Context: an optimization exercise on an open-source flow, tuned for a short achievable clock period and few clock cycles. The choices shown serve that exercise and are no tape-out recipe.
Only simulation tests tie the RTL to the original design; equivalence was not proved.
The series may have gaps, and a smaller design here may also do less where the tests do not look.
No driver is modelled on the clock port, so clocking that relies on it looks cheaper here than on a real chip.
Power and IR drop assume default switching activity.

## config.mk

```make
export PLATFORM = sky130hd
export DESIGN_NAME = mips_cpu
export DESIGN_NICKNAME = mips_cpu
export VERILOG_FILES = /design/flow/design.v
export SDC_FILE = /design/flow/constraint.sdc
export NUM_CORES = 4
export LEC_CHECK = 0
export CAP_MARGIN = 20
export CORE_MARGIN = 2
export CORE_UTILIZATION = 38
export PLACE_DENSITY = 0.6
export SETUP_SLACK_MARGIN = 1.0
export SLEW_MARGIN = 20
```

## run.sh

```bash
#!/bin/bash
# synth_recipe.tcl (not shown) runs the flow's synth.tcl, then flattens the netlist and writes it again
# the make line also repeats each setting of config.mk as NAME=value (left out here)
make -C /OpenROAD-flow-scripts/flow DESIGN_CONFIG=/design/flow/config.mk WORK_HOME=/design/flow/orfs CLKGATE_MAP_FILE= SYNTH_SCRIPT=/design/flow/synth_recipe.tcl finish
```

## design.v

```verilog
`timescale 1ns / 1ps
module Control(
    input [5:0] op,
    input [5:0] func,
    output reg branch,
    output reg jr,
    output reg jump,
    output reg jal,
    output reg RegWE,
    output reg RegDst,
    output reg ALUsrcB,
    output reg [3:0] ALUOp,
    output reg MemWE,
    output reg MemReg
    );
    always@(*)
    begin
        branch = 0;
        jr = 0;
        jump = 0;
        jal = 0;
        RegWE = 0;
        RegDst = 0;
        ALUsrcB = 0;
        ALUOp = 0;
        MemWE = 0;
        MemReg = 0;
        case (op)
            6'b000000: 
            begin
                case (func[5:3])
                    3'b100: 
                    begin
                        branch = 0;
                        jr = 0;
                        jump = 0;
                        jal = 0;
                        RegWE = 1;
                        RegDst = 1;
                        ALUsrcB = 0;
                        MemWE = 0;
                        MemReg = 0;
                        case (func[2:0])
                            3'b000: ALUOp = 4'b0101; 
                            3'b010: ALUOp = 4'b0110; 
                            3'b100: ALUOp = 4'b0111; 
                            3'b101: ALUOp = 4'b1000; 
                            3'b111: ALUOp = 4'b1010; 
                            3'b110: ALUOp = 4'b1001; 
                            default:ALUOp =0;
                        endcase
                    end
                    3'b000:
                    begin
                        branch = 0;
                        jr = 0;
                        jump = 0;
                        jal = 0;
                        RegWE = 1;
                        RegDst = 1;
                        ALUsrcB = 0;
                        MemWE = 0;
                        MemReg = 0;
                        case (func[2:0])
                            3'b000: ALUOp = 4'b0000;
                            3'b010: ALUOp = 4'b0010;
                            3'b011: ALUOp = 4'b0001;
                            default:ALUOp =0;
                        endcase
                    end
                    3'b001:
                    begin
                        branch = 0;
                        jr = 1;
                        jump = 1;
                        jal = 0;
                        RegWE = 0;
                        RegDst = 0;
                        ALUsrcB = 0;
                        ALUOp = 0;
                        MemWE = 0;
                        MemReg = 0;
                    end
                endcase
            end
            default: 
            begin
                case (op[5:3])
                    3'b001:
                    begin
                        branch = 0;
                        jr = 0;
                        jump = 0;
                        jal = 0;
                        RegWE = 1;
                        RegDst = 0;
                        ALUsrcB = 1;
                        MemWE = 0;
                        MemReg = 0;
                        case (op[2:0])
                            3'b000: ALUOp = 4'b0101; 
                            3'b100: ALUOp = 4'b0111; 
                            3'b101: ALUOp = 4'b1000; 
                            3'b110: ALUOp = 4'b1001; 
                            default:ALUOp =0;
                        endcase
                    end 
                    3'b100: 
                    begin
                        branch = 0;
                        jr = 0;
                        jump = 0;
                        jal = 0;
                        RegWE = 1;
                        RegDst = 0;
                        ALUsrcB = 1;
                        ALUOp = 4'b0101;
                        MemWE = 0;
                        MemReg = 1;
                    end
                    3'b101: 
                    begin
                        branch = 0;
                        jr = 0;
                        jump = 0;
                        jal = 0;
                        RegWE = 0;
                        RegDst = 0;
                        ALUsrcB = 1;
                        ALUOp = 4'b0101;
                        MemWE = 1;
                        MemReg = 0;
                    end
                    3'b000: 
                    begin
                        jr = 0;
                        RegDst = 0;
                        ALUsrcB = 0;
                        ALUOp = 0;
                        MemWE = 0;
                        MemReg = 0;
                        case (op[2:0])
                            3'b100:
                            begin
                                branch = 1;
                                jump = 0;
                                jal = 0;
                                RegWE = 0;
                                ALUsrcB = 0;
                                ALUOp = 4'b0110;
                            end
                            3'b010:  
                            begin
                                branch = 0;
                                jump = 1;
                                jal = 0;
                                RegWE = 0; 
                            end  
                            3'b011: 
                            begin
                                branch = 0;
                                jump = 1;
                                jal = 1;
                                RegWE = 1; 
                            end  
                        endcase
                    end 
                endcase
            end
        endcase
    end
endmodule
`timescale 1ns / 1ps
module SignExtend(
    input[15:0] imm,
    output [31:0] SignImm
);
    assign SignImm[15:0] = imm[15:0];
    assign SignImm[31:16] = {16{imm[15]}};
endmodule
`timescale 1ns / 1ps
module PC(
    input clk,
    input [31:0] offset,         
    input [25:0] absoluteAddr,   
    input [31:0] registerAddr,   
    input branch,            
    input jr,                
    input jump,              
    input reset,             
    output reg [31:0] PC,
    output [31:0] PC_plus4   
    );
    assign PC_plus4 = PC + 4;
    wire [31:0] PC_beq = (offset << 2) + PC_plus4;
    wire [31:0] PC_j = {PC_plus4[31:28], absoluteAddr, 2'b00};
    wire [31:0] PC_1 = branch ? PC_beq : PC_plus4;
    wire [31:0] PC_2 = jr ? registerAddr : PC_j;
    wire [31:0] PC_final = jump ? PC_2 : PC_1;
    always @(posedge clk or posedge reset)
        if (reset) PC <= 0;
        else       PC <= PC_final;
endmodule
`timescale 1ns / 1ps
module RegisterFile(
    input           clk,
    input           RegWre,      
    input [4:0]     A1,          
    input [4:0]     A2,          
    input [4:0]     WriteReg,    
    input [31:0]    WriteData,
    input           reset,       
    output[31:0]    ReadData1,
    output[31:0]    ReadData2
    );
    reg [31:0] register[31:0];
    integer i;
    assign ReadData1 = register[A1];
    assign ReadData2 = register[A2];
    always@(posedge clk or posedge reset) begin
        if (reset) begin
            for (i = 0; i < 32; i = i + 1)
                register[i] <= 0;
        end
        else begin
            if (RegWre && WriteReg != 5'b0)
                register[WriteReg] <= WriteData;
        end
    end
endmodule
`timescale 1ns / 1ps
module ALU(
    input [3:0] ALUOp,
    input [31:0] A,
    input [31:0] B,
    input [4:0]  C,               
    output reg zero,              
    output reg [31:0] result
    );
    always@(*)
     begin
        case (ALUOp)
            4'b0000: result = B << C;              
            4'b0001: result = $signed(B) >>> C;    
            4'b0010: result = B >> C;              
            4'b0101: result = A + B;               
            4'b0110: result = A - B;               
            4'b0111: result = A & B;               
            4'b1000: result = A | B;               
            4'b1001: result = A ^ B;               
            4'b1010: result = ~(A | B);            
            default : result = 0;
        endcase
        if (result)  zero = 0;
        else  zero = 1;
     end
endmodule
`timescale 1ns / 1ps
module mips_cpu(
    input         clk,
    input         rst,
    output [31:0] imem_addr,
    input  [31:0] imem_rdata,
    output [31:0] dmem_addr,
    output [31:0] dmem_wdata,
    output        dmem_we,
    input  [31:0] dmem_rdata
    );
    wire[31:0] PC;
    wire[31:0] PC_plus4;
    wire[31:0] Instr = imem_rdata;
    wire[31:0] RD1;
    wire[31:0] RD2;
    wire[31:0] SignImm;
    wire branch, jr, jump, jal, RegWE, RegDst, ALUsrcB, MemWE, MemReg;
    wire[3:0] ALUOp;
    wire ALUzero;
    wire[31:0] ALUResult;
    wire[31:0] DMresult = dmem_rdata;
    assign imem_addr  = PC;
    assign dmem_addr  = ALUResult;
    assign dmem_wdata = RD2;
    assign dmem_we    = MemWE;
    Control ctrl(
        .op(Instr[31:26]),
        .func(Instr[5:0]),
        .branch(branch),
        .jr(jr),
        .jump(jump),
        .jal(jal),
        .RegWE(RegWE),
        .RegDst(RegDst),
        .ALUsrcB(ALUsrcB),
        .ALUOp(ALUOp),
        .MemWE(MemWE),
        .MemReg(MemReg)
    );
    SignExtend se(
        .imm(Instr[15:0]),
        .SignImm(SignImm)
    );
    PC pc(
        .clk(clk),
        .offset(SignImm),
        .absoluteAddr(Instr[25:0]),
        .registerAddr(RD1),
        .branch(ALUzero & branch),
        .jr(jr),
        .jump(jump),
        .reset(rst),
        .PC(PC),
        .PC_plus4(PC_plus4)
    );
    RegisterFile rf(
        .clk(clk),
        .RegWre(RegWE),
        .A1(Instr[25:21]),
        .A2(Instr[20:16]),
        .WriteReg(jal?5'd31:(RegDst?Instr[15:11]:Instr[20:16])),
        .WriteData(jal?PC_plus4:(MemReg?DMresult:ALUResult)),
        .reset(rst),
        .ReadData1(RD1),
        .ReadData2(RD2)
    );
    ALU alu(
        .ALUOp(ALUOp),
        .A(RD1),
        .B(ALUsrcB?SignImm:RD2),
        .C(Instr[10:6]),
        .zero(ALUzero),
        .result(ALUResult)
    );
endmodule
```

## constraint.sdc

```tcl
create_clock -name core_clock -period 12.0 [get_ports {clk}]
set_input_delay 2.4000 -clock core_clock [delete_from_list [all_inputs] [get_ports {clk}]]
set_output_delay 2.4000 -clock core_clock [all_outputs]
set_load 0.01 [all_outputs]
```

**Run 1: signal wires on met3**

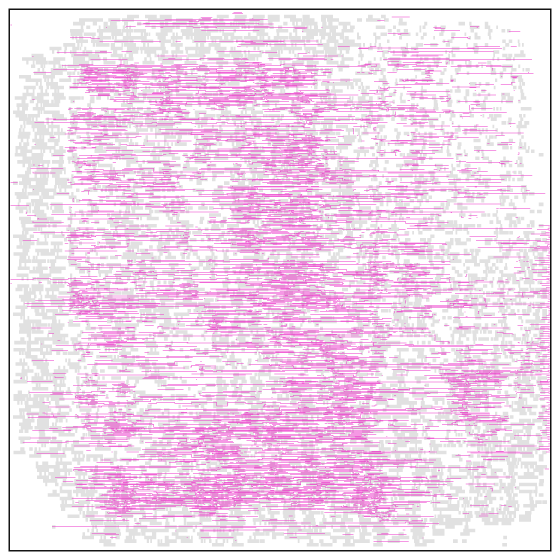
The longest straight run is 289 µm. The layer carries 58.8 mm of wire.

**Run 1: wiring by layer**

The bar under the picture is 100 µm long. Two of the layers only.
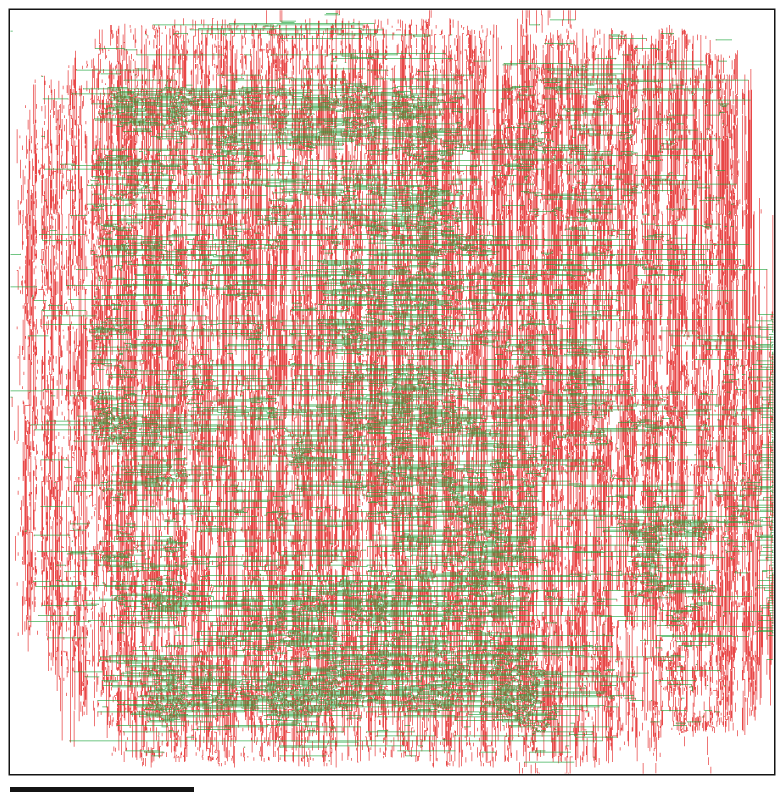
Key: green = metal 3 [wire length 58.8 mm]; red = metal 2 [wire length 173 mm]

==> impl_metrics.toml, run 1 <==
[logic_synthesis]
yosys_reg_bits = 1056
yosysWarnings = 5
synth_area_leader_cell = "sky130_fd_sc_hd__dfrtp_1"
synthesis.area_per_instance_um2 = 8.33
synth_top_area_share = 0.413
synth_async_sr_flop_share = 1.00
yosys-top-cells-area = "sky130_fd_sc_hd__dfrtp_1, sky130_fd_sc_hd__o21ai_0, sky130_fd_sc_hd__nand2_1, sky130_fd_sc_hd__nand3_1, sky130_fd_sc_hd__clkbuf_1"
count_of_mapped_cells_out_of_synthesis = 7686
synth_compound_gate_area_share = 0.255
synth_sequential_area_ratio = 0.413
yosys.area_share.xor_xnor = 0.0166
yosys.area_share.adder = 0.0260

[critical_path]
critPathArrivalTime_ns = 8.67
timing.critical_path.mode_cell = "sky130_fd_sc_hd__buf_4"
ff2ff_path_depth = 30
timing.critical_path.to_type = "primary output"
critPathLaunchType = "primary input"

[sta]
post-route-worst-setup-slack_ns = 0.934
finalMaxSlewViolations = 0
unrepaired_setup_endpoints_after_global_routing = "true"
setup_viol_count_final = 0
timing.clock.skew_ns = 0.0373
share_of_the_clock_period_used_by_the_worst_path_after_layout = 0.922
tightestPinTransition_ns = 1.26
layout_min_cycle_time_ns = 11.07
hold_violation_count_in_the_final_report = 0

[placed_design]
detailedPlace.worstSlack_ns = -0.0540
place.gp.congestion = 1.08
dpl-instance-area_mm2 = 0.0723

[drt]
num_vias = 72900
wirelength_um = 435000
detail_route.drc_violations = 0
route.detailed.vias_per_inst = 7.08
drtPass1Iterations = 11

[cells_and_area]
commonest_cells_after_routing_fill_and_taps_aside = "sky130_fd_sc_hd__nand2_1, sky130_fd_sc_hd__o21ai_0, sky130_fd_sc_hd__dfrtp_1, sky130_fd_sc_hd__buf_4, sky130_fd_sc_hd__nand3_1"
finalCoreUtilization = 0.464
final_layout_size_suffix_gt1_frac = 0.164
final_cell_area_mm2 = 0.0776
final_common_cell = "sky130_fd_sc_hd__nand2_1"
fillers = 16500

[clock_network]
insertion_delay_of_the_later_clocked_pin_in_the_worst_skew_pair_ns = 0.81
cts.path.max_buffers = 3
cts-root-buf = "sky130_fd_sc_hd__clkbuf_16"
cts.htree.levels = 3
cts_tree = "yes"
clock_pin_slew_on_the_worst_setup_and_hold_paths_ns = 0.06
holdBufCountCts = 0
cts_num_sinks = 1056

[power_and_ir_drop]
power.total_mw = 11.6
worst_ir_drop_vdd_mv = 0.123
power_per_cell_area_mw_per_mm2 = 149

[job]
cap_viol_max_count = 0

[grt]
wire_length_of_the_first_global_routing_pass_um = 585000
grt_pass1_vias = 67600
grt_usage = 0.490

[worst_hold_path]
hold_start = "rf.register[0][26]"

[status]
run_status = "no timing/DRC/antenna violations"
Testbench counts for the RTL of run 1, summed over its fixed seeds: cycles 95,097.
**Run 1: sequential cells grouped by signal name**

The bar under the picture is 100 µm long. Other cells in gray.
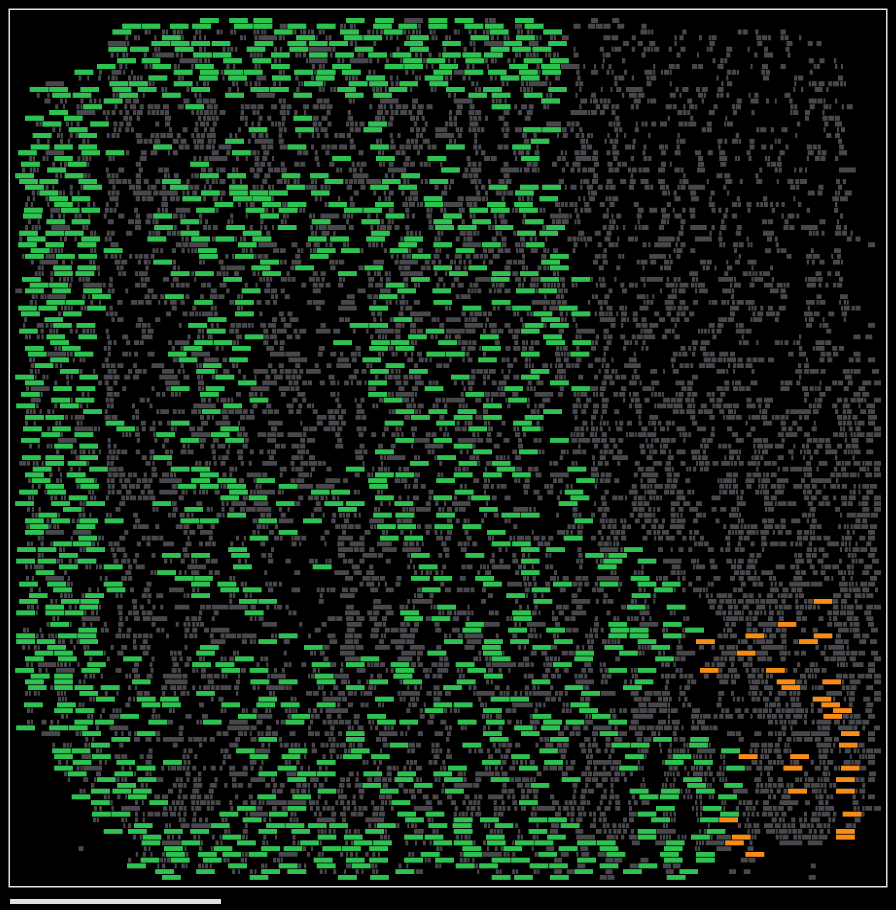
Key: green = rf.register [placed flops 1024]; orange = pc.PC [placed flops 32, where south-east]

## run 1: worst max-delay path: cells and delay by family
kind,cells,cell delay [ns]
adder cells (fa/ha/maj),1,0.30
AND/OR/NAND/NOR,4,0.84
AO/OA/AOI/OAI,10,2.26
buffers and inverters,11,2.47
XOR/XNOR,2,0.32
## run 1: synth_stat cells (all sizes together), types with 21 or more instances
cell type  instances
dfrtp           1056
o221ai            26
and2              26
nor4              63
a21o              30
and3             222
nor2b             21
a2111oi           51
a22oi            288
o21ai           1102
a221oi           201
nor2             307
mux2i             31
mux2              51
a211oi            50
xnor2             94
nand4            218
o31ai             27
a22o             178
clkbuf           616
ha               129
o32a              34
nand3            564
buf              129
nand2           1269
a31oi             51
inv              119
nor3              79
a21oi            206
or2               21
o22ai             39
xor2              27
and4              29
o211ai            32
## run 1: final cells by class
type	instances	area, µm²	share of cell area
diodes	22	55.1	0.000710
clock buffers	156	3290	0.0425
clock inverters	64	692	0.00892
inverters	120	454	0.00585
multi-input cells	5766	35600	0.459
flip-flops and latches	1056	26400	0.341
repair buffers	911	8270	0.107
well taps	2204	2760	0.0355
## run 1: power breakdown
group / internal [mW] / leakage, nW / switching, mW
combinational: 1.06 / 17.8 / 2.04
sequential: 4.05 / 14.3 / 0.622
clock: 2.15 / 1.96 / 1.67
## run 1: routing by layer
layer / vias to the layer above / global-route usage / wire (µm)
li1: 29000 / - / -
met1: 35400 / 0.596 / 157000
met2: 6337 / 0.681 / 173000
met3: 2127 / 0.187 / 58800
met4: 32 / 0.407 / 45900
met5: - / 0.00333 / 451
## run 1: worst max path at each step
stage                         startpoint            end  slack, ns  cells past startpoint
after floorplan                      rst       pc.PC[0]      -4.96                      1
after global placement    imem_rdata[20]  dmem_addr[28]      -0.09                     31
after detailed placement  imem_rdata[18]  dmem_addr[28]      -0.05                     31
after CTS                 imem_rdata[19]  dmem_addr[28]       0.98                     32
after global routing      imem_rdata[18]  dmem_addr[10]       0.83                     29
final                     imem_rdata[20]  dmem_addr[10]       0.93                     28
## run 1: logic make-up (layout without fill, tap and decap cells)
group | count (synthesis) | after routing
flops | 1056 | 1056
other cells | 0 | 22
simple gates | 2925 | 2926
compound gates | 2492 | 2492
buf+inv | 865 | 1251
mux | 95 | 95
xor+xnor | 121 | 121
fa+ha+maj | 132 | 132
## run 1: repair_timing
action / CTS / global route
endpoints found under the setup margin: 23 / 20
cloned: 2 / 1
gates resized for setup: 130 / 80
hold endpoints to repair: 0 / 0
pin swaps: 21 / 29
buffers inserted: 26 / 18
## run 1: state kept, by name, summed over array words and instances (netlist names)
| name | flops |
|---|---|
| pc.PC | 32 |
| rf.register | 1024 |
**Run 1: clock routing**

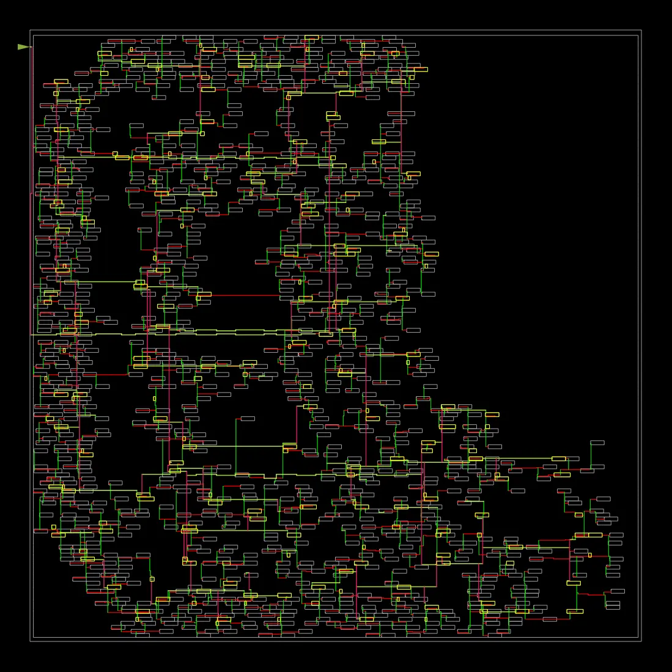

==> run 2: a larger rewrite; changed files in full <==
removed: run.sh
==> design.v <==
`timescale 1ns / 1ps
module Control(
    input  [31:0] ins,
    output reg       RegWE,      
    output reg       RegDst,     
    output reg       ALUsrcB,    
    output reg [9:0] Sel,
    output reg       MemReg,     
    output reg       MemWE,      
    output reg       branch,     
    output reg       jr,
    output reg       jal,
    output reg       useRs,
    output reg       useRt
    );
    wire [5:0] op = ins[31:26];
    wire [5:0] fn = ins[5:0];
    always @(*) begin
        RegWE = 0; RegDst = 0; ALUsrcB = 0; Sel = 0; MemReg = 0; MemWE = 0;
        branch = 0; jr = 0; jal = 0; useRs = 0; useRt = 0;
        case (op)
            6'b000000: begin
                case (fn)
                    6'b100000: begin RegWE = 1; RegDst = 1; useRs = 1; useRt = 1; Sel[0] = 1; end
                    6'b100010: begin RegWE = 1; RegDst = 1; useRs = 1; useRt = 1; Sel[1] = 1; end
                    6'b100100: begin RegWE = 1; RegDst = 1; useRs = 1; useRt = 1; Sel[2] = 1; end
                    6'b100101: begin RegWE = 1; RegDst = 1; useRs = 1; useRt = 1; Sel[3] = 1; end
                    6'b100110: begin RegWE = 1; RegDst = 1; useRs = 1; useRt = 1; Sel[4] = 1; end
                    6'b100111: begin RegWE = 1; RegDst = 1; useRs = 1; useRt = 1; Sel[5] = 1; end
                    6'b000000: begin RegWE = 1; RegDst = 1; useRt = 1; Sel[6] = 1; end
                    6'b000010: begin RegWE = 1; RegDst = 1; useRt = 1; Sel[7] = 1; end
                    6'b000011: begin RegWE = 1; RegDst = 1; useRt = 1; Sel[8] = 1; end
                    6'b001000: begin jr = 1; useRs = 1; end
                    default: ;
                endcase
            end
            6'b001000: begin RegWE = 1; ALUsrcB = 1; useRs = 1; Sel[0] = 1; end  
            6'b001100: begin RegWE = 1; ALUsrcB = 1; useRs = 1; Sel[2] = 1; end  
            6'b001101: begin RegWE = 1; ALUsrcB = 1; useRs = 1; Sel[3] = 1; end  
            6'b001110: begin RegWE = 1; ALUsrcB = 1; useRs = 1; Sel[4] = 1; end  
            6'b100011: begin RegWE = 1; ALUsrcB = 1; useRs = 1; MemReg = 1; Sel[0] = 1; end  
            6'b101011: begin ALUsrcB = 1; useRs = 1; useRt = 1; MemWE = 1; Sel[0] = 1; end  
            6'b000100: begin branch = 1; useRs = 1; useRt = 1; end  
            6'b000011: begin RegWE = 1; jal = 1; Sel[9] = 1; end  
            default: ;
        endcase
    end
endmodule
`timescale 1ns / 1ps
module SignExtend(
    input[15:0] imm,
    output [31:0] SignImm
);
    assign SignImm[15:0] = imm[15:0];
    assign SignImm[31:16] = {16{imm[15]}};
endmodule
`timescale 1ns / 1ps
module PC(
    input  [31:0] ins,           
    input  [3:0]  pc4hi,         
    input         redir,         
    input  [31:0] redirTgt,
    input  [31:0] ra,            
    input  [31:0] pc4, pc8, pc12, pc16,    
    output [31:0] next,          
    output        jal,           
    output        bs             
    );
    wire [31:0] jt = {pc4hi, ins[25:0], 2'b00};
    PCDecode dec(.ins(ins), .jal(jal), .bs(bs));
    genvar k;
    generate
        for (k = 0; k < 4; k = k + 1) begin : s
            PCSlice sl(
                .ins(ins), .jt(jt[8*k+7:8*k]), .ra(ra[8*k+7:8*k]),
                .p4(pc4[8*k+7:8*k]), .p8(pc8[8*k+7:8*k]), .p12(pc12[8*k+7:8*k]), .p16(pc16[8*k+7:8*k]),
                .redir(redir), .redirTgt(redirTgt[8*k+7:8*k]), .next(next[8*k+7:8*k])
            );
        end
    endgenerate
endmodule
module PCDecode(
    input  [31:0] ins,
    output        jal,
    output        bs
    );
    wire jF = ~ins[31] & ~ins[29] & ins[27];
    assign jal = jF & ins[26];
    assign bs  = ins[28] & ~ins[29] & (ins[25:21] == ins[20:16]) & (ins[15:2] == 14'd0);
endmodule
module PCSlice(
    input  [31:0] ins,
    input  [7:0]  jt, ra, p4, p8, p12, p16,
    input         redir,
    input  [7:0]  redirTgt,
    output [7:0]  next
    );
    wire jF  = ~ins[31] & ~ins[29] & ins[27];                           
    wire jrF = ~ins[31] & ~ins[29] & ~ins[28] & ~ins[27] & ins[3];      
    wire bs  = ins[28] & ~ins[29] & (ins[25:21] == ins[20:16]) & (ins[15:2] == 14'd0);
    wire [7:0] bt = ins[1] ? (ins[0] ? p16 : p12) : (ins[0] ? p8 : p4);
    wire [7:0] fj = jF ? jt : (jrF ? ra : (bs ? bt : p4));
    assign next = redir ? redirTgt : fj;
endmodule
`timescale 1ns / 1ps
module RegisterFile(
    input           clk,
    input           RegWre,      
    input [31:1]    Sel1,        
    input [31:1]    Sel2,        
    input [4:0]     WriteReg,
    input [31:0]    WriteData,
    input           reset,       
    output[31:0]    ReadData1,
    output[31:0]    ReadData2
    );
    reg [31:0] register[31:1];
    reg [31:1] valid;
    wire [31:1] s1 = Sel1 & valid;
    wire [31:1] s2 = Sel2 & valid;
    reg [31:0] r1, r2;
    integer i;
    always @(*) begin
        r1 = 32'd0;
        r2 = 32'd0;
        for (i = 1; i < 32; i = i + 1) begin
            r1 = r1 | (register[i] & {32{s1[i]}});
            r2 = r2 | (register[i] & {32{s2[i]}});
        end
    end
    assign ReadData1 = r1;
    assign ReadData2 = r2;
    always @(posedge clk or posedge reset)
        if (reset) valid <= 31'd0;
        else if (RegWre && WriteReg != 5'b0) valid[WriteReg] <= 1'b1;
    always @(posedge clk)
        if (RegWre && WriteReg != 5'b0)
            register[WriteReg] <= WriteData;
endmodule
`timescale 1ns / 1ps
module ALU(
    input  [9:0]  Sel,
    input  [31:0] A,
    input  [31:0] B,
    input  [4:0]  C,               
    input  [31:0] Link,            
    output [31:0] result
    );
    wire [31:0] sum, diff, other;
    Adder add(.A(A), .B(B),  .CI(1'b0), .S(sum));
    Adder sub(.A(A), .B(~B), .CI(1'b1), .S(diff));
    ALUMisc misc(.Sel(Sel[9:2]), .A(A), .B(B), .C(C), .Link(Link), .result(other));
    ALUSel fin(.selAdd(Sel[0]), .selSub(Sel[1]), .sum(sum), .diff(diff), .other(other), .result(result));
endmodule
module ALUMisc(
    input  [9:2]  Sel,
    input  [31:0] A,
    input  [31:0] B,
    input  [4:0]  C,
    input  [31:0] Link,
    output [31:0] result
    );
    wire [31:0] sl  = B << C;
    wire [31:0] sr  = B >> C;
    wire [31:0] sra = $signed(B) >>> C;
    assign result = ({32{Sel[2]}} & (A & B))
                  | ({32{Sel[3]}} & (A | B))
                  | ({32{Sel[4]}} & (A ^ B))
                  | ({32{Sel[5]}} & ~(A | B))
                  | ({32{Sel[6]}} & sl)
                  | ({32{Sel[7]}} & sr)
                  | ({32{Sel[8]}} & sra)
                  | ({32{Sel[9]}} & Link);
endmodule
module ALUSel(
    input         selAdd,
    input         selSub,
    input  [31:0] sum,
    input  [31:0] diff,
    input  [31:0] other,
    output [31:0] result
    );
    assign result = ({32{selAdd}} & sum) | ({32{selSub}} & diff) | other;
endmodule
module Adder(
    input  [31:0] A,
    input  [31:0] B,
    input         CI,
    output [31:0] S
    );
    wire [31:0] g [0:5];
    wire [31:0] p [0:5];
    assign g[0] = (A & B) | {31'd0, (A[0] ^ B[0]) & CI};
    assign p[0] = A ^ B;
    genvar l, i;
    generate
        for (l = 0; l < 5; l = l + 1) begin : lvl
            for (i = 0; i < 32; i = i + 1) begin : b
                if (i >= (1 << l)) begin : m
                    assign g[l+1][i] = g[l][i] | (p[l][i] & g[l][i - (1 << l)]);
                    assign p[l+1][i] = p[l][i] & p[l][i - (1 << l)];
                end else begin : k
                    assign g[l+1][i] = g[l][i];
                    assign p[l+1][i] = p[l][i];
                end
            end
        end
    endgenerate
    assign S = p[0] ^ {g[5][30:0], CI};
endmodule
`timescale 1ns / 1ps
module mips_cpu(
    input         clk,
    input         rst,
    output [31:0] imem_addr,
    input  [31:0] imem_rdata,
    output [31:0] dmem_addr,
    output [31:0] dmem_wdata,
    output        dmem_we,
    input  [31:0] dmem_rdata
    );
    reg  [31:0] pcF;
    reg  [31:0] pcO;             
    reg  [31:0] raF;             
    reg         vD;
    reg  [31:0] insD;
    reg  [31:0] pc4D;
    reg  [31:0] aE, bE, sE;      
    reg  [9:0]  selE;            
    reg  [4:0]  shE;
    reg         weE, loadE, storeE, beqE, jrE;
    reg  [4:0]  rdE;
    reg  [31:0] pc4E, tgtE;
    reg         weM, loadM, storeM;
    reg  [4:0]  rdM;
    reg  [31:0] resM, sdM;       
    reg  [31:0] resMi;           
    reg         weW;
    reg  [4:0]  rdW;
    reg  [31:0] resW;
    wire [31:0] insF = imem_rdata;
    wire [31:0] pc4F = pcF + 32'd4;
    wire [4:0]  rsD = insD[25:21];
    wire [4:0]  rtD = insD[20:16];
    wire [31:0] immD;
    wire        regWeD, regDstD, useImmD, loadD, storeD, beqD, jrD, jalD, useRsD, useRtD;
    wire [9:0]  selD;
    Control ctrl(
        .ins(insD),
        .RegWE(regWeD), .RegDst(regDstD), .ALUsrcB(useImmD), .Sel(selD),
        .MemReg(loadD), .MemWE(storeD), .branch(beqD), .jr(jrD), .jal(jalD),
        .useRs(useRsD), .useRt(useRtD)
    );
    SignExtend se(.imm(insD[15:0]), .SignImm(immD));
    wire [4:0]  rdD = jalD ? 5'd31 : (regDstD ? insD[15:11] : rtD);
    wire        weD = regWeD & (rdD != 5'd0);
    reg  [31:1] ohA, ohB;        
    wire [31:0] rfA, rfB;
    RegisterFile rf(
        .clk(clk), .reset(rst),
        .Sel1(ohA), .Sel2(ohB),
        .RegWre(weW), .WriteReg(rdW), .WriteData(resW),
        .ReadData1(rfA), .ReadData2(rfB)
    );
    reg  hitAE, hitBE, hitAM, hitBM, hitAW, hitBW, luA, luB;
    wire [31:0] resMW = loadM ? dmem_rdata : resMi;
    wire [31:0] aD = hitAM ? resMW : (hitAW ? resW : rfA);
    wire [31:0] bD = hitBM ? resMW : (hitBW ? resW : rfB);
    wire loadUse = (useRsD && luA) || (useRtD && luB);
    wire hazD    = vD && loadUse;    
    wire [31:0] tgtD  = pc4D + {immD[29:0], 2'b00};
    wire [31:0] opA = aE;
    wire [31:0] opB = bE;
    wire [31:0] opS = sE;
    wire [31:0] aluR;
    ALU alu(.Sel(selE), .A(opA), .B(opB), .C(shE), .Link(pc4E), .result(aluR));
    wire        eqE    = (opA == opB);
    wire        redirE = (beqE & eqE) | (jrE & ~eqE);
    wire        fzD    = vD & beqD & ~tkD & ~loadE & (selE[0] | selE[1])
                       & ((hitAE & (rtD == 5'd0)) | (hitBE & (rsD == 5'd0)));
    wire        sumZ   = ((opA ^ opB) == {opA[30:0] | opB[30:0], 1'b0});
    wire        fzTake = fzD & (selE[0] ? sumZ : eqE);
    wire        redirD = fzTake;
    reg         rstF;            
    always @(posedge clk or posedge rst)
        if (rst) rstF <= 1'b1;
        else     rstF <= 1'b0;
    wire        pcRedir = redirD | redirE | rstF | hazD;      
    wire [31:0] pcOther = rstF ? 32'd0 : (redirE ? (jrE ? opA : tgtE) : (hazD ? pcF : tgtD));
    wire [31:0] pcNext;
    wire        jalF, bsF;
    PC pc(
        .ins(insF), .pc4hi(pc4F[31:28]), .redir(pcRedir), .redirTgt(pcOther), .ra(raF),
        .pc4(pc4F), .pc8(pcF + 32'd8), .pc12(pcF + 32'd12), .pc16(pcF + 32'd16),
        .next(pcNext), .jal(jalF), .bs(bsF)
    );
    reg         tkD;         
    always @(posedge clk or posedge rst)
        if (rst) pcF <= 32'd0;
        else     pcF <= pcNext;
    always @(posedge clk)
        pcO <= pcNext;
    always @(posedge clk)
        if (jalF) raF <= pc4F;
    always @(posedge clk or posedge rst)
        if (rst) vD <= 1'b0;
        else vD <= ~(redirE | redirD | rstF);      
    always @(posedge clk)
    begin
        if (!hazD) begin
            insD <= insF;
            tkD  <= bsF;
            pc4D <= pc4F;
        end
    end
    wire goE = vD & ~hazD & ~redirE;
    wire [4:0] rsF = hazD ? rsD : insF[25:21];
    wire [4:0] rtF = hazD ? rtD : insF[20:16];
    wire       weN = goE & weD;          
    integer    r;
    always @(posedge clk) begin
        hitAE <= weN & (rdD == rsF);
        hitBE <= weN & (rdD == rtF);
        luA   <= weN & loadD & (rdD == rsF);
        luB   <= weN & loadD & (rdD == rtF);
        hitAM <= weE & (rdE == rsF);
        hitBM <= weE & (rdE == rtF);
        hitAW <= weM & (rdM == rsF);
        hitBW <= weM & (rdM == rtF);
        for (r = 1; r < 32; r = r + 1) begin
            ohA[r] <= (rsF == r);
            ohB[r] <= (rtF == r);
        end
    end
    wire [31:0] aNext, bNext, sNext;
    LateMux fa(.sel(hitAE),        .late(aluR), .early(aD), .out(aNext));
    LateMux fb(.sel(hitBE & regB), .late(aluR), .early(useImmD ? immD : (jrD ? pcF : bD)), .out(bNext));   
    LateMux fs(.sel(hitBE),        .late(aluR), .early(bD), .out(sNext));
    wire regB = ~useImmD & ~jrD;     
    always @(posedge clk or posedge rst)
        if (rst) begin
            weE <= 1'b0; loadE <= 1'b0; storeE <= 1'b0; beqE <= 1'b0; jrE <= 1'b0;
        end else begin
            weE    <= goE & weD;
            loadE  <= goE & loadD;
            storeE <= goE & storeD;
            beqE   <= goE & beqD & ~tkD & ~fzD;
            jrE    <= goE & jrD;
        end
    always @(posedge clk) begin
        aE <= aNext;
        bE <= bNext;
        sE <= sNext;
        selE <= selD;
        shE <= insD[10:6];
        rdE <= rdD;
        pc4E <= pc4D;
        tgtE <= tgtD;
    end
    always @(posedge clk or posedge rst)
        if (rst) begin
            weM <= 1'b0; loadM <= 1'b0;
        end else begin
            weM <= weE; loadM <= loadE;
        end
    always @(posedge clk or posedge rst)
        if (rst) resMi <= 32'd0;
        else     resMi <= aluR;
    always @(posedge clk)
        storeM <= storeE;
    always @(posedge clk) begin
        rdM <= rdE;
        resM <= aluR;
        sdM <= opS;
    end
    assign imem_addr  = pcO;
    assign dmem_addr  = resM;
    assign dmem_wdata = sdM;
    assign dmem_we    = storeM;
    always @(posedge clk or posedge rst)
        if (rst) weW <= 1'b0;
        else     weW <= weM;
    always @(posedge clk) begin
        rdW  <= rdM;
        resW <= resMW;
    end
endmodule
module LateMux(
    input         sel,
    input  [31:0] late,
    input  [31:0] early,
    output [31:0] out
    );
    assign out = sel ? late : early;
endmodule
==> flow/run.sh <==
#!/bin/bash
# The standard layout with these changes (clock period and constraints unchanged):
# - the resizer may change a cell's footprint, and ports get buf_6 buffers
#   instead of the weak clkdlybuf4s50_1;
# - slow 3- and 4-input OR/AND/NOR gates and the adder cells are kept from
#   the cell mapping (adders are left to abc as plain gates);
# - after clock tree synthesis, the tree's root buffer is split into four
#   buffers on the clock port (split_root.tcl), each driving a quarter of the
#   root's loads: every register's clock arrives earlier by the same amount.
#   Global routing's timing repair then works on the new tree.
set -euo pipefail
BASE_DU="sky130_fd_sc_hd__probe_p_8 sky130_fd_sc_hd__probec_p_8 sky130_fd_sc_hd__lpflow_bleeder_1 sky130_fd_sc_hd__lpflow_clkbufkapwr_1 sky130_fd_sc_hd__lpflow_clkbufkapwr_16 sky130_fd_sc_hd__lpflow_clkbufkapwr_2 sky130_fd_sc_hd__lpflow_clkbufkapwr_4 sky130_fd_sc_hd__lpflow_clkbufkapwr_8 sky130_fd_sc_hd__lpflow_clkinvkapwr_1 sky130_fd_sc_hd__lpflow_clkinvkapwr_16 sky130_fd_sc_hd__lpflow_clkinvkapwr_2 sky130_fd_sc_hd__lpflow_clkinvkapwr_4 sky130_fd_sc_hd__lpflow_clkinvkapwr_8 sky130_fd_sc_hd__lpflow_decapkapwr_12 sky130_fd_sc_hd__lpflow_decapkapwr_3 sky130_fd_sc_hd__lpflow_decapkapwr_4 sky130_fd_sc_hd__lpflow_decapkapwr_6 sky130_fd_sc_hd__lpflow_decapkapwr_8 sky130_fd_sc_hd__lpflow_inputiso0n_1 sky130_fd_sc_hd__lpflow_inputiso0p_1 sky130_fd_sc_hd__lpflow_inputiso1n_1 sky130_fd_sc_hd__lpflow_inputiso1p_1 sky130_fd_sc_hd__lpflow_inputisolatch_1 sky130_fd_sc_hd__lpflow_isobufsrc_1 sky130_fd_sc_hd__lpflow_isobufsrc_16 sky130_fd_sc_hd__lpflow_isobufsrc_2 sky130_fd_sc_hd__lpflow_isobufsrc_4 sky130_fd_sc_hd__lpflow_isobufsrc_8 sky130_fd_sc_hd__lpflow_isobufsrckapwr_16 sky130_fd_sc_hd__lpflow_lsbuf_lh_hl_isowell_tap_1 sky130_fd_sc_hd__lpflow_lsbuf_lh_hl_isowell_tap_2 sky130_fd_sc_hd__lpflow_lsbuf_lh_hl_isowell_tap_4 sky130_fd_sc_hd__lpflow_lsbuf_lh_isowell_4 sky130_fd_sc_hd__lpflow_lsbuf_lh_isowell_tap_1 sky130_fd_sc_hd__lpflow_lsbuf_lh_isowell_tap_2 sky130_fd_sc_hd__lpflow_lsbuf_lh_isowell_tap_4"
EXTRA_DU="sky130_fd_sc_hd__or4_* sky130_fd_sc_hd__or4b_* sky130_fd_sc_hd__or4bb_* sky130_fd_sc_hd__or3_* sky130_fd_sc_hd__or3b_* sky130_fd_sc_hd__and4_* sky130_fd_sc_hd__and4b_* sky130_fd_sc_hd__and4bb_* sky130_fd_sc_hd__nor4_* sky130_fd_sc_hd__nor4b_* sky130_fd_sc_hd__nor4bb_* sky130_fd_sc_hd__a2111o_* sky130_fd_sc_hd__a2111oi_* sky130_fd_sc_hd__o2111a_* sky130_fd_sc_hd__o2111ai_* sky130_fd_sc_hd__fa_* sky130_fd_sc_hd__ha_* sky130_fd_sc_hd__maj3_*"
R=orfs/results/sky130hd/mips_cpu/base
bash standard.sh SETUP_SLACK_MARGIN=8.55 MATCH_CELL_FOOTPRINT=0 \
    "BUFFER_PORTS_ARGS=-buffer_cell sky130_fd_sc_hd__buf_6" \
    "DONT_USE_CELLS=$BASE_DU $EXTRA_DU" cts > standard_cts.log 2>&1
IN_ODB=$R/4_cts.odb OUT_ODB=$R/4_cts_split.odb openroad -exit -no_init flow/split_root.tcl > split_root.log 2>&1
mv $R/4_cts_split.odb $R/4_cts.odb
bash standard.sh SETUP_SLACK_MARGIN=8.55 MATCH_CELL_FOOTPRINT=0 \
    "BUFFER_PORTS_ARGS=-buffer_cell sky130_fd_sc_hd__buf_6" \
    "DONT_USE_CELLS=$BASE_DU $EXTRA_DU" finish > standard.log 2>&1
==> flow/split_root.tcl <==
set P $::env(FLOW_HOME)/platforms/sky130hd
read_lef $P/lef/sky130_fd_sc_hd.tlef
read_lef $P/lef/sky130_fd_sc_hd_merged.lef
read_liberty $P/lib/sky130_fd_sc_hd__tt_025C_1v80.lib
read_db $::env(IN_ODB)
set block [ord::get_db_block]
set clkport [$block findBTerm clk]
set clknet [$clkport getNet]
set iterms [$clknet getITerms]
puts "clk net loads: [llength $iterms]"
set root [[lindex $iterms 0] getInst]
set rootmaster [[$root getMaster] getName]
puts "root [$root getName] $rootmaster"
set outnet ""
foreach it [$root getITerms] {
  if {[$it isOutputSignal]} { set outnet [$it getNet] }
}
set loads {}
foreach it [$outnet getITerms] {
  if {[$it isInputSignal]} { lappend loads $it }
}
puts "root loads: [llength $loads]"
# sort loads by angle around the root location into 4 groups (quadrants)
set rb [$root getBBox]
set rx [expr {([$rb xMin]+[$rb xMax])/2}]
set ry [expr {([$rb yMin]+[$rb yMax])/2}]
set items {}
foreach it $loads {
  set b [[$it getInst] getBBox]
  set x [expr {([$b xMin]+[$b xMax])/2 - $rx}]
  set y [expr {([$b yMin]+[$b yMax])/2 - $ry}]
  lappend items [list [expr {atan2($y,$x)}] $it $x $y]
}
set items [lsort -real -index 0 $items]
set n [llength $items]
set ngroups 4
set master [[ord::get_db] findMaster $rootmaster]
for {set g 1} {$g < $ngroups} {incr g} {
  set lo [expr {$g * $n / $ngroups}]
  set hi [expr {($g + 1) * $n / $ngroups}]
  set name "clkbuf_0_clk_split$g"
  set inst [odb::dbInst_create $block $master $name]
  set net [odb::dbNet_create $block "clknet_0_clk_split$g"]
  $net setSigType CLOCK
  [$inst findITerm A] connect $clknet
  [$inst findITerm X] connect $net
  set sx 0; set sy 0
  for {set i $lo} {$i < $hi} {incr i} {
    set it [lindex [lindex $items $i] 1]
    $it disconnect
    $it connect $net
    set sx [expr {$sx + [lindex [lindex $items $i] 2]}]
    set sy [expr {$sy + [lindex [lindex $items $i] 3]}]
  }
  set k [expr {$hi - $lo}]
  # place a third of the way from the root towards the group's centroid
  set px [expr {int($rx + $sx / $k / 3)}]
  set py [expr {int($ry + $sy / $k / 3)}]
  $inst setLocation $px $py
  $inst setPlacementStatus PLACED
  puts "$name drives $k loads at $px $py"
}
# the original root keeps group 0
set k [expr {$n / $ngroups}]
puts "root keeps $k loads"
detailed_placement
check_placement
write_db $::env(OUT_ODB)
==> standard.sh <==
#!/bin/bash
# synth_recipe.tcl (not shown) runs the flow's synth.tcl, then flattens the netlist and writes it again
# the make line also repeats each setting of config.mk as NAME=value (left out here)
make -C /OpenROAD-flow-scripts/flow DESIGN_CONFIG=/design/flow/config.mk WORK_HOME=/design/flow/orfs CLKGATE_MAP_FILE= SYNTH_SCRIPT=/design/flow/synth_recipe.tcl "${@:-finish}"
==> config.mk <==
export PLATFORM = sky130hd
export DESIGN_NAME = mips_cpu
export DESIGN_NICKNAME = mips_cpu
export VERILOG_FILES = /design/flow/design.v
export SDC_FILE = /design/flow/constraint.sdc
export NUM_CORES = 4
export LEC_CHECK = 0
export ABC_CLOCK_PERIOD_IN_PS = 1000
export CAP_MARGIN = 20
export CORE_MARGIN = 2
export CORE_UTILIZATION = 35
export PLACE_DENSITY = 0.55
export SLEW_MARGIN = 20
export SYNTH_HIERARCHICAL = 1
**Run 2: clock routing**

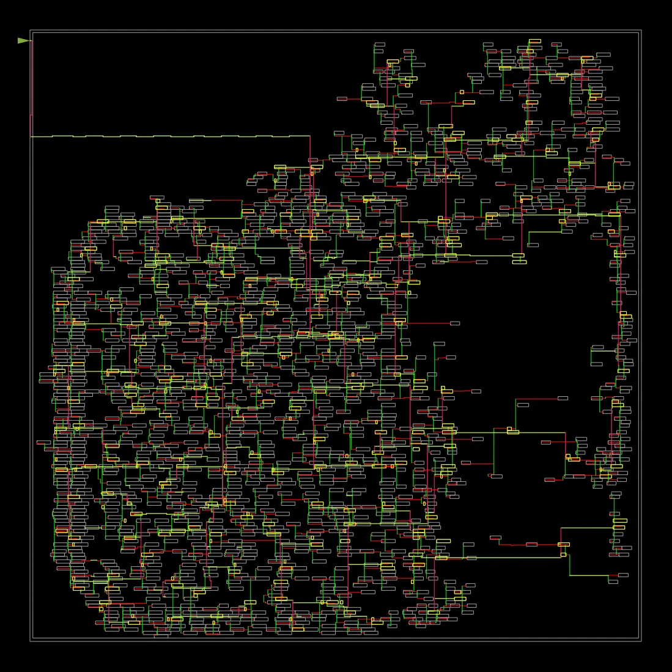
layout sequential cell count: 1581
total of clock buffers placed in the layout: 238
Fin Clk Skew: 0.136 ns
total clock sinks: 1581

==> impl_metrics.toml, run 2 <==
[sta]
setup_viol_count_final = 0
layout_min_cycle_time_ns = 3.77
hold-worst-slack_ns = 0.326
hold_violation_count_in_the_final_report = 0
finalMaxSlewViolations = 0
share_of_the_clock_period_used_by_the_worst_path_after_layout = 0.314
tightestPinTransition_ns = 1.36
unrepaired_setup_endpoints_after_global_routing = "true"

[grt]
grt_overflow = 0
wire_length_of_the_first_global_routing_pass_um = 632000
grt_start_max_net_pins = 69
grt_pass1_vias = 69900
grt_usage = 0.388

[logic_synthesis]
synth_sequential_area_ratio = 0.523
yosysWarnings = 10
synth_area_leader_cell = "sky130_fd_sc_hd__edfxtp_1"
synth_compound_gate_area_share = 0.159
synth-edff-count = 1089
synth.cells.most_frequent = "sky130_fd_sc_hd__edfxtp_1, sky130_fd_sc_hd__nand3_1, sky130_fd_sc_hd__nor2_1, sky130_fd_sc_hd__nand2_1, sky130_fd_sc_hd__a22oi_1"
yosys-top-cells-area = "sky130_fd_sc_hd__edfxtp_1, sky130_fd_sc_hd__dfxtp_1, sky130_fd_sc_hd__a22oi_1, sky130_fd_sc_hd__nand3_1, sky130_fd_sc_hd__dfrtp_1"
count_of_mapped_cells_out_of_synthesis = 7431
synth_mux_area_frac = 0.0687
synth_top_area_share = 0.397
yosys.area_share.adder = 0
synthMostInstantiatedCell = "sky130_fd_sc_hd__edfxtp_1"
syn_area_mm2 = 0.0823
synth_async_sr_flop_share = 0.0664
synth_top_family_by_area = "simple AND/OR/NAND/NOR gates"
yosys_reg_bits = 1581
synthesis.area_per_instance_um2 = 11.1
yosys.area_share.xor_xnor = 0.0424

[clock_network]
insertion_delay_of_the_later_clocked_pin_in_the_worst_skew_pair_ns = 0.70
cts.path.max_buffers = 3
cts-root-buf = "sky130_fd_sc_hd__clkbuf_16"
clock_pin_slew_on_the_worst_setup_and_hold_paths_ns = 0.06
cts_tree = "yes"
cts.htree.levels = 4

[cells_and_area]
final_layout_size_suffix_gt1_frac = 0.217
flip_flop_count_of_the_largest_register_after_layout = 992
final_common_cell = "sky130_fd_sc_hd__edfxtp_1"
largest-register = "rf.register"
syn2layout_area_growth_pct = 17.9
final_cell_area_mm2 = 0.0970
commonest_cells_after_routing_fill_and_taps_aside = "sky130_fd_sc_hd__edfxtp_1, sky130_fd_sc_hd__nand3_1, sky130_fd_sc_hd__nand2_1, sky130_fd_sc_hd__nor2_1, sky130_fd_sc_hd__a22oi_1"

[drt]
detail_route.drc_violations = 0
route.detailed.vias_per_inst = 7.05
detail-route-antenna-nets = 0
wirelength_um = 484000
drtPass1Iterations = 11
num_vias = 77300

[critical_path]
cell_class_contributing_the_biggest_share_of_worst_path_delay = "buffers and inverters"
timing.critical_path.mode_cell = "sky130_fd_sc_hd__buf_4"
critical_path_buf_inv_count = 2
setup.worst_path.class = "flip-flop to flip-flop"
timing.critical_path.from = "rf.valid[12]"
critPathLaunchType = "flip-flop"
critPathArrivalTime_ns = 4.36
worst-path-max-fanout = 18
timing.critical_path.to_type = "flip-flop"

[power_and_ir_drop]
worst_ir_drop_vdd_mv = 0.132
power_per_cell_area_mw_per_mm2 = 160

[worst_hold_path]
hold_start = "sE[15]"

[floorplanning]
chipHeight_um = 489
initial_core_util = 0.351

[placed_design]
place.gp.congestion = 1.02
dpl-instance-area_mm2 = 0.0872

[job]
cap_viol_max_count = 0

[status]
run_status = "no timing/DRC/antenna violations"
Testbench counts for the RTL of run 2, summed over its fixed seeds: cycles 97,327.
**Run 2: wiring by layer**

The bar under the picture is 100 µm long. Two of the layers only.
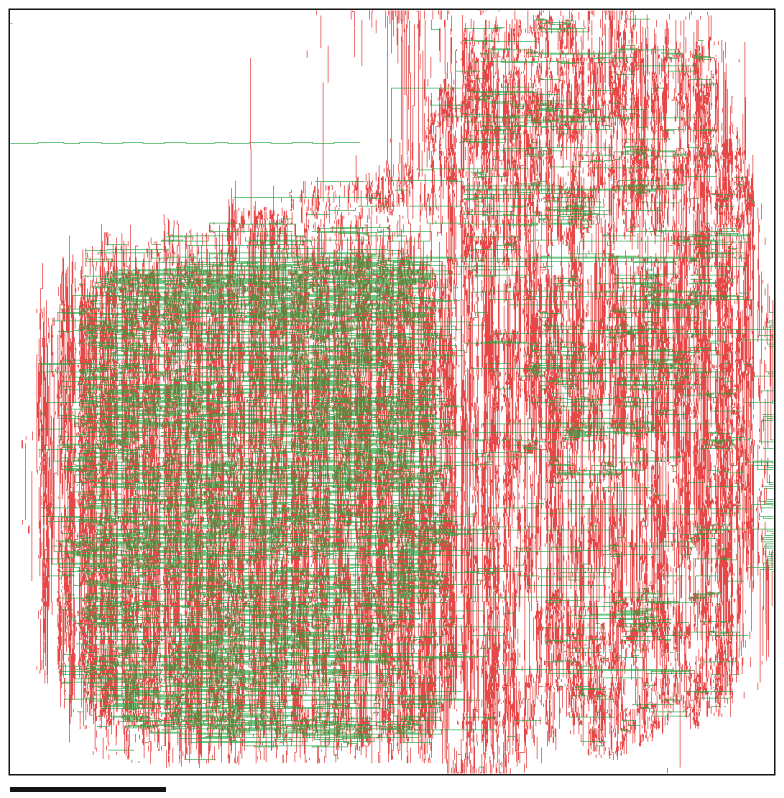
Key: green = metal 3 [wire length 69.6 mm]; red = metal 2 [wire length 198 mm]

==> run 2: cell type report <==
class | instances | area (µm²)
Clock inverter | 91 | 1100
Inverter | 75 | 332
Clock buffer | 238 | 4880
Buffer | 3 | 75.1
Fill cell | 22100 | 137000
Multi-Input combinational cell | 5200 | 37500
Sequential cell | 1581 | 43400
Timing Repair inverter | 2 | 16.3
Antenna cell | 51 | 128
Tap cell | 3150 | 3940
Timing Repair Buffer | 577 | 5740
==> run 2: final timing paths <==
| kind | endpoint | depth (start not counted) |
|---|---|---|
| worst min-delay path | sdM[15] | 0 |
| worst max register to register | aE[7] | 9 |
| worst min register to register | sdM[15] | 0 |
| min in group asynchronous | rf.valid[13] | 3 |
| max in group asynchronous | resMi[3] | 4 |
| worst max-delay path | aE[7] | 9 |
==> run 2: metrics by stage <==
stage          cells  utilization  total power [mW]  worst slack (ns)
2_1_floorplan   7440            -              8.12              8.36
3_3_place_gp   10500        0.372              9.51              6.94
3_5_place_dp   10500        0.372              9.51              7.18
4_1_cts        10800        0.406              15.2              8.17
5_1_grt        10900        0.413              15.8              8.43
6_report       11000        0.414              15.5              8.23
==> run 2: timing repair <==
action	in CTS	in global routing
buffers inserted	45	72
gates cloned	8	6
setup endpoints to repair	403	266
pin swaps	20	57
resized for setup	424	207
hold buffers	0	0
==> run 2: worst register-to-register path, stage by stage, from the launching register on <==
cell and delay [ns]:
sky130_fd_sc_hd__dfrtp_1 0.34, sky130_fd_sc_hd__buf_4 0.35, sky130_fd_sc_hd__and2_2 0.63, sky130_fd_sc_hd__buf_4 0.70, sky130_fd_sc_hd__a22o_1 0.28, sky130_fd_sc_hd__nor3_1 0.05, sky130_fd_sc_hd__nand4b_1 0.37, sky130_fd_sc_hd__mux2i_1 0.18
sky130_fd_sc_hd__o21ai_1 0.52, sky130_fd_sc_hd__mux2_4 0.25
==> run 2: kinds of logic after synthesis <==
logic type | count (synthesis)
other cells | 4
simple gates | 2584
mux | 426
buf+inv | 660
flops | 1581
compound gates | 1790
xor+xnor | 386
==> run 2: layer usage <==
metal	share of wire	track usage	up-vias
met2	0.41	0.553	7777
met4	0.10	0.307	29
met5	0.0017	0.0181	-
met3	0.14	0.154	2441
met1	0.34	0.463	38100
li1	-	-	29000
==> run 2: power breakdown <==
part,switching (mW),leakage (nW),total (mW),internal [mW]
combinational,1.87,15.7,2.95,1.08
clock,2.49,2.94,5.73,3.24
sequential,0.606,14.7,6.87,6.27
==> run 2: modules after synthesis, one instance, submodules excluded <==
module,cells inside,flip-flops and latches,cell area (µm²)
RegisterFile,3143,1023,44700
mips_cpu,2003,558,21300
ALUMisc,721,0,5480
Adder,395,0,2560
PCSlice,118,0,698
LateMux,36,0,544
Control,69,0,400
ALUSel,38,0,389
SignExtend,32,0,240
PCDecode,20,0,136
ALU,34,0,128
PC,1,0,3.75
**Run 2: clock distribution**

The bar under the picture is 100 µm long.
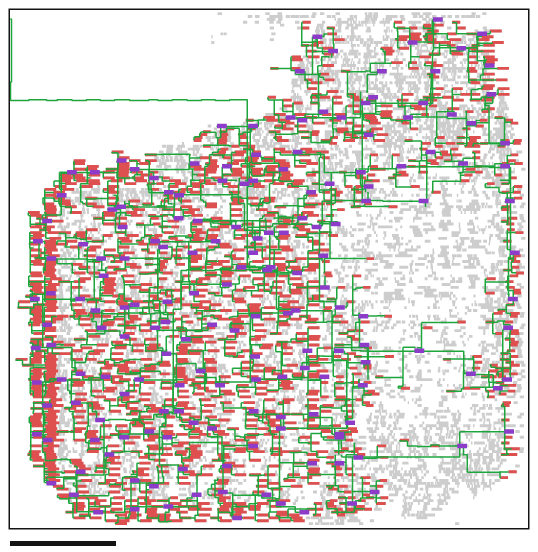

==> run 3: changes to the inputs <==
--- a/design.v
+++ b/design.v
@@ -114,3 +114,4 @@
     output[31:0]    ReadData1,
-    output[31:0]    ReadData2
+    output[31:0]    ReadData2,
+    output[31:1]    ValidNext
     );
@@ -118,4 +119,10 @@
     reg [31:1] valid;
-    wire [31:1] s1 = Sel1 & valid;
-    wire [31:1] s2 = Sel2 & valid;
+    wire [31:1] s1 = Sel1;
+    wire [31:1] s2 = Sel2;
+    genvar g;
+    generate
+        for (g = 1; g < 32; g = g + 1) begin : vn
+            assign ValidNext[g] = valid[g] | (RegWre && WriteReg == g);
+        end
+    endgenerate
     reg [31:0] r1, r2;
@@ -257,2 +264,3 @@
     reg  [31:1] ohA, ohB;        
+    wire [31:1] rfValidN;
     wire [31:0] rfA, rfB;
@@ -262,3 +270,3 @@
         .RegWre(weW), .WriteReg(rdW), .WriteData(resW),
-        .ReadData1(rfA), .ReadData2(rfB)
+        .ReadData1(rfA), .ReadData2(rfB), .ValidNext(rfValidN)
     );
@@ -330,4 +338,4 @@
         for (r = 1; r < 32; r = r + 1) begin
-            ohA[r] <= (rsF == r);
-            ohB[r] <= (rtF == r);
+            ohA[r] <= (rsF == r) & rfValidN[r];
+            ohB[r] <= (rtF == r) & rfValidN[r];
         end
**Run 3: clock distribution**

The bar under the picture is 100 µm long.
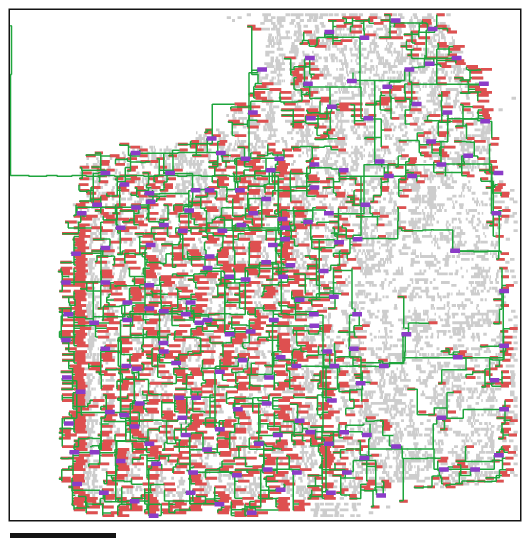
Key: purple = clock drivers [count 170]; red = flip-flops [count 1581]; green = clock wires [length 20.9 mm]
There are 171 routed clock nets.

**Run 3: clock routing**

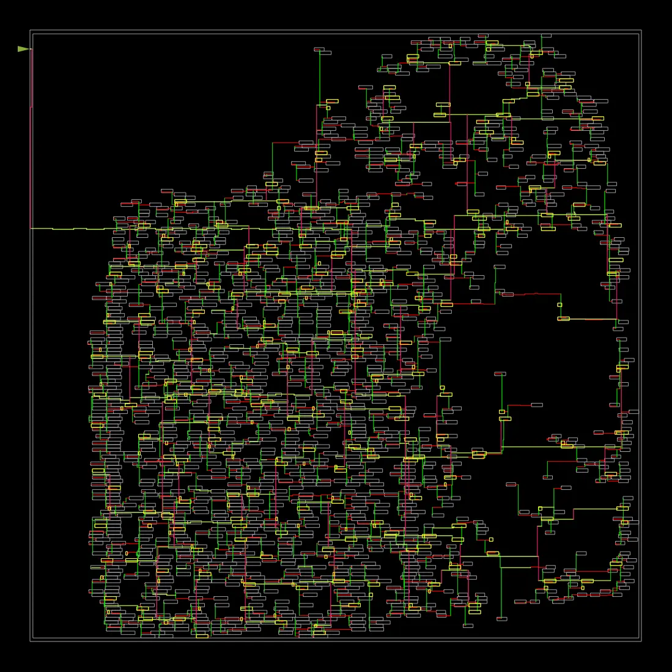
Fin Clk Skew: 0.122 ns
CTS buffer count: 167

==> impl_metrics.toml, run 3 <==
[critical_path]
critical_path_buf_inv_count = 1
worst-path-max-fanout = 20
critPathArrivalTime_ns = 4.16
cell_class_contributing_the_biggest_share_of_worst_path_delay = "compound AO/OA/AOI/OAI gates"
timing.critical_path.to_type = "flip-flop"
critPathLaunchType = "flip-flop"
setup.worst_path.class = "flip-flop to flip-flop"

[clock_network]
cts.htree.levels = 4
cts-root-buf = "sky130_fd_sc_hd__clkbuf_16"
cts_tree = "yes"
cts.path.max_buffers = 3
cts_num_sinks = 1581

[cells_and_area]
fillers = 21400
syn2layout_area_growth_pct = 16.1
ff_latch_area_mm2 = 0.0435
final_layout_size_suffix_gt1_frac = 0.209
largest-register = "rf.register"
final_common_cell = "sky130_fd_sc_hd__edfxtp_1"
commonest_cells_after_routing_fill_and_taps_aside = "sky130_fd_sc_hd__edfxtp_1, sky130_fd_sc_hd__a22oi_1, sky130_fd_sc_hd__nor2_1, sky130_fd_sc_hd__nand2_1, sky130_fd_sc_hd__nand4_1"

[logic_synthesis]
synth_area_leader_cell = "sky130_fd_sc_hd__edfxtp_1"
synthMostInstantiatedCell = "sky130_fd_sc_hd__edfxtp_1"
synth-edff-count = 1089
synth_top_area_share = 0.409
yosys-top-cells-area = "sky130_fd_sc_hd__edfxtp_1, sky130_fd_sc_hd__dfxtp_1, sky130_fd_sc_hd__a22oi_1, sky130_fd_sc_hd__dfrtp_1, sky130_fd_sc_hd__mux2i_1"
yosys_reg_bits = 1581
synthesis.area_per_instance_um2 = 11.6
synth_async_sr_flop_share = 0.0664
count_of_mapped_cells_out_of_synthesis = 6878

[power_and_ir_drop]
pwr-share-comb = 0.170
int_power_mw = 10.3
power_per_cell_area_mw_per_mm2 = 161
p_clk_frac = 0.366
sequentialPowerShare = 0.464
p_sw_frac = 0.313
worst_ir_drop_vdd_mv = 0.113

[sta]
finalMaxSlewViolations = 0
layout_min_cycle_time_ns = 3.59
share_of_the_clock_period_used_by_the_worst_path_after_layout = 0.299
tightestPinTransition_ns = 1.21

[drt]
route.detailed.vias_per_inst = 6.90
detail_route.drc_violations = 0
drtPass1Iterations = 8

[grt]
grt_usage = 0.343
use_met3 = 0.108
grt_start_max_net_pins = 69
wire_length_of_the_first_global_routing_pass_um = 553000
grt_pass1_vias = 65100

[placed_design]
place.gp.congestion = 1.01

[status]
run_status = "no timing/DRC/antenna violations"

[floorplanning]
chipHeight_um = 482

[job]
cap_viol_max_count = 0
Testbench counts for the RTL of run 3, summed over its fixed seeds: cycles 97,327.
==> run 3: cell types whose count changed in the layout (fill, tap and decap cells not counted), moves of 81 or more <==
cell                       before  now
sky130_fd_sc_hd__a221oi_1      12  107
sky130_fd_sc_hd__a22o_1       259  131
sky130_fd_sc_hd__a22oi_1      452  687
sky130_fd_sc_hd__and3_1        59  174
sky130_fd_sc_hd__buf_4        320  186
sky130_fd_sc_hd__nand2_1      496  415
sky130_fd_sc_hd__nand3_1      621  104
sky130_fd_sc_hd__nor3_1       171   64
==> run 3: area by class of cell <==
class,count,area share
Clock buffer,217,0.0497
Timing Repair Buffer,410,0.0456
Sequential cell,1581,0.469
Multi-Input combinational cell,4718,0.378
Buffer,3,0.000810
Timing Repair inverter,1,0.000121
Inverter,72,0.00352
Clock inverter,97,0.0119
Antenna cell,13,0.000351
Tap cell,3009,0.0406
==> run 3: metrics by stage <==
step,hold slack (ns),utilization,area [µm²],setup WS [ns],std cells
final,0.325,0.408,92700,8.41,10100
after global routing,0.329,0.408,92700,8.43,10100
after detailed placement,0.314,0.372,84600,7.21,9723
after floorplan,0.310,-,80000,8.36,6887
after CTS,0.325,0.402,91500,8.17,10100
after global placement,0.312,0.372,84600,7.17,9721
==> run 3: timing repair <==
action,in CTS,in global routing
setup buffers,15,44
endpoints found under the hold margin,0,0
pin swaps,5,14
hold buffers,0,0
setup endpoints to repair,434,283
resized for setup,296,139
cloned,3,5
==> run 3: power by group through the flow <==
stage / Combinational [mW] / Sequential (mW) / Clock, mW
floorplan: 1.51 / 6.58 / 0
global placement: 2.33 / 6.99 / 0
detailed placement: 2.33 / 6.99 / 0
CTS: 2.40 / 6.90 / 5.42
global route: 2.65 / 6.93 / 5.70
finish: 2.53 / 6.94 / 5.47
==> run 3: cells by family after synthesis <==
family | after synthesis | synth area share
compound gates | 2064 | 0.194
xor+xnor | 384 | 0.0438
buf+inv | 589 | 0.0378
flops | 1581 | 0.539
mux | 429 | 0.0714
other cells | 4 | 0.000188
simple gates | 1827 | 0.113
==> run 3: path summary, 6_finish.rpt <==
kind                              from         to  slack [ns]  depth (start not counted)
worst max-delay path            ohB[8]     bE[26]        8.41                         10
worst min-delay path            sE[23]    sdM[23]        0.33                          0
worst max register to register  ohB[8]     bE[26]        8.41                         10
worst min register to register  sE[23]    sdM[23]        0.33                          0
max in group asynchronous          rst  resMi[29]        8.96                          3
min in group asynchronous          rst     storeE        1.91                          2
==> run 3: metal layers <==
metal	part of all wire	vias up
met2	0.42	6467
met3	0.14	1719
met4	0.088	14
met5	0.00032	-
met1	0.35	34500
li1	-	27100
==> run 3: per-module statistics from Yosys, one instance, submodules excluded, excerpt <==
module        flip-flops and latches  times used  cells  area (µm²)
ALU                                0           1     34         128
PCDecode                           0           1     20         136
ALUSel                             0           1     38         389
mips_cpu                         558           1   1986       21600
SignExtend                         0           1     32         240
ALUMisc                            0           1    721        5480
RegisterFile                    1023           1   2607       42000
LateMux                            0           3     36         544
**Run 3: wiring by layer**

The bar under the picture is 100 µm long. Two of the layers only.
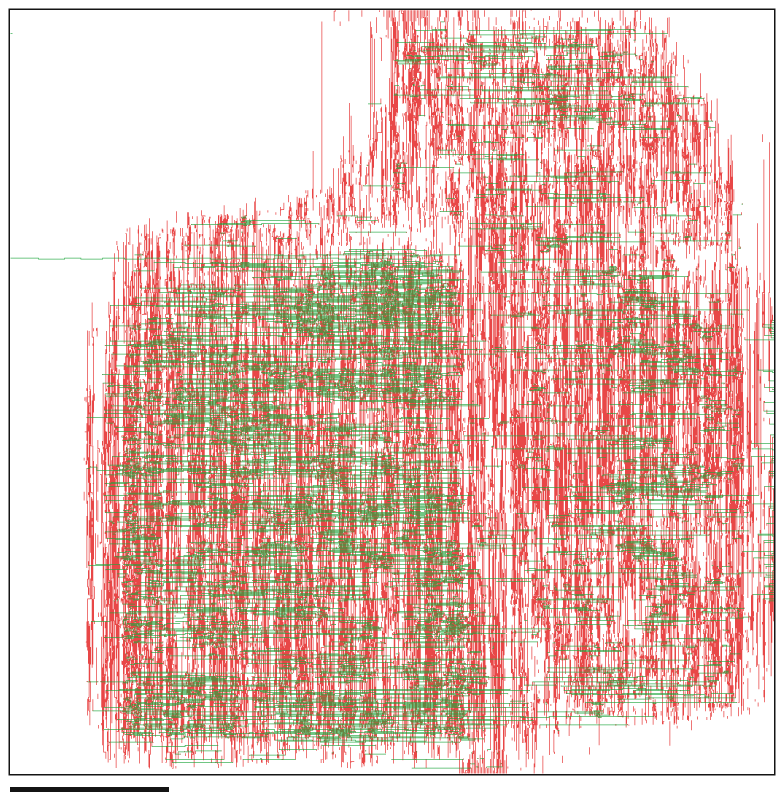

==> run 4: changes to the inputs <==
--- a/design.v
+++ b/design.v
@@ -108,4 +108,6 @@
     input           RegWre,      
-    input [31:1]    Sel1,        
-    input [31:1]    Sel2,        
+    input [31:1]    Sel1L,       
+    input [31:1]    Sel1H,       
+    input [31:1]    Sel2L,       
+    input [31:1]    Sel2H,
     input [4:0]     WriteReg,
@@ -119,4 +121,2 @@
     reg [31:1] valid;
-    wire [31:1] s1 = Sel1;
-    wire [31:1] s2 = Sel2;
     genvar g;
@@ -133,4 +133,4 @@
         for (i = 1; i < 32; i = i + 1) begin
-            r1 = r1 | (register[i] & {32{s1[i]}});
-            r2 = r2 | (register[i] & {32{s2[i]}});
+            r1 = r1 | (register[i] & {{16{Sel1H[i]}}, {16{Sel1L[i]}}});
+            r2 = r2 | (register[i] & {{16{Sel2H[i]}}, {16{Sel2L[i]}}});
         end
@@ -146,2 +146,10 @@
 endmodule
+module SelReg(
+    input             clk,
+    input      [31:1] d,
+    output reg [31:1] q
+    );
+    always @(posedge clk)
+        q <= d;
+endmodule
 `timescale 1ns / 1ps
@@ -264,3 +272,8 @@
     reg  [31:1] ohA, ohB;        
+    wire [31:1] ohAL, ohAH, ohBL, ohBH;
     wire [31:1] rfValidN;
+    SelReg selAL(.clk(clk), .d(ohA), .q(ohAL));
+    SelReg selAH(.clk(clk), .d(ohA), .q(ohAH));
+    SelReg selBL(.clk(clk), .d(ohB), .q(ohBL));
+    SelReg selBH(.clk(clk), .d(ohB), .q(ohBH));
     wire [31:0] rfA, rfB;
@@ -268,3 +281,3 @@
         .clk(clk), .reset(rst),
-        .Sel1(ohA), .Sel2(ohB),
+        .Sel1L(ohAL), .Sel1H(ohAH), .Sel2L(ohBL), .Sel2H(ohBH),
         .RegWre(weW), .WriteReg(rdW), .WriteData(resW),
@@ -328,2 +341,7 @@
     integer    r;
+    always @(*)
+        for (r = 1; r < 32; r = r + 1) begin
+            ohA[r] = (rsF == r) & rfValidN[r];
+            ohB[r] = (rtF == r) & rfValidN[r];
+        end
     always @(posedge clk) begin
@@ -337,6 +355,2 @@
         hitBW <= weM & (rdM == rtF);
-        for (r = 1; r < 32; r = r + 1) begin
-            ohA[r] <= (rsF == r) & rfValidN[r];
-            ohB[r] <= (rtF == r) & rfValidN[r];
-        end
     end
**Run 4: wiring by layer**

The bar under the picture is 100 µm long. Two of the layers only.
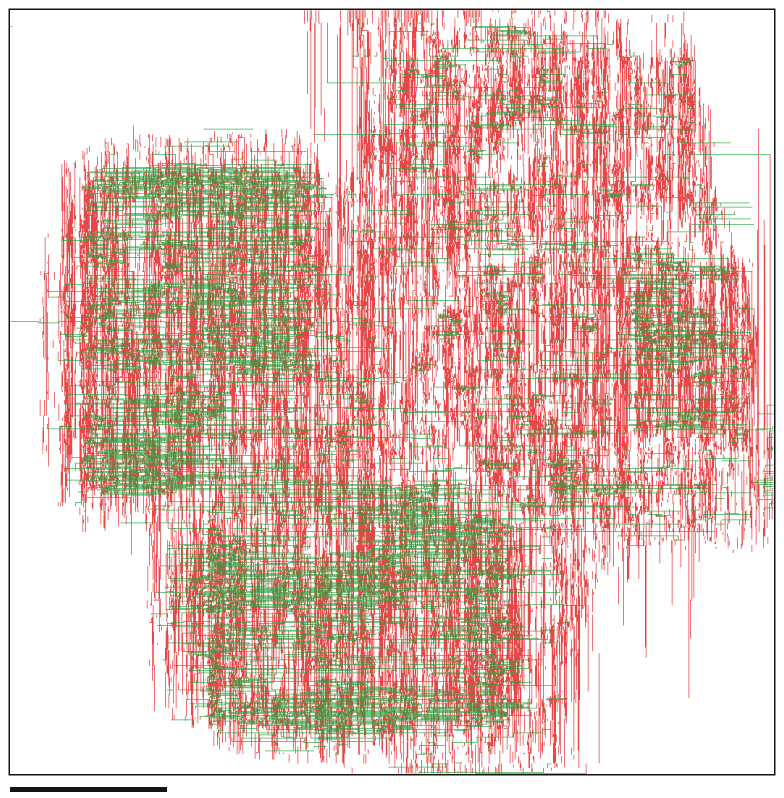
Key: red = metal 2 [wire length 170 mm]; green = metal 3 [wire length 58.0 mm]

**Run 4: clock distribution**

The bar under the picture is 100 µm long.
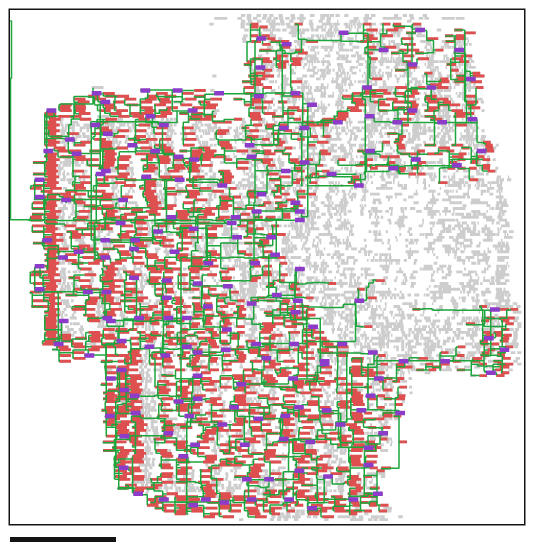
Key: green = clock wires [length 21.0 mm]; purple = clock drivers [count 177]; red = flip-flops [count 1643]
There are 178 routed clock nets. Position of the flops: widely spread.

==> impl_metrics.toml, run 4 <==
[status]
run_status = "no timing/DRC/antenna violations"

[clock_network]
insertion_delay_of_the_later_clocked_pin_in_the_worst_skew_pair_ns = 0.65
holdBufCountCts = 0
cts_made_buffers = 174
cts_tree = "yes"
cts-root-buf = "sky130_fd_sc_hd__clkbuf_16"
cts.path.max_buffers = 3
cts_num_sinks = 1643
cts.htree.levels = 4
clock_pin_slew_on_the_worst_setup_and_hold_paths_ns = 0.06

[logic_synthesis]
synth_compound_gate_area_share = 0.188
synth_top_area_share = 0.403
synthesis.area_per_instance_um2 = 11.6
syn_area_mm2 = 0.0811
synthMostInstantiatedCell = "sky130_fd_sc_hd__edfxtp_1"
yosys-top-cells-area = "sky130_fd_sc_hd__edfxtp_1, sky130_fd_sc_hd__dfxtp_1, sky130_fd_sc_hd__a22oi_1, sky130_fd_sc_hd__dfrtp_1, sky130_fd_sc_hd__mux2i_1"
synth_mux_area_frac = 0.0701
synth_async_sr_flop_share = 0.0639
synth-edff-count = 1089
synth.cells.most_frequent = "sky130_fd_sc_hd__edfxtp_1, sky130_fd_sc_hd__a22oi_1, sky130_fd_sc_hd__nor2_1, sky130_fd_sc_hd__dfxtp_1, sky130_fd_sc_hd__nand2_1"
yosys.area_share.adder = 0
synthSimpleGateAreaFrac = 0.112
yosys_reg_bits = 1643
yosys.area_share.xor_xnor = 0.0437
synth_top_family_by_area = "compound AO/OA/AOI/OAI gates"
yosysWarnings = 11
synth_sequential_area_ratio = 0.547
count_of_mapped_cells_out_of_synthesis = 7006
synth_area_leader_cell = "sky130_fd_sc_hd__edfxtp_1"

[grt]
wire_length_of_the_first_global_routing_pass_um = 548000
grt_pass1_vias = 65400
grt_usage = 0.331
grt_overflow = 0
grt_start_max_net_pins = 78

[floorplanning]
floorplan.die.width_um = 485
initial_core_util = 0.352
chipHeight_um = 485
placement_rows = 176
pin_count = 163
floorplan.die_area_mm2 = 0.236

[sta]
unrepaired_setup_endpoints_after_global_routing = "true"
setup_viol_count_final = 0
finalMaxSlewViolations = 0
finalSetupTns_ns = 0
post-route-worst-setup-slack_ns = 8.40
hold_violation_count_in_the_final_report = 0
layout_min_cycle_time_ns = 3.60
tightestPinTransition_ns = 1.23
share_of_the_clock_period_used_by_the_worst_path_after_layout = 0.300
timing.clock.skew_ns = 0.0952
hold-worst-slack_ns = 0.326

[cells_and_area]
final_common_cell = "sky130_fd_sc_hd__edfxtp_1"
commonest_cells_after_routing_fill_and_taps_aside = "sky130_fd_sc_hd__edfxtp_1, sky130_fd_sc_hd__a22oi_1, sky130_fd_sc_hd__nor2_1, sky130_fd_sc_hd__nand2_1, sky130_fd_sc_hd__nand4_1"
ff_latch_area_mm2 = 0.0447
final_layout_size_suffix_gt1_frac = 0.213
nets = 7148
fillers = 21400
multi_input_comb_area_mm2 = 0.0350
largest-register = "rf.register"
syn2layout_area_growth_pct = 16.4
flip_flop_count_of_the_largest_register_after_layout = 992

[critical_path]
cp_slowest_cell = "sky130_fd_sc_hd__dfxtp_4"
ff2ff_path_depth = 10
critical_path.cell_chain = "buf_6"
cell_class_contributing_the_biggest_share_of_worst_path_delay = "flip-flops"
critPathArrivalTime_ns = 1.20
timing.critical_path.to_type = "primary output"
worstSetupPathDepth = 1
worst-path-max-fanout = 1
critical_path_buf_inv_count = 1
critPathLaunchType = "flip-flop"
setup.worst_path.class = "flip-flop to primary output"

[drt]
drtPass1Iterations = 13
detail_route.drc_violations = 0
wirelength_um = 410000
detail-route-antenna-nets = 0
route.detailed.vias_per_inst = 6.87
drt_initial_violations = 14100
num_vias = 70500

[power_and_ir_drop]
p_leak_nw = 32.4
power_per_cell_area_mw_per_mm2 = 162
worst_ir_drop_vdd_mv = 0.112

[placed_design]
detailedPlace.worstSlack_ns = 7.41
place.gp.congestion = 1.02

[worst_hold_path]
timing.hold.worst_path_depth = 0

[job]
cap_viol_max_count = 0
Testbench counts for the RTL of run 4, summed over its fixed seeds: cycles 97,327.
-- run 4: changes by cell type after synthesis, moves of 7 or more --
cell and change:
sky130_fd_sc_hd__a221oi_1 +30, sky130_fd_sc_hd__or2_2 +8, sky130_fd_sc_hd__a221oi_2 -31, sky130_fd_sc_hd__nand2_1 +14
sky130_fd_sc_hd__buf_1 -16, sky130_fd_sc_hd__dfxtp_1 +62, sky130_fd_sc_hd__buf_2 +95, sky130_fd_sc_hd__clkbuf_1 +19
sky130_fd_sc_hd__nor2_1 -19, sky130_fd_sc_hd__buf_6 -27, sky130_fd_sc_hd__nand3_1 -7, sky130_fd_sc_hd__xor2_1 -7
sky130_fd_sc_hd__nand4_1 +7, sky130_fd_sc_hd__nor3_1 +11
-- run 4: through the flow --
stage	util	instance area (µm²)	power (mW)	instances
3_3_place_gp	0.373	85900	9.44	9842
3_5_place_dp	0.374	86000	9.45	9843
6_report	0.410	94400	15.3	10300
2_1_floorplan	-	81200	8.31	7015
5_1_grt	0.410	94300	15.7	10300
4_1_cts	0.404	93000	15.1	10200
-- run 4: report_power, final --
group,internal (mW),total [mW],switching [mW],leakage [nW]
logic,0.988,2.53,1.54,14.3
registers,6.47,7.06,0.590,15.2
clock network,3.31,5.72,2.42,2.93
total,10.8,15.3,4.55,32.4
-- run 4: layout make-up --
cell class / count / share of cell area
flip-flops and latches: 1643 / 0.474
multi-input cells: 4722 / 0.371
clock buffers: 240 / 0.0513
repair buffers: 467 / 0.0485
well taps: 3026 / 0.0401
clock inverters: 89 / 0.0116
inverters: 70 / 0.00326
plain buffers: 3 / 0.000796
diodes: 8 / 0.000212
repair inverters: 1 / 0.000119
-- run 4: metal layers --
| metal | share of wire | vias to the layer above | global-route usage |
|---|---|---|---|
| li1 | - | 27400 | - |
| met1 | 0.35 | 34600 | 0.407 |
| met2 | 0.41 | 6617 | 0.482 |
| met3 | 0.14 | 1902 | 0.120 |
| met4 | 0.090 | 27 | 0.228 |
| met5 | 0.00093 | - | 0.00490 |
-- run 4: worst paths after layout --
check	from	endpoint	slack, ns
worst min register to register	sE[9]	sdM[9]	0.33
worst max-delay path	resM[19]	dmem_addr[19]	8.40
max in group asynchronous	rst	jrE	8.84
min in group asynchronous	rst	rf.valid[17]	1.92
worst min-delay path	sE[9]	sdM[9]	0.33
worst max register to register	selBL.q[6]	bE[15]	8.44
-- run 4: cell families after synthesis --
kind of cell / after synthesis
other cells: 4
xor+xnor: 386
simple gates: 1836
buf+inv: 651
flops: 1643
mux: 428
compound gates: 2058
-- run 4: worst reg2reg max path: cells and delay by family (launching register included) --
kind	cells	cell delay (ns)
compound gates	4	1.34
buf+inv	1	0.41
simple gates	2	0.59
flops	1	0.73
mux	3	0.45
-- run 4: per-module statistics from Yosys (local to each module, per instance), a selection --
module	cells inside	flip-flops and latches
PCSlice	118	0
PC	1	0
ALUSel	38	0
RegisterFile	2671	1023
SignExtend	32	0
SelReg	31	31
ALUMisc	721	0
mips_cpu	1926	496
Adder	395	0
LateMux	36	0
Control	69	0
PCDecode	20	0
-- run 4: timing repair --
item                                    CTS  global route
cloned                                    2             7
endpoints found under the setup margin  501           296
pin swaps                                10            25
endpoints found under the hold margin     0             0
gates resized for setup                 270           137
setup buffers                            21            55

==> layout pictures side by side <==
Signal wires on met3.
(a)
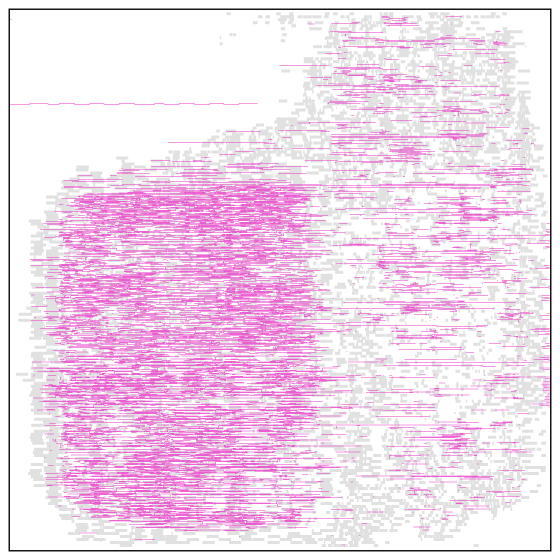
(b)
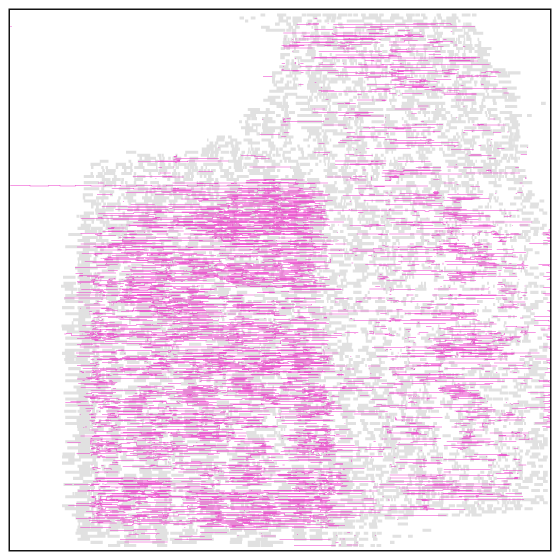
(c)
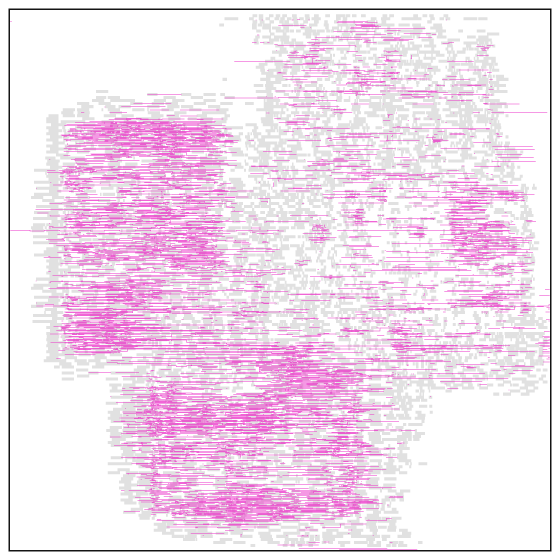
- run 2 = (a)
- run 4 = (c)
- run 3 = (b)

[separate check: timing with driven ports]
The flow's constraints put no driver on any port. The routed layouts listed below were extracted and timed again, unchanged, in two steps. Step 1 assumes that a clkbuf_16 drives the clock port and a buf_2 every other input. Step 2 adds t to the input delays and takes it off the output delays; t is the mean of the earliest and latest rising clock arrival at the registers after step 1. Input paths then give back, and output paths get back, about the clock's delay inside the block. Slacks: ideal / step 1 / step 2; pairs: ideal / step 1.
run	t, ns	setup slack, ns	hold slack, ns	worst slew at a driven data input, ns	cell pins on the clock port's net
run 1	0.877	0.934 / 0.793 / 0.793	0.402 / 0.402 / 0.402	0.17	1
run 2	0.763	8.227 / 8.227 / 7.893	0.326 / 0.326 / 0.326	0.09	4
run 3	0.761	8.412 / 8.300 / 7.887	0.325 / 0.325 / 0.325	0.06	4
run 4	0.734	8.396 / 8.266 / 7.795	0.326 / 0.326 / 0.326	0.20	4
After both steps setup and hold are still met in every run listed. For run 4, which loses most, drivers alone change the setup slack by -0.130 ns; drivers and shift together by -0.601 ns.
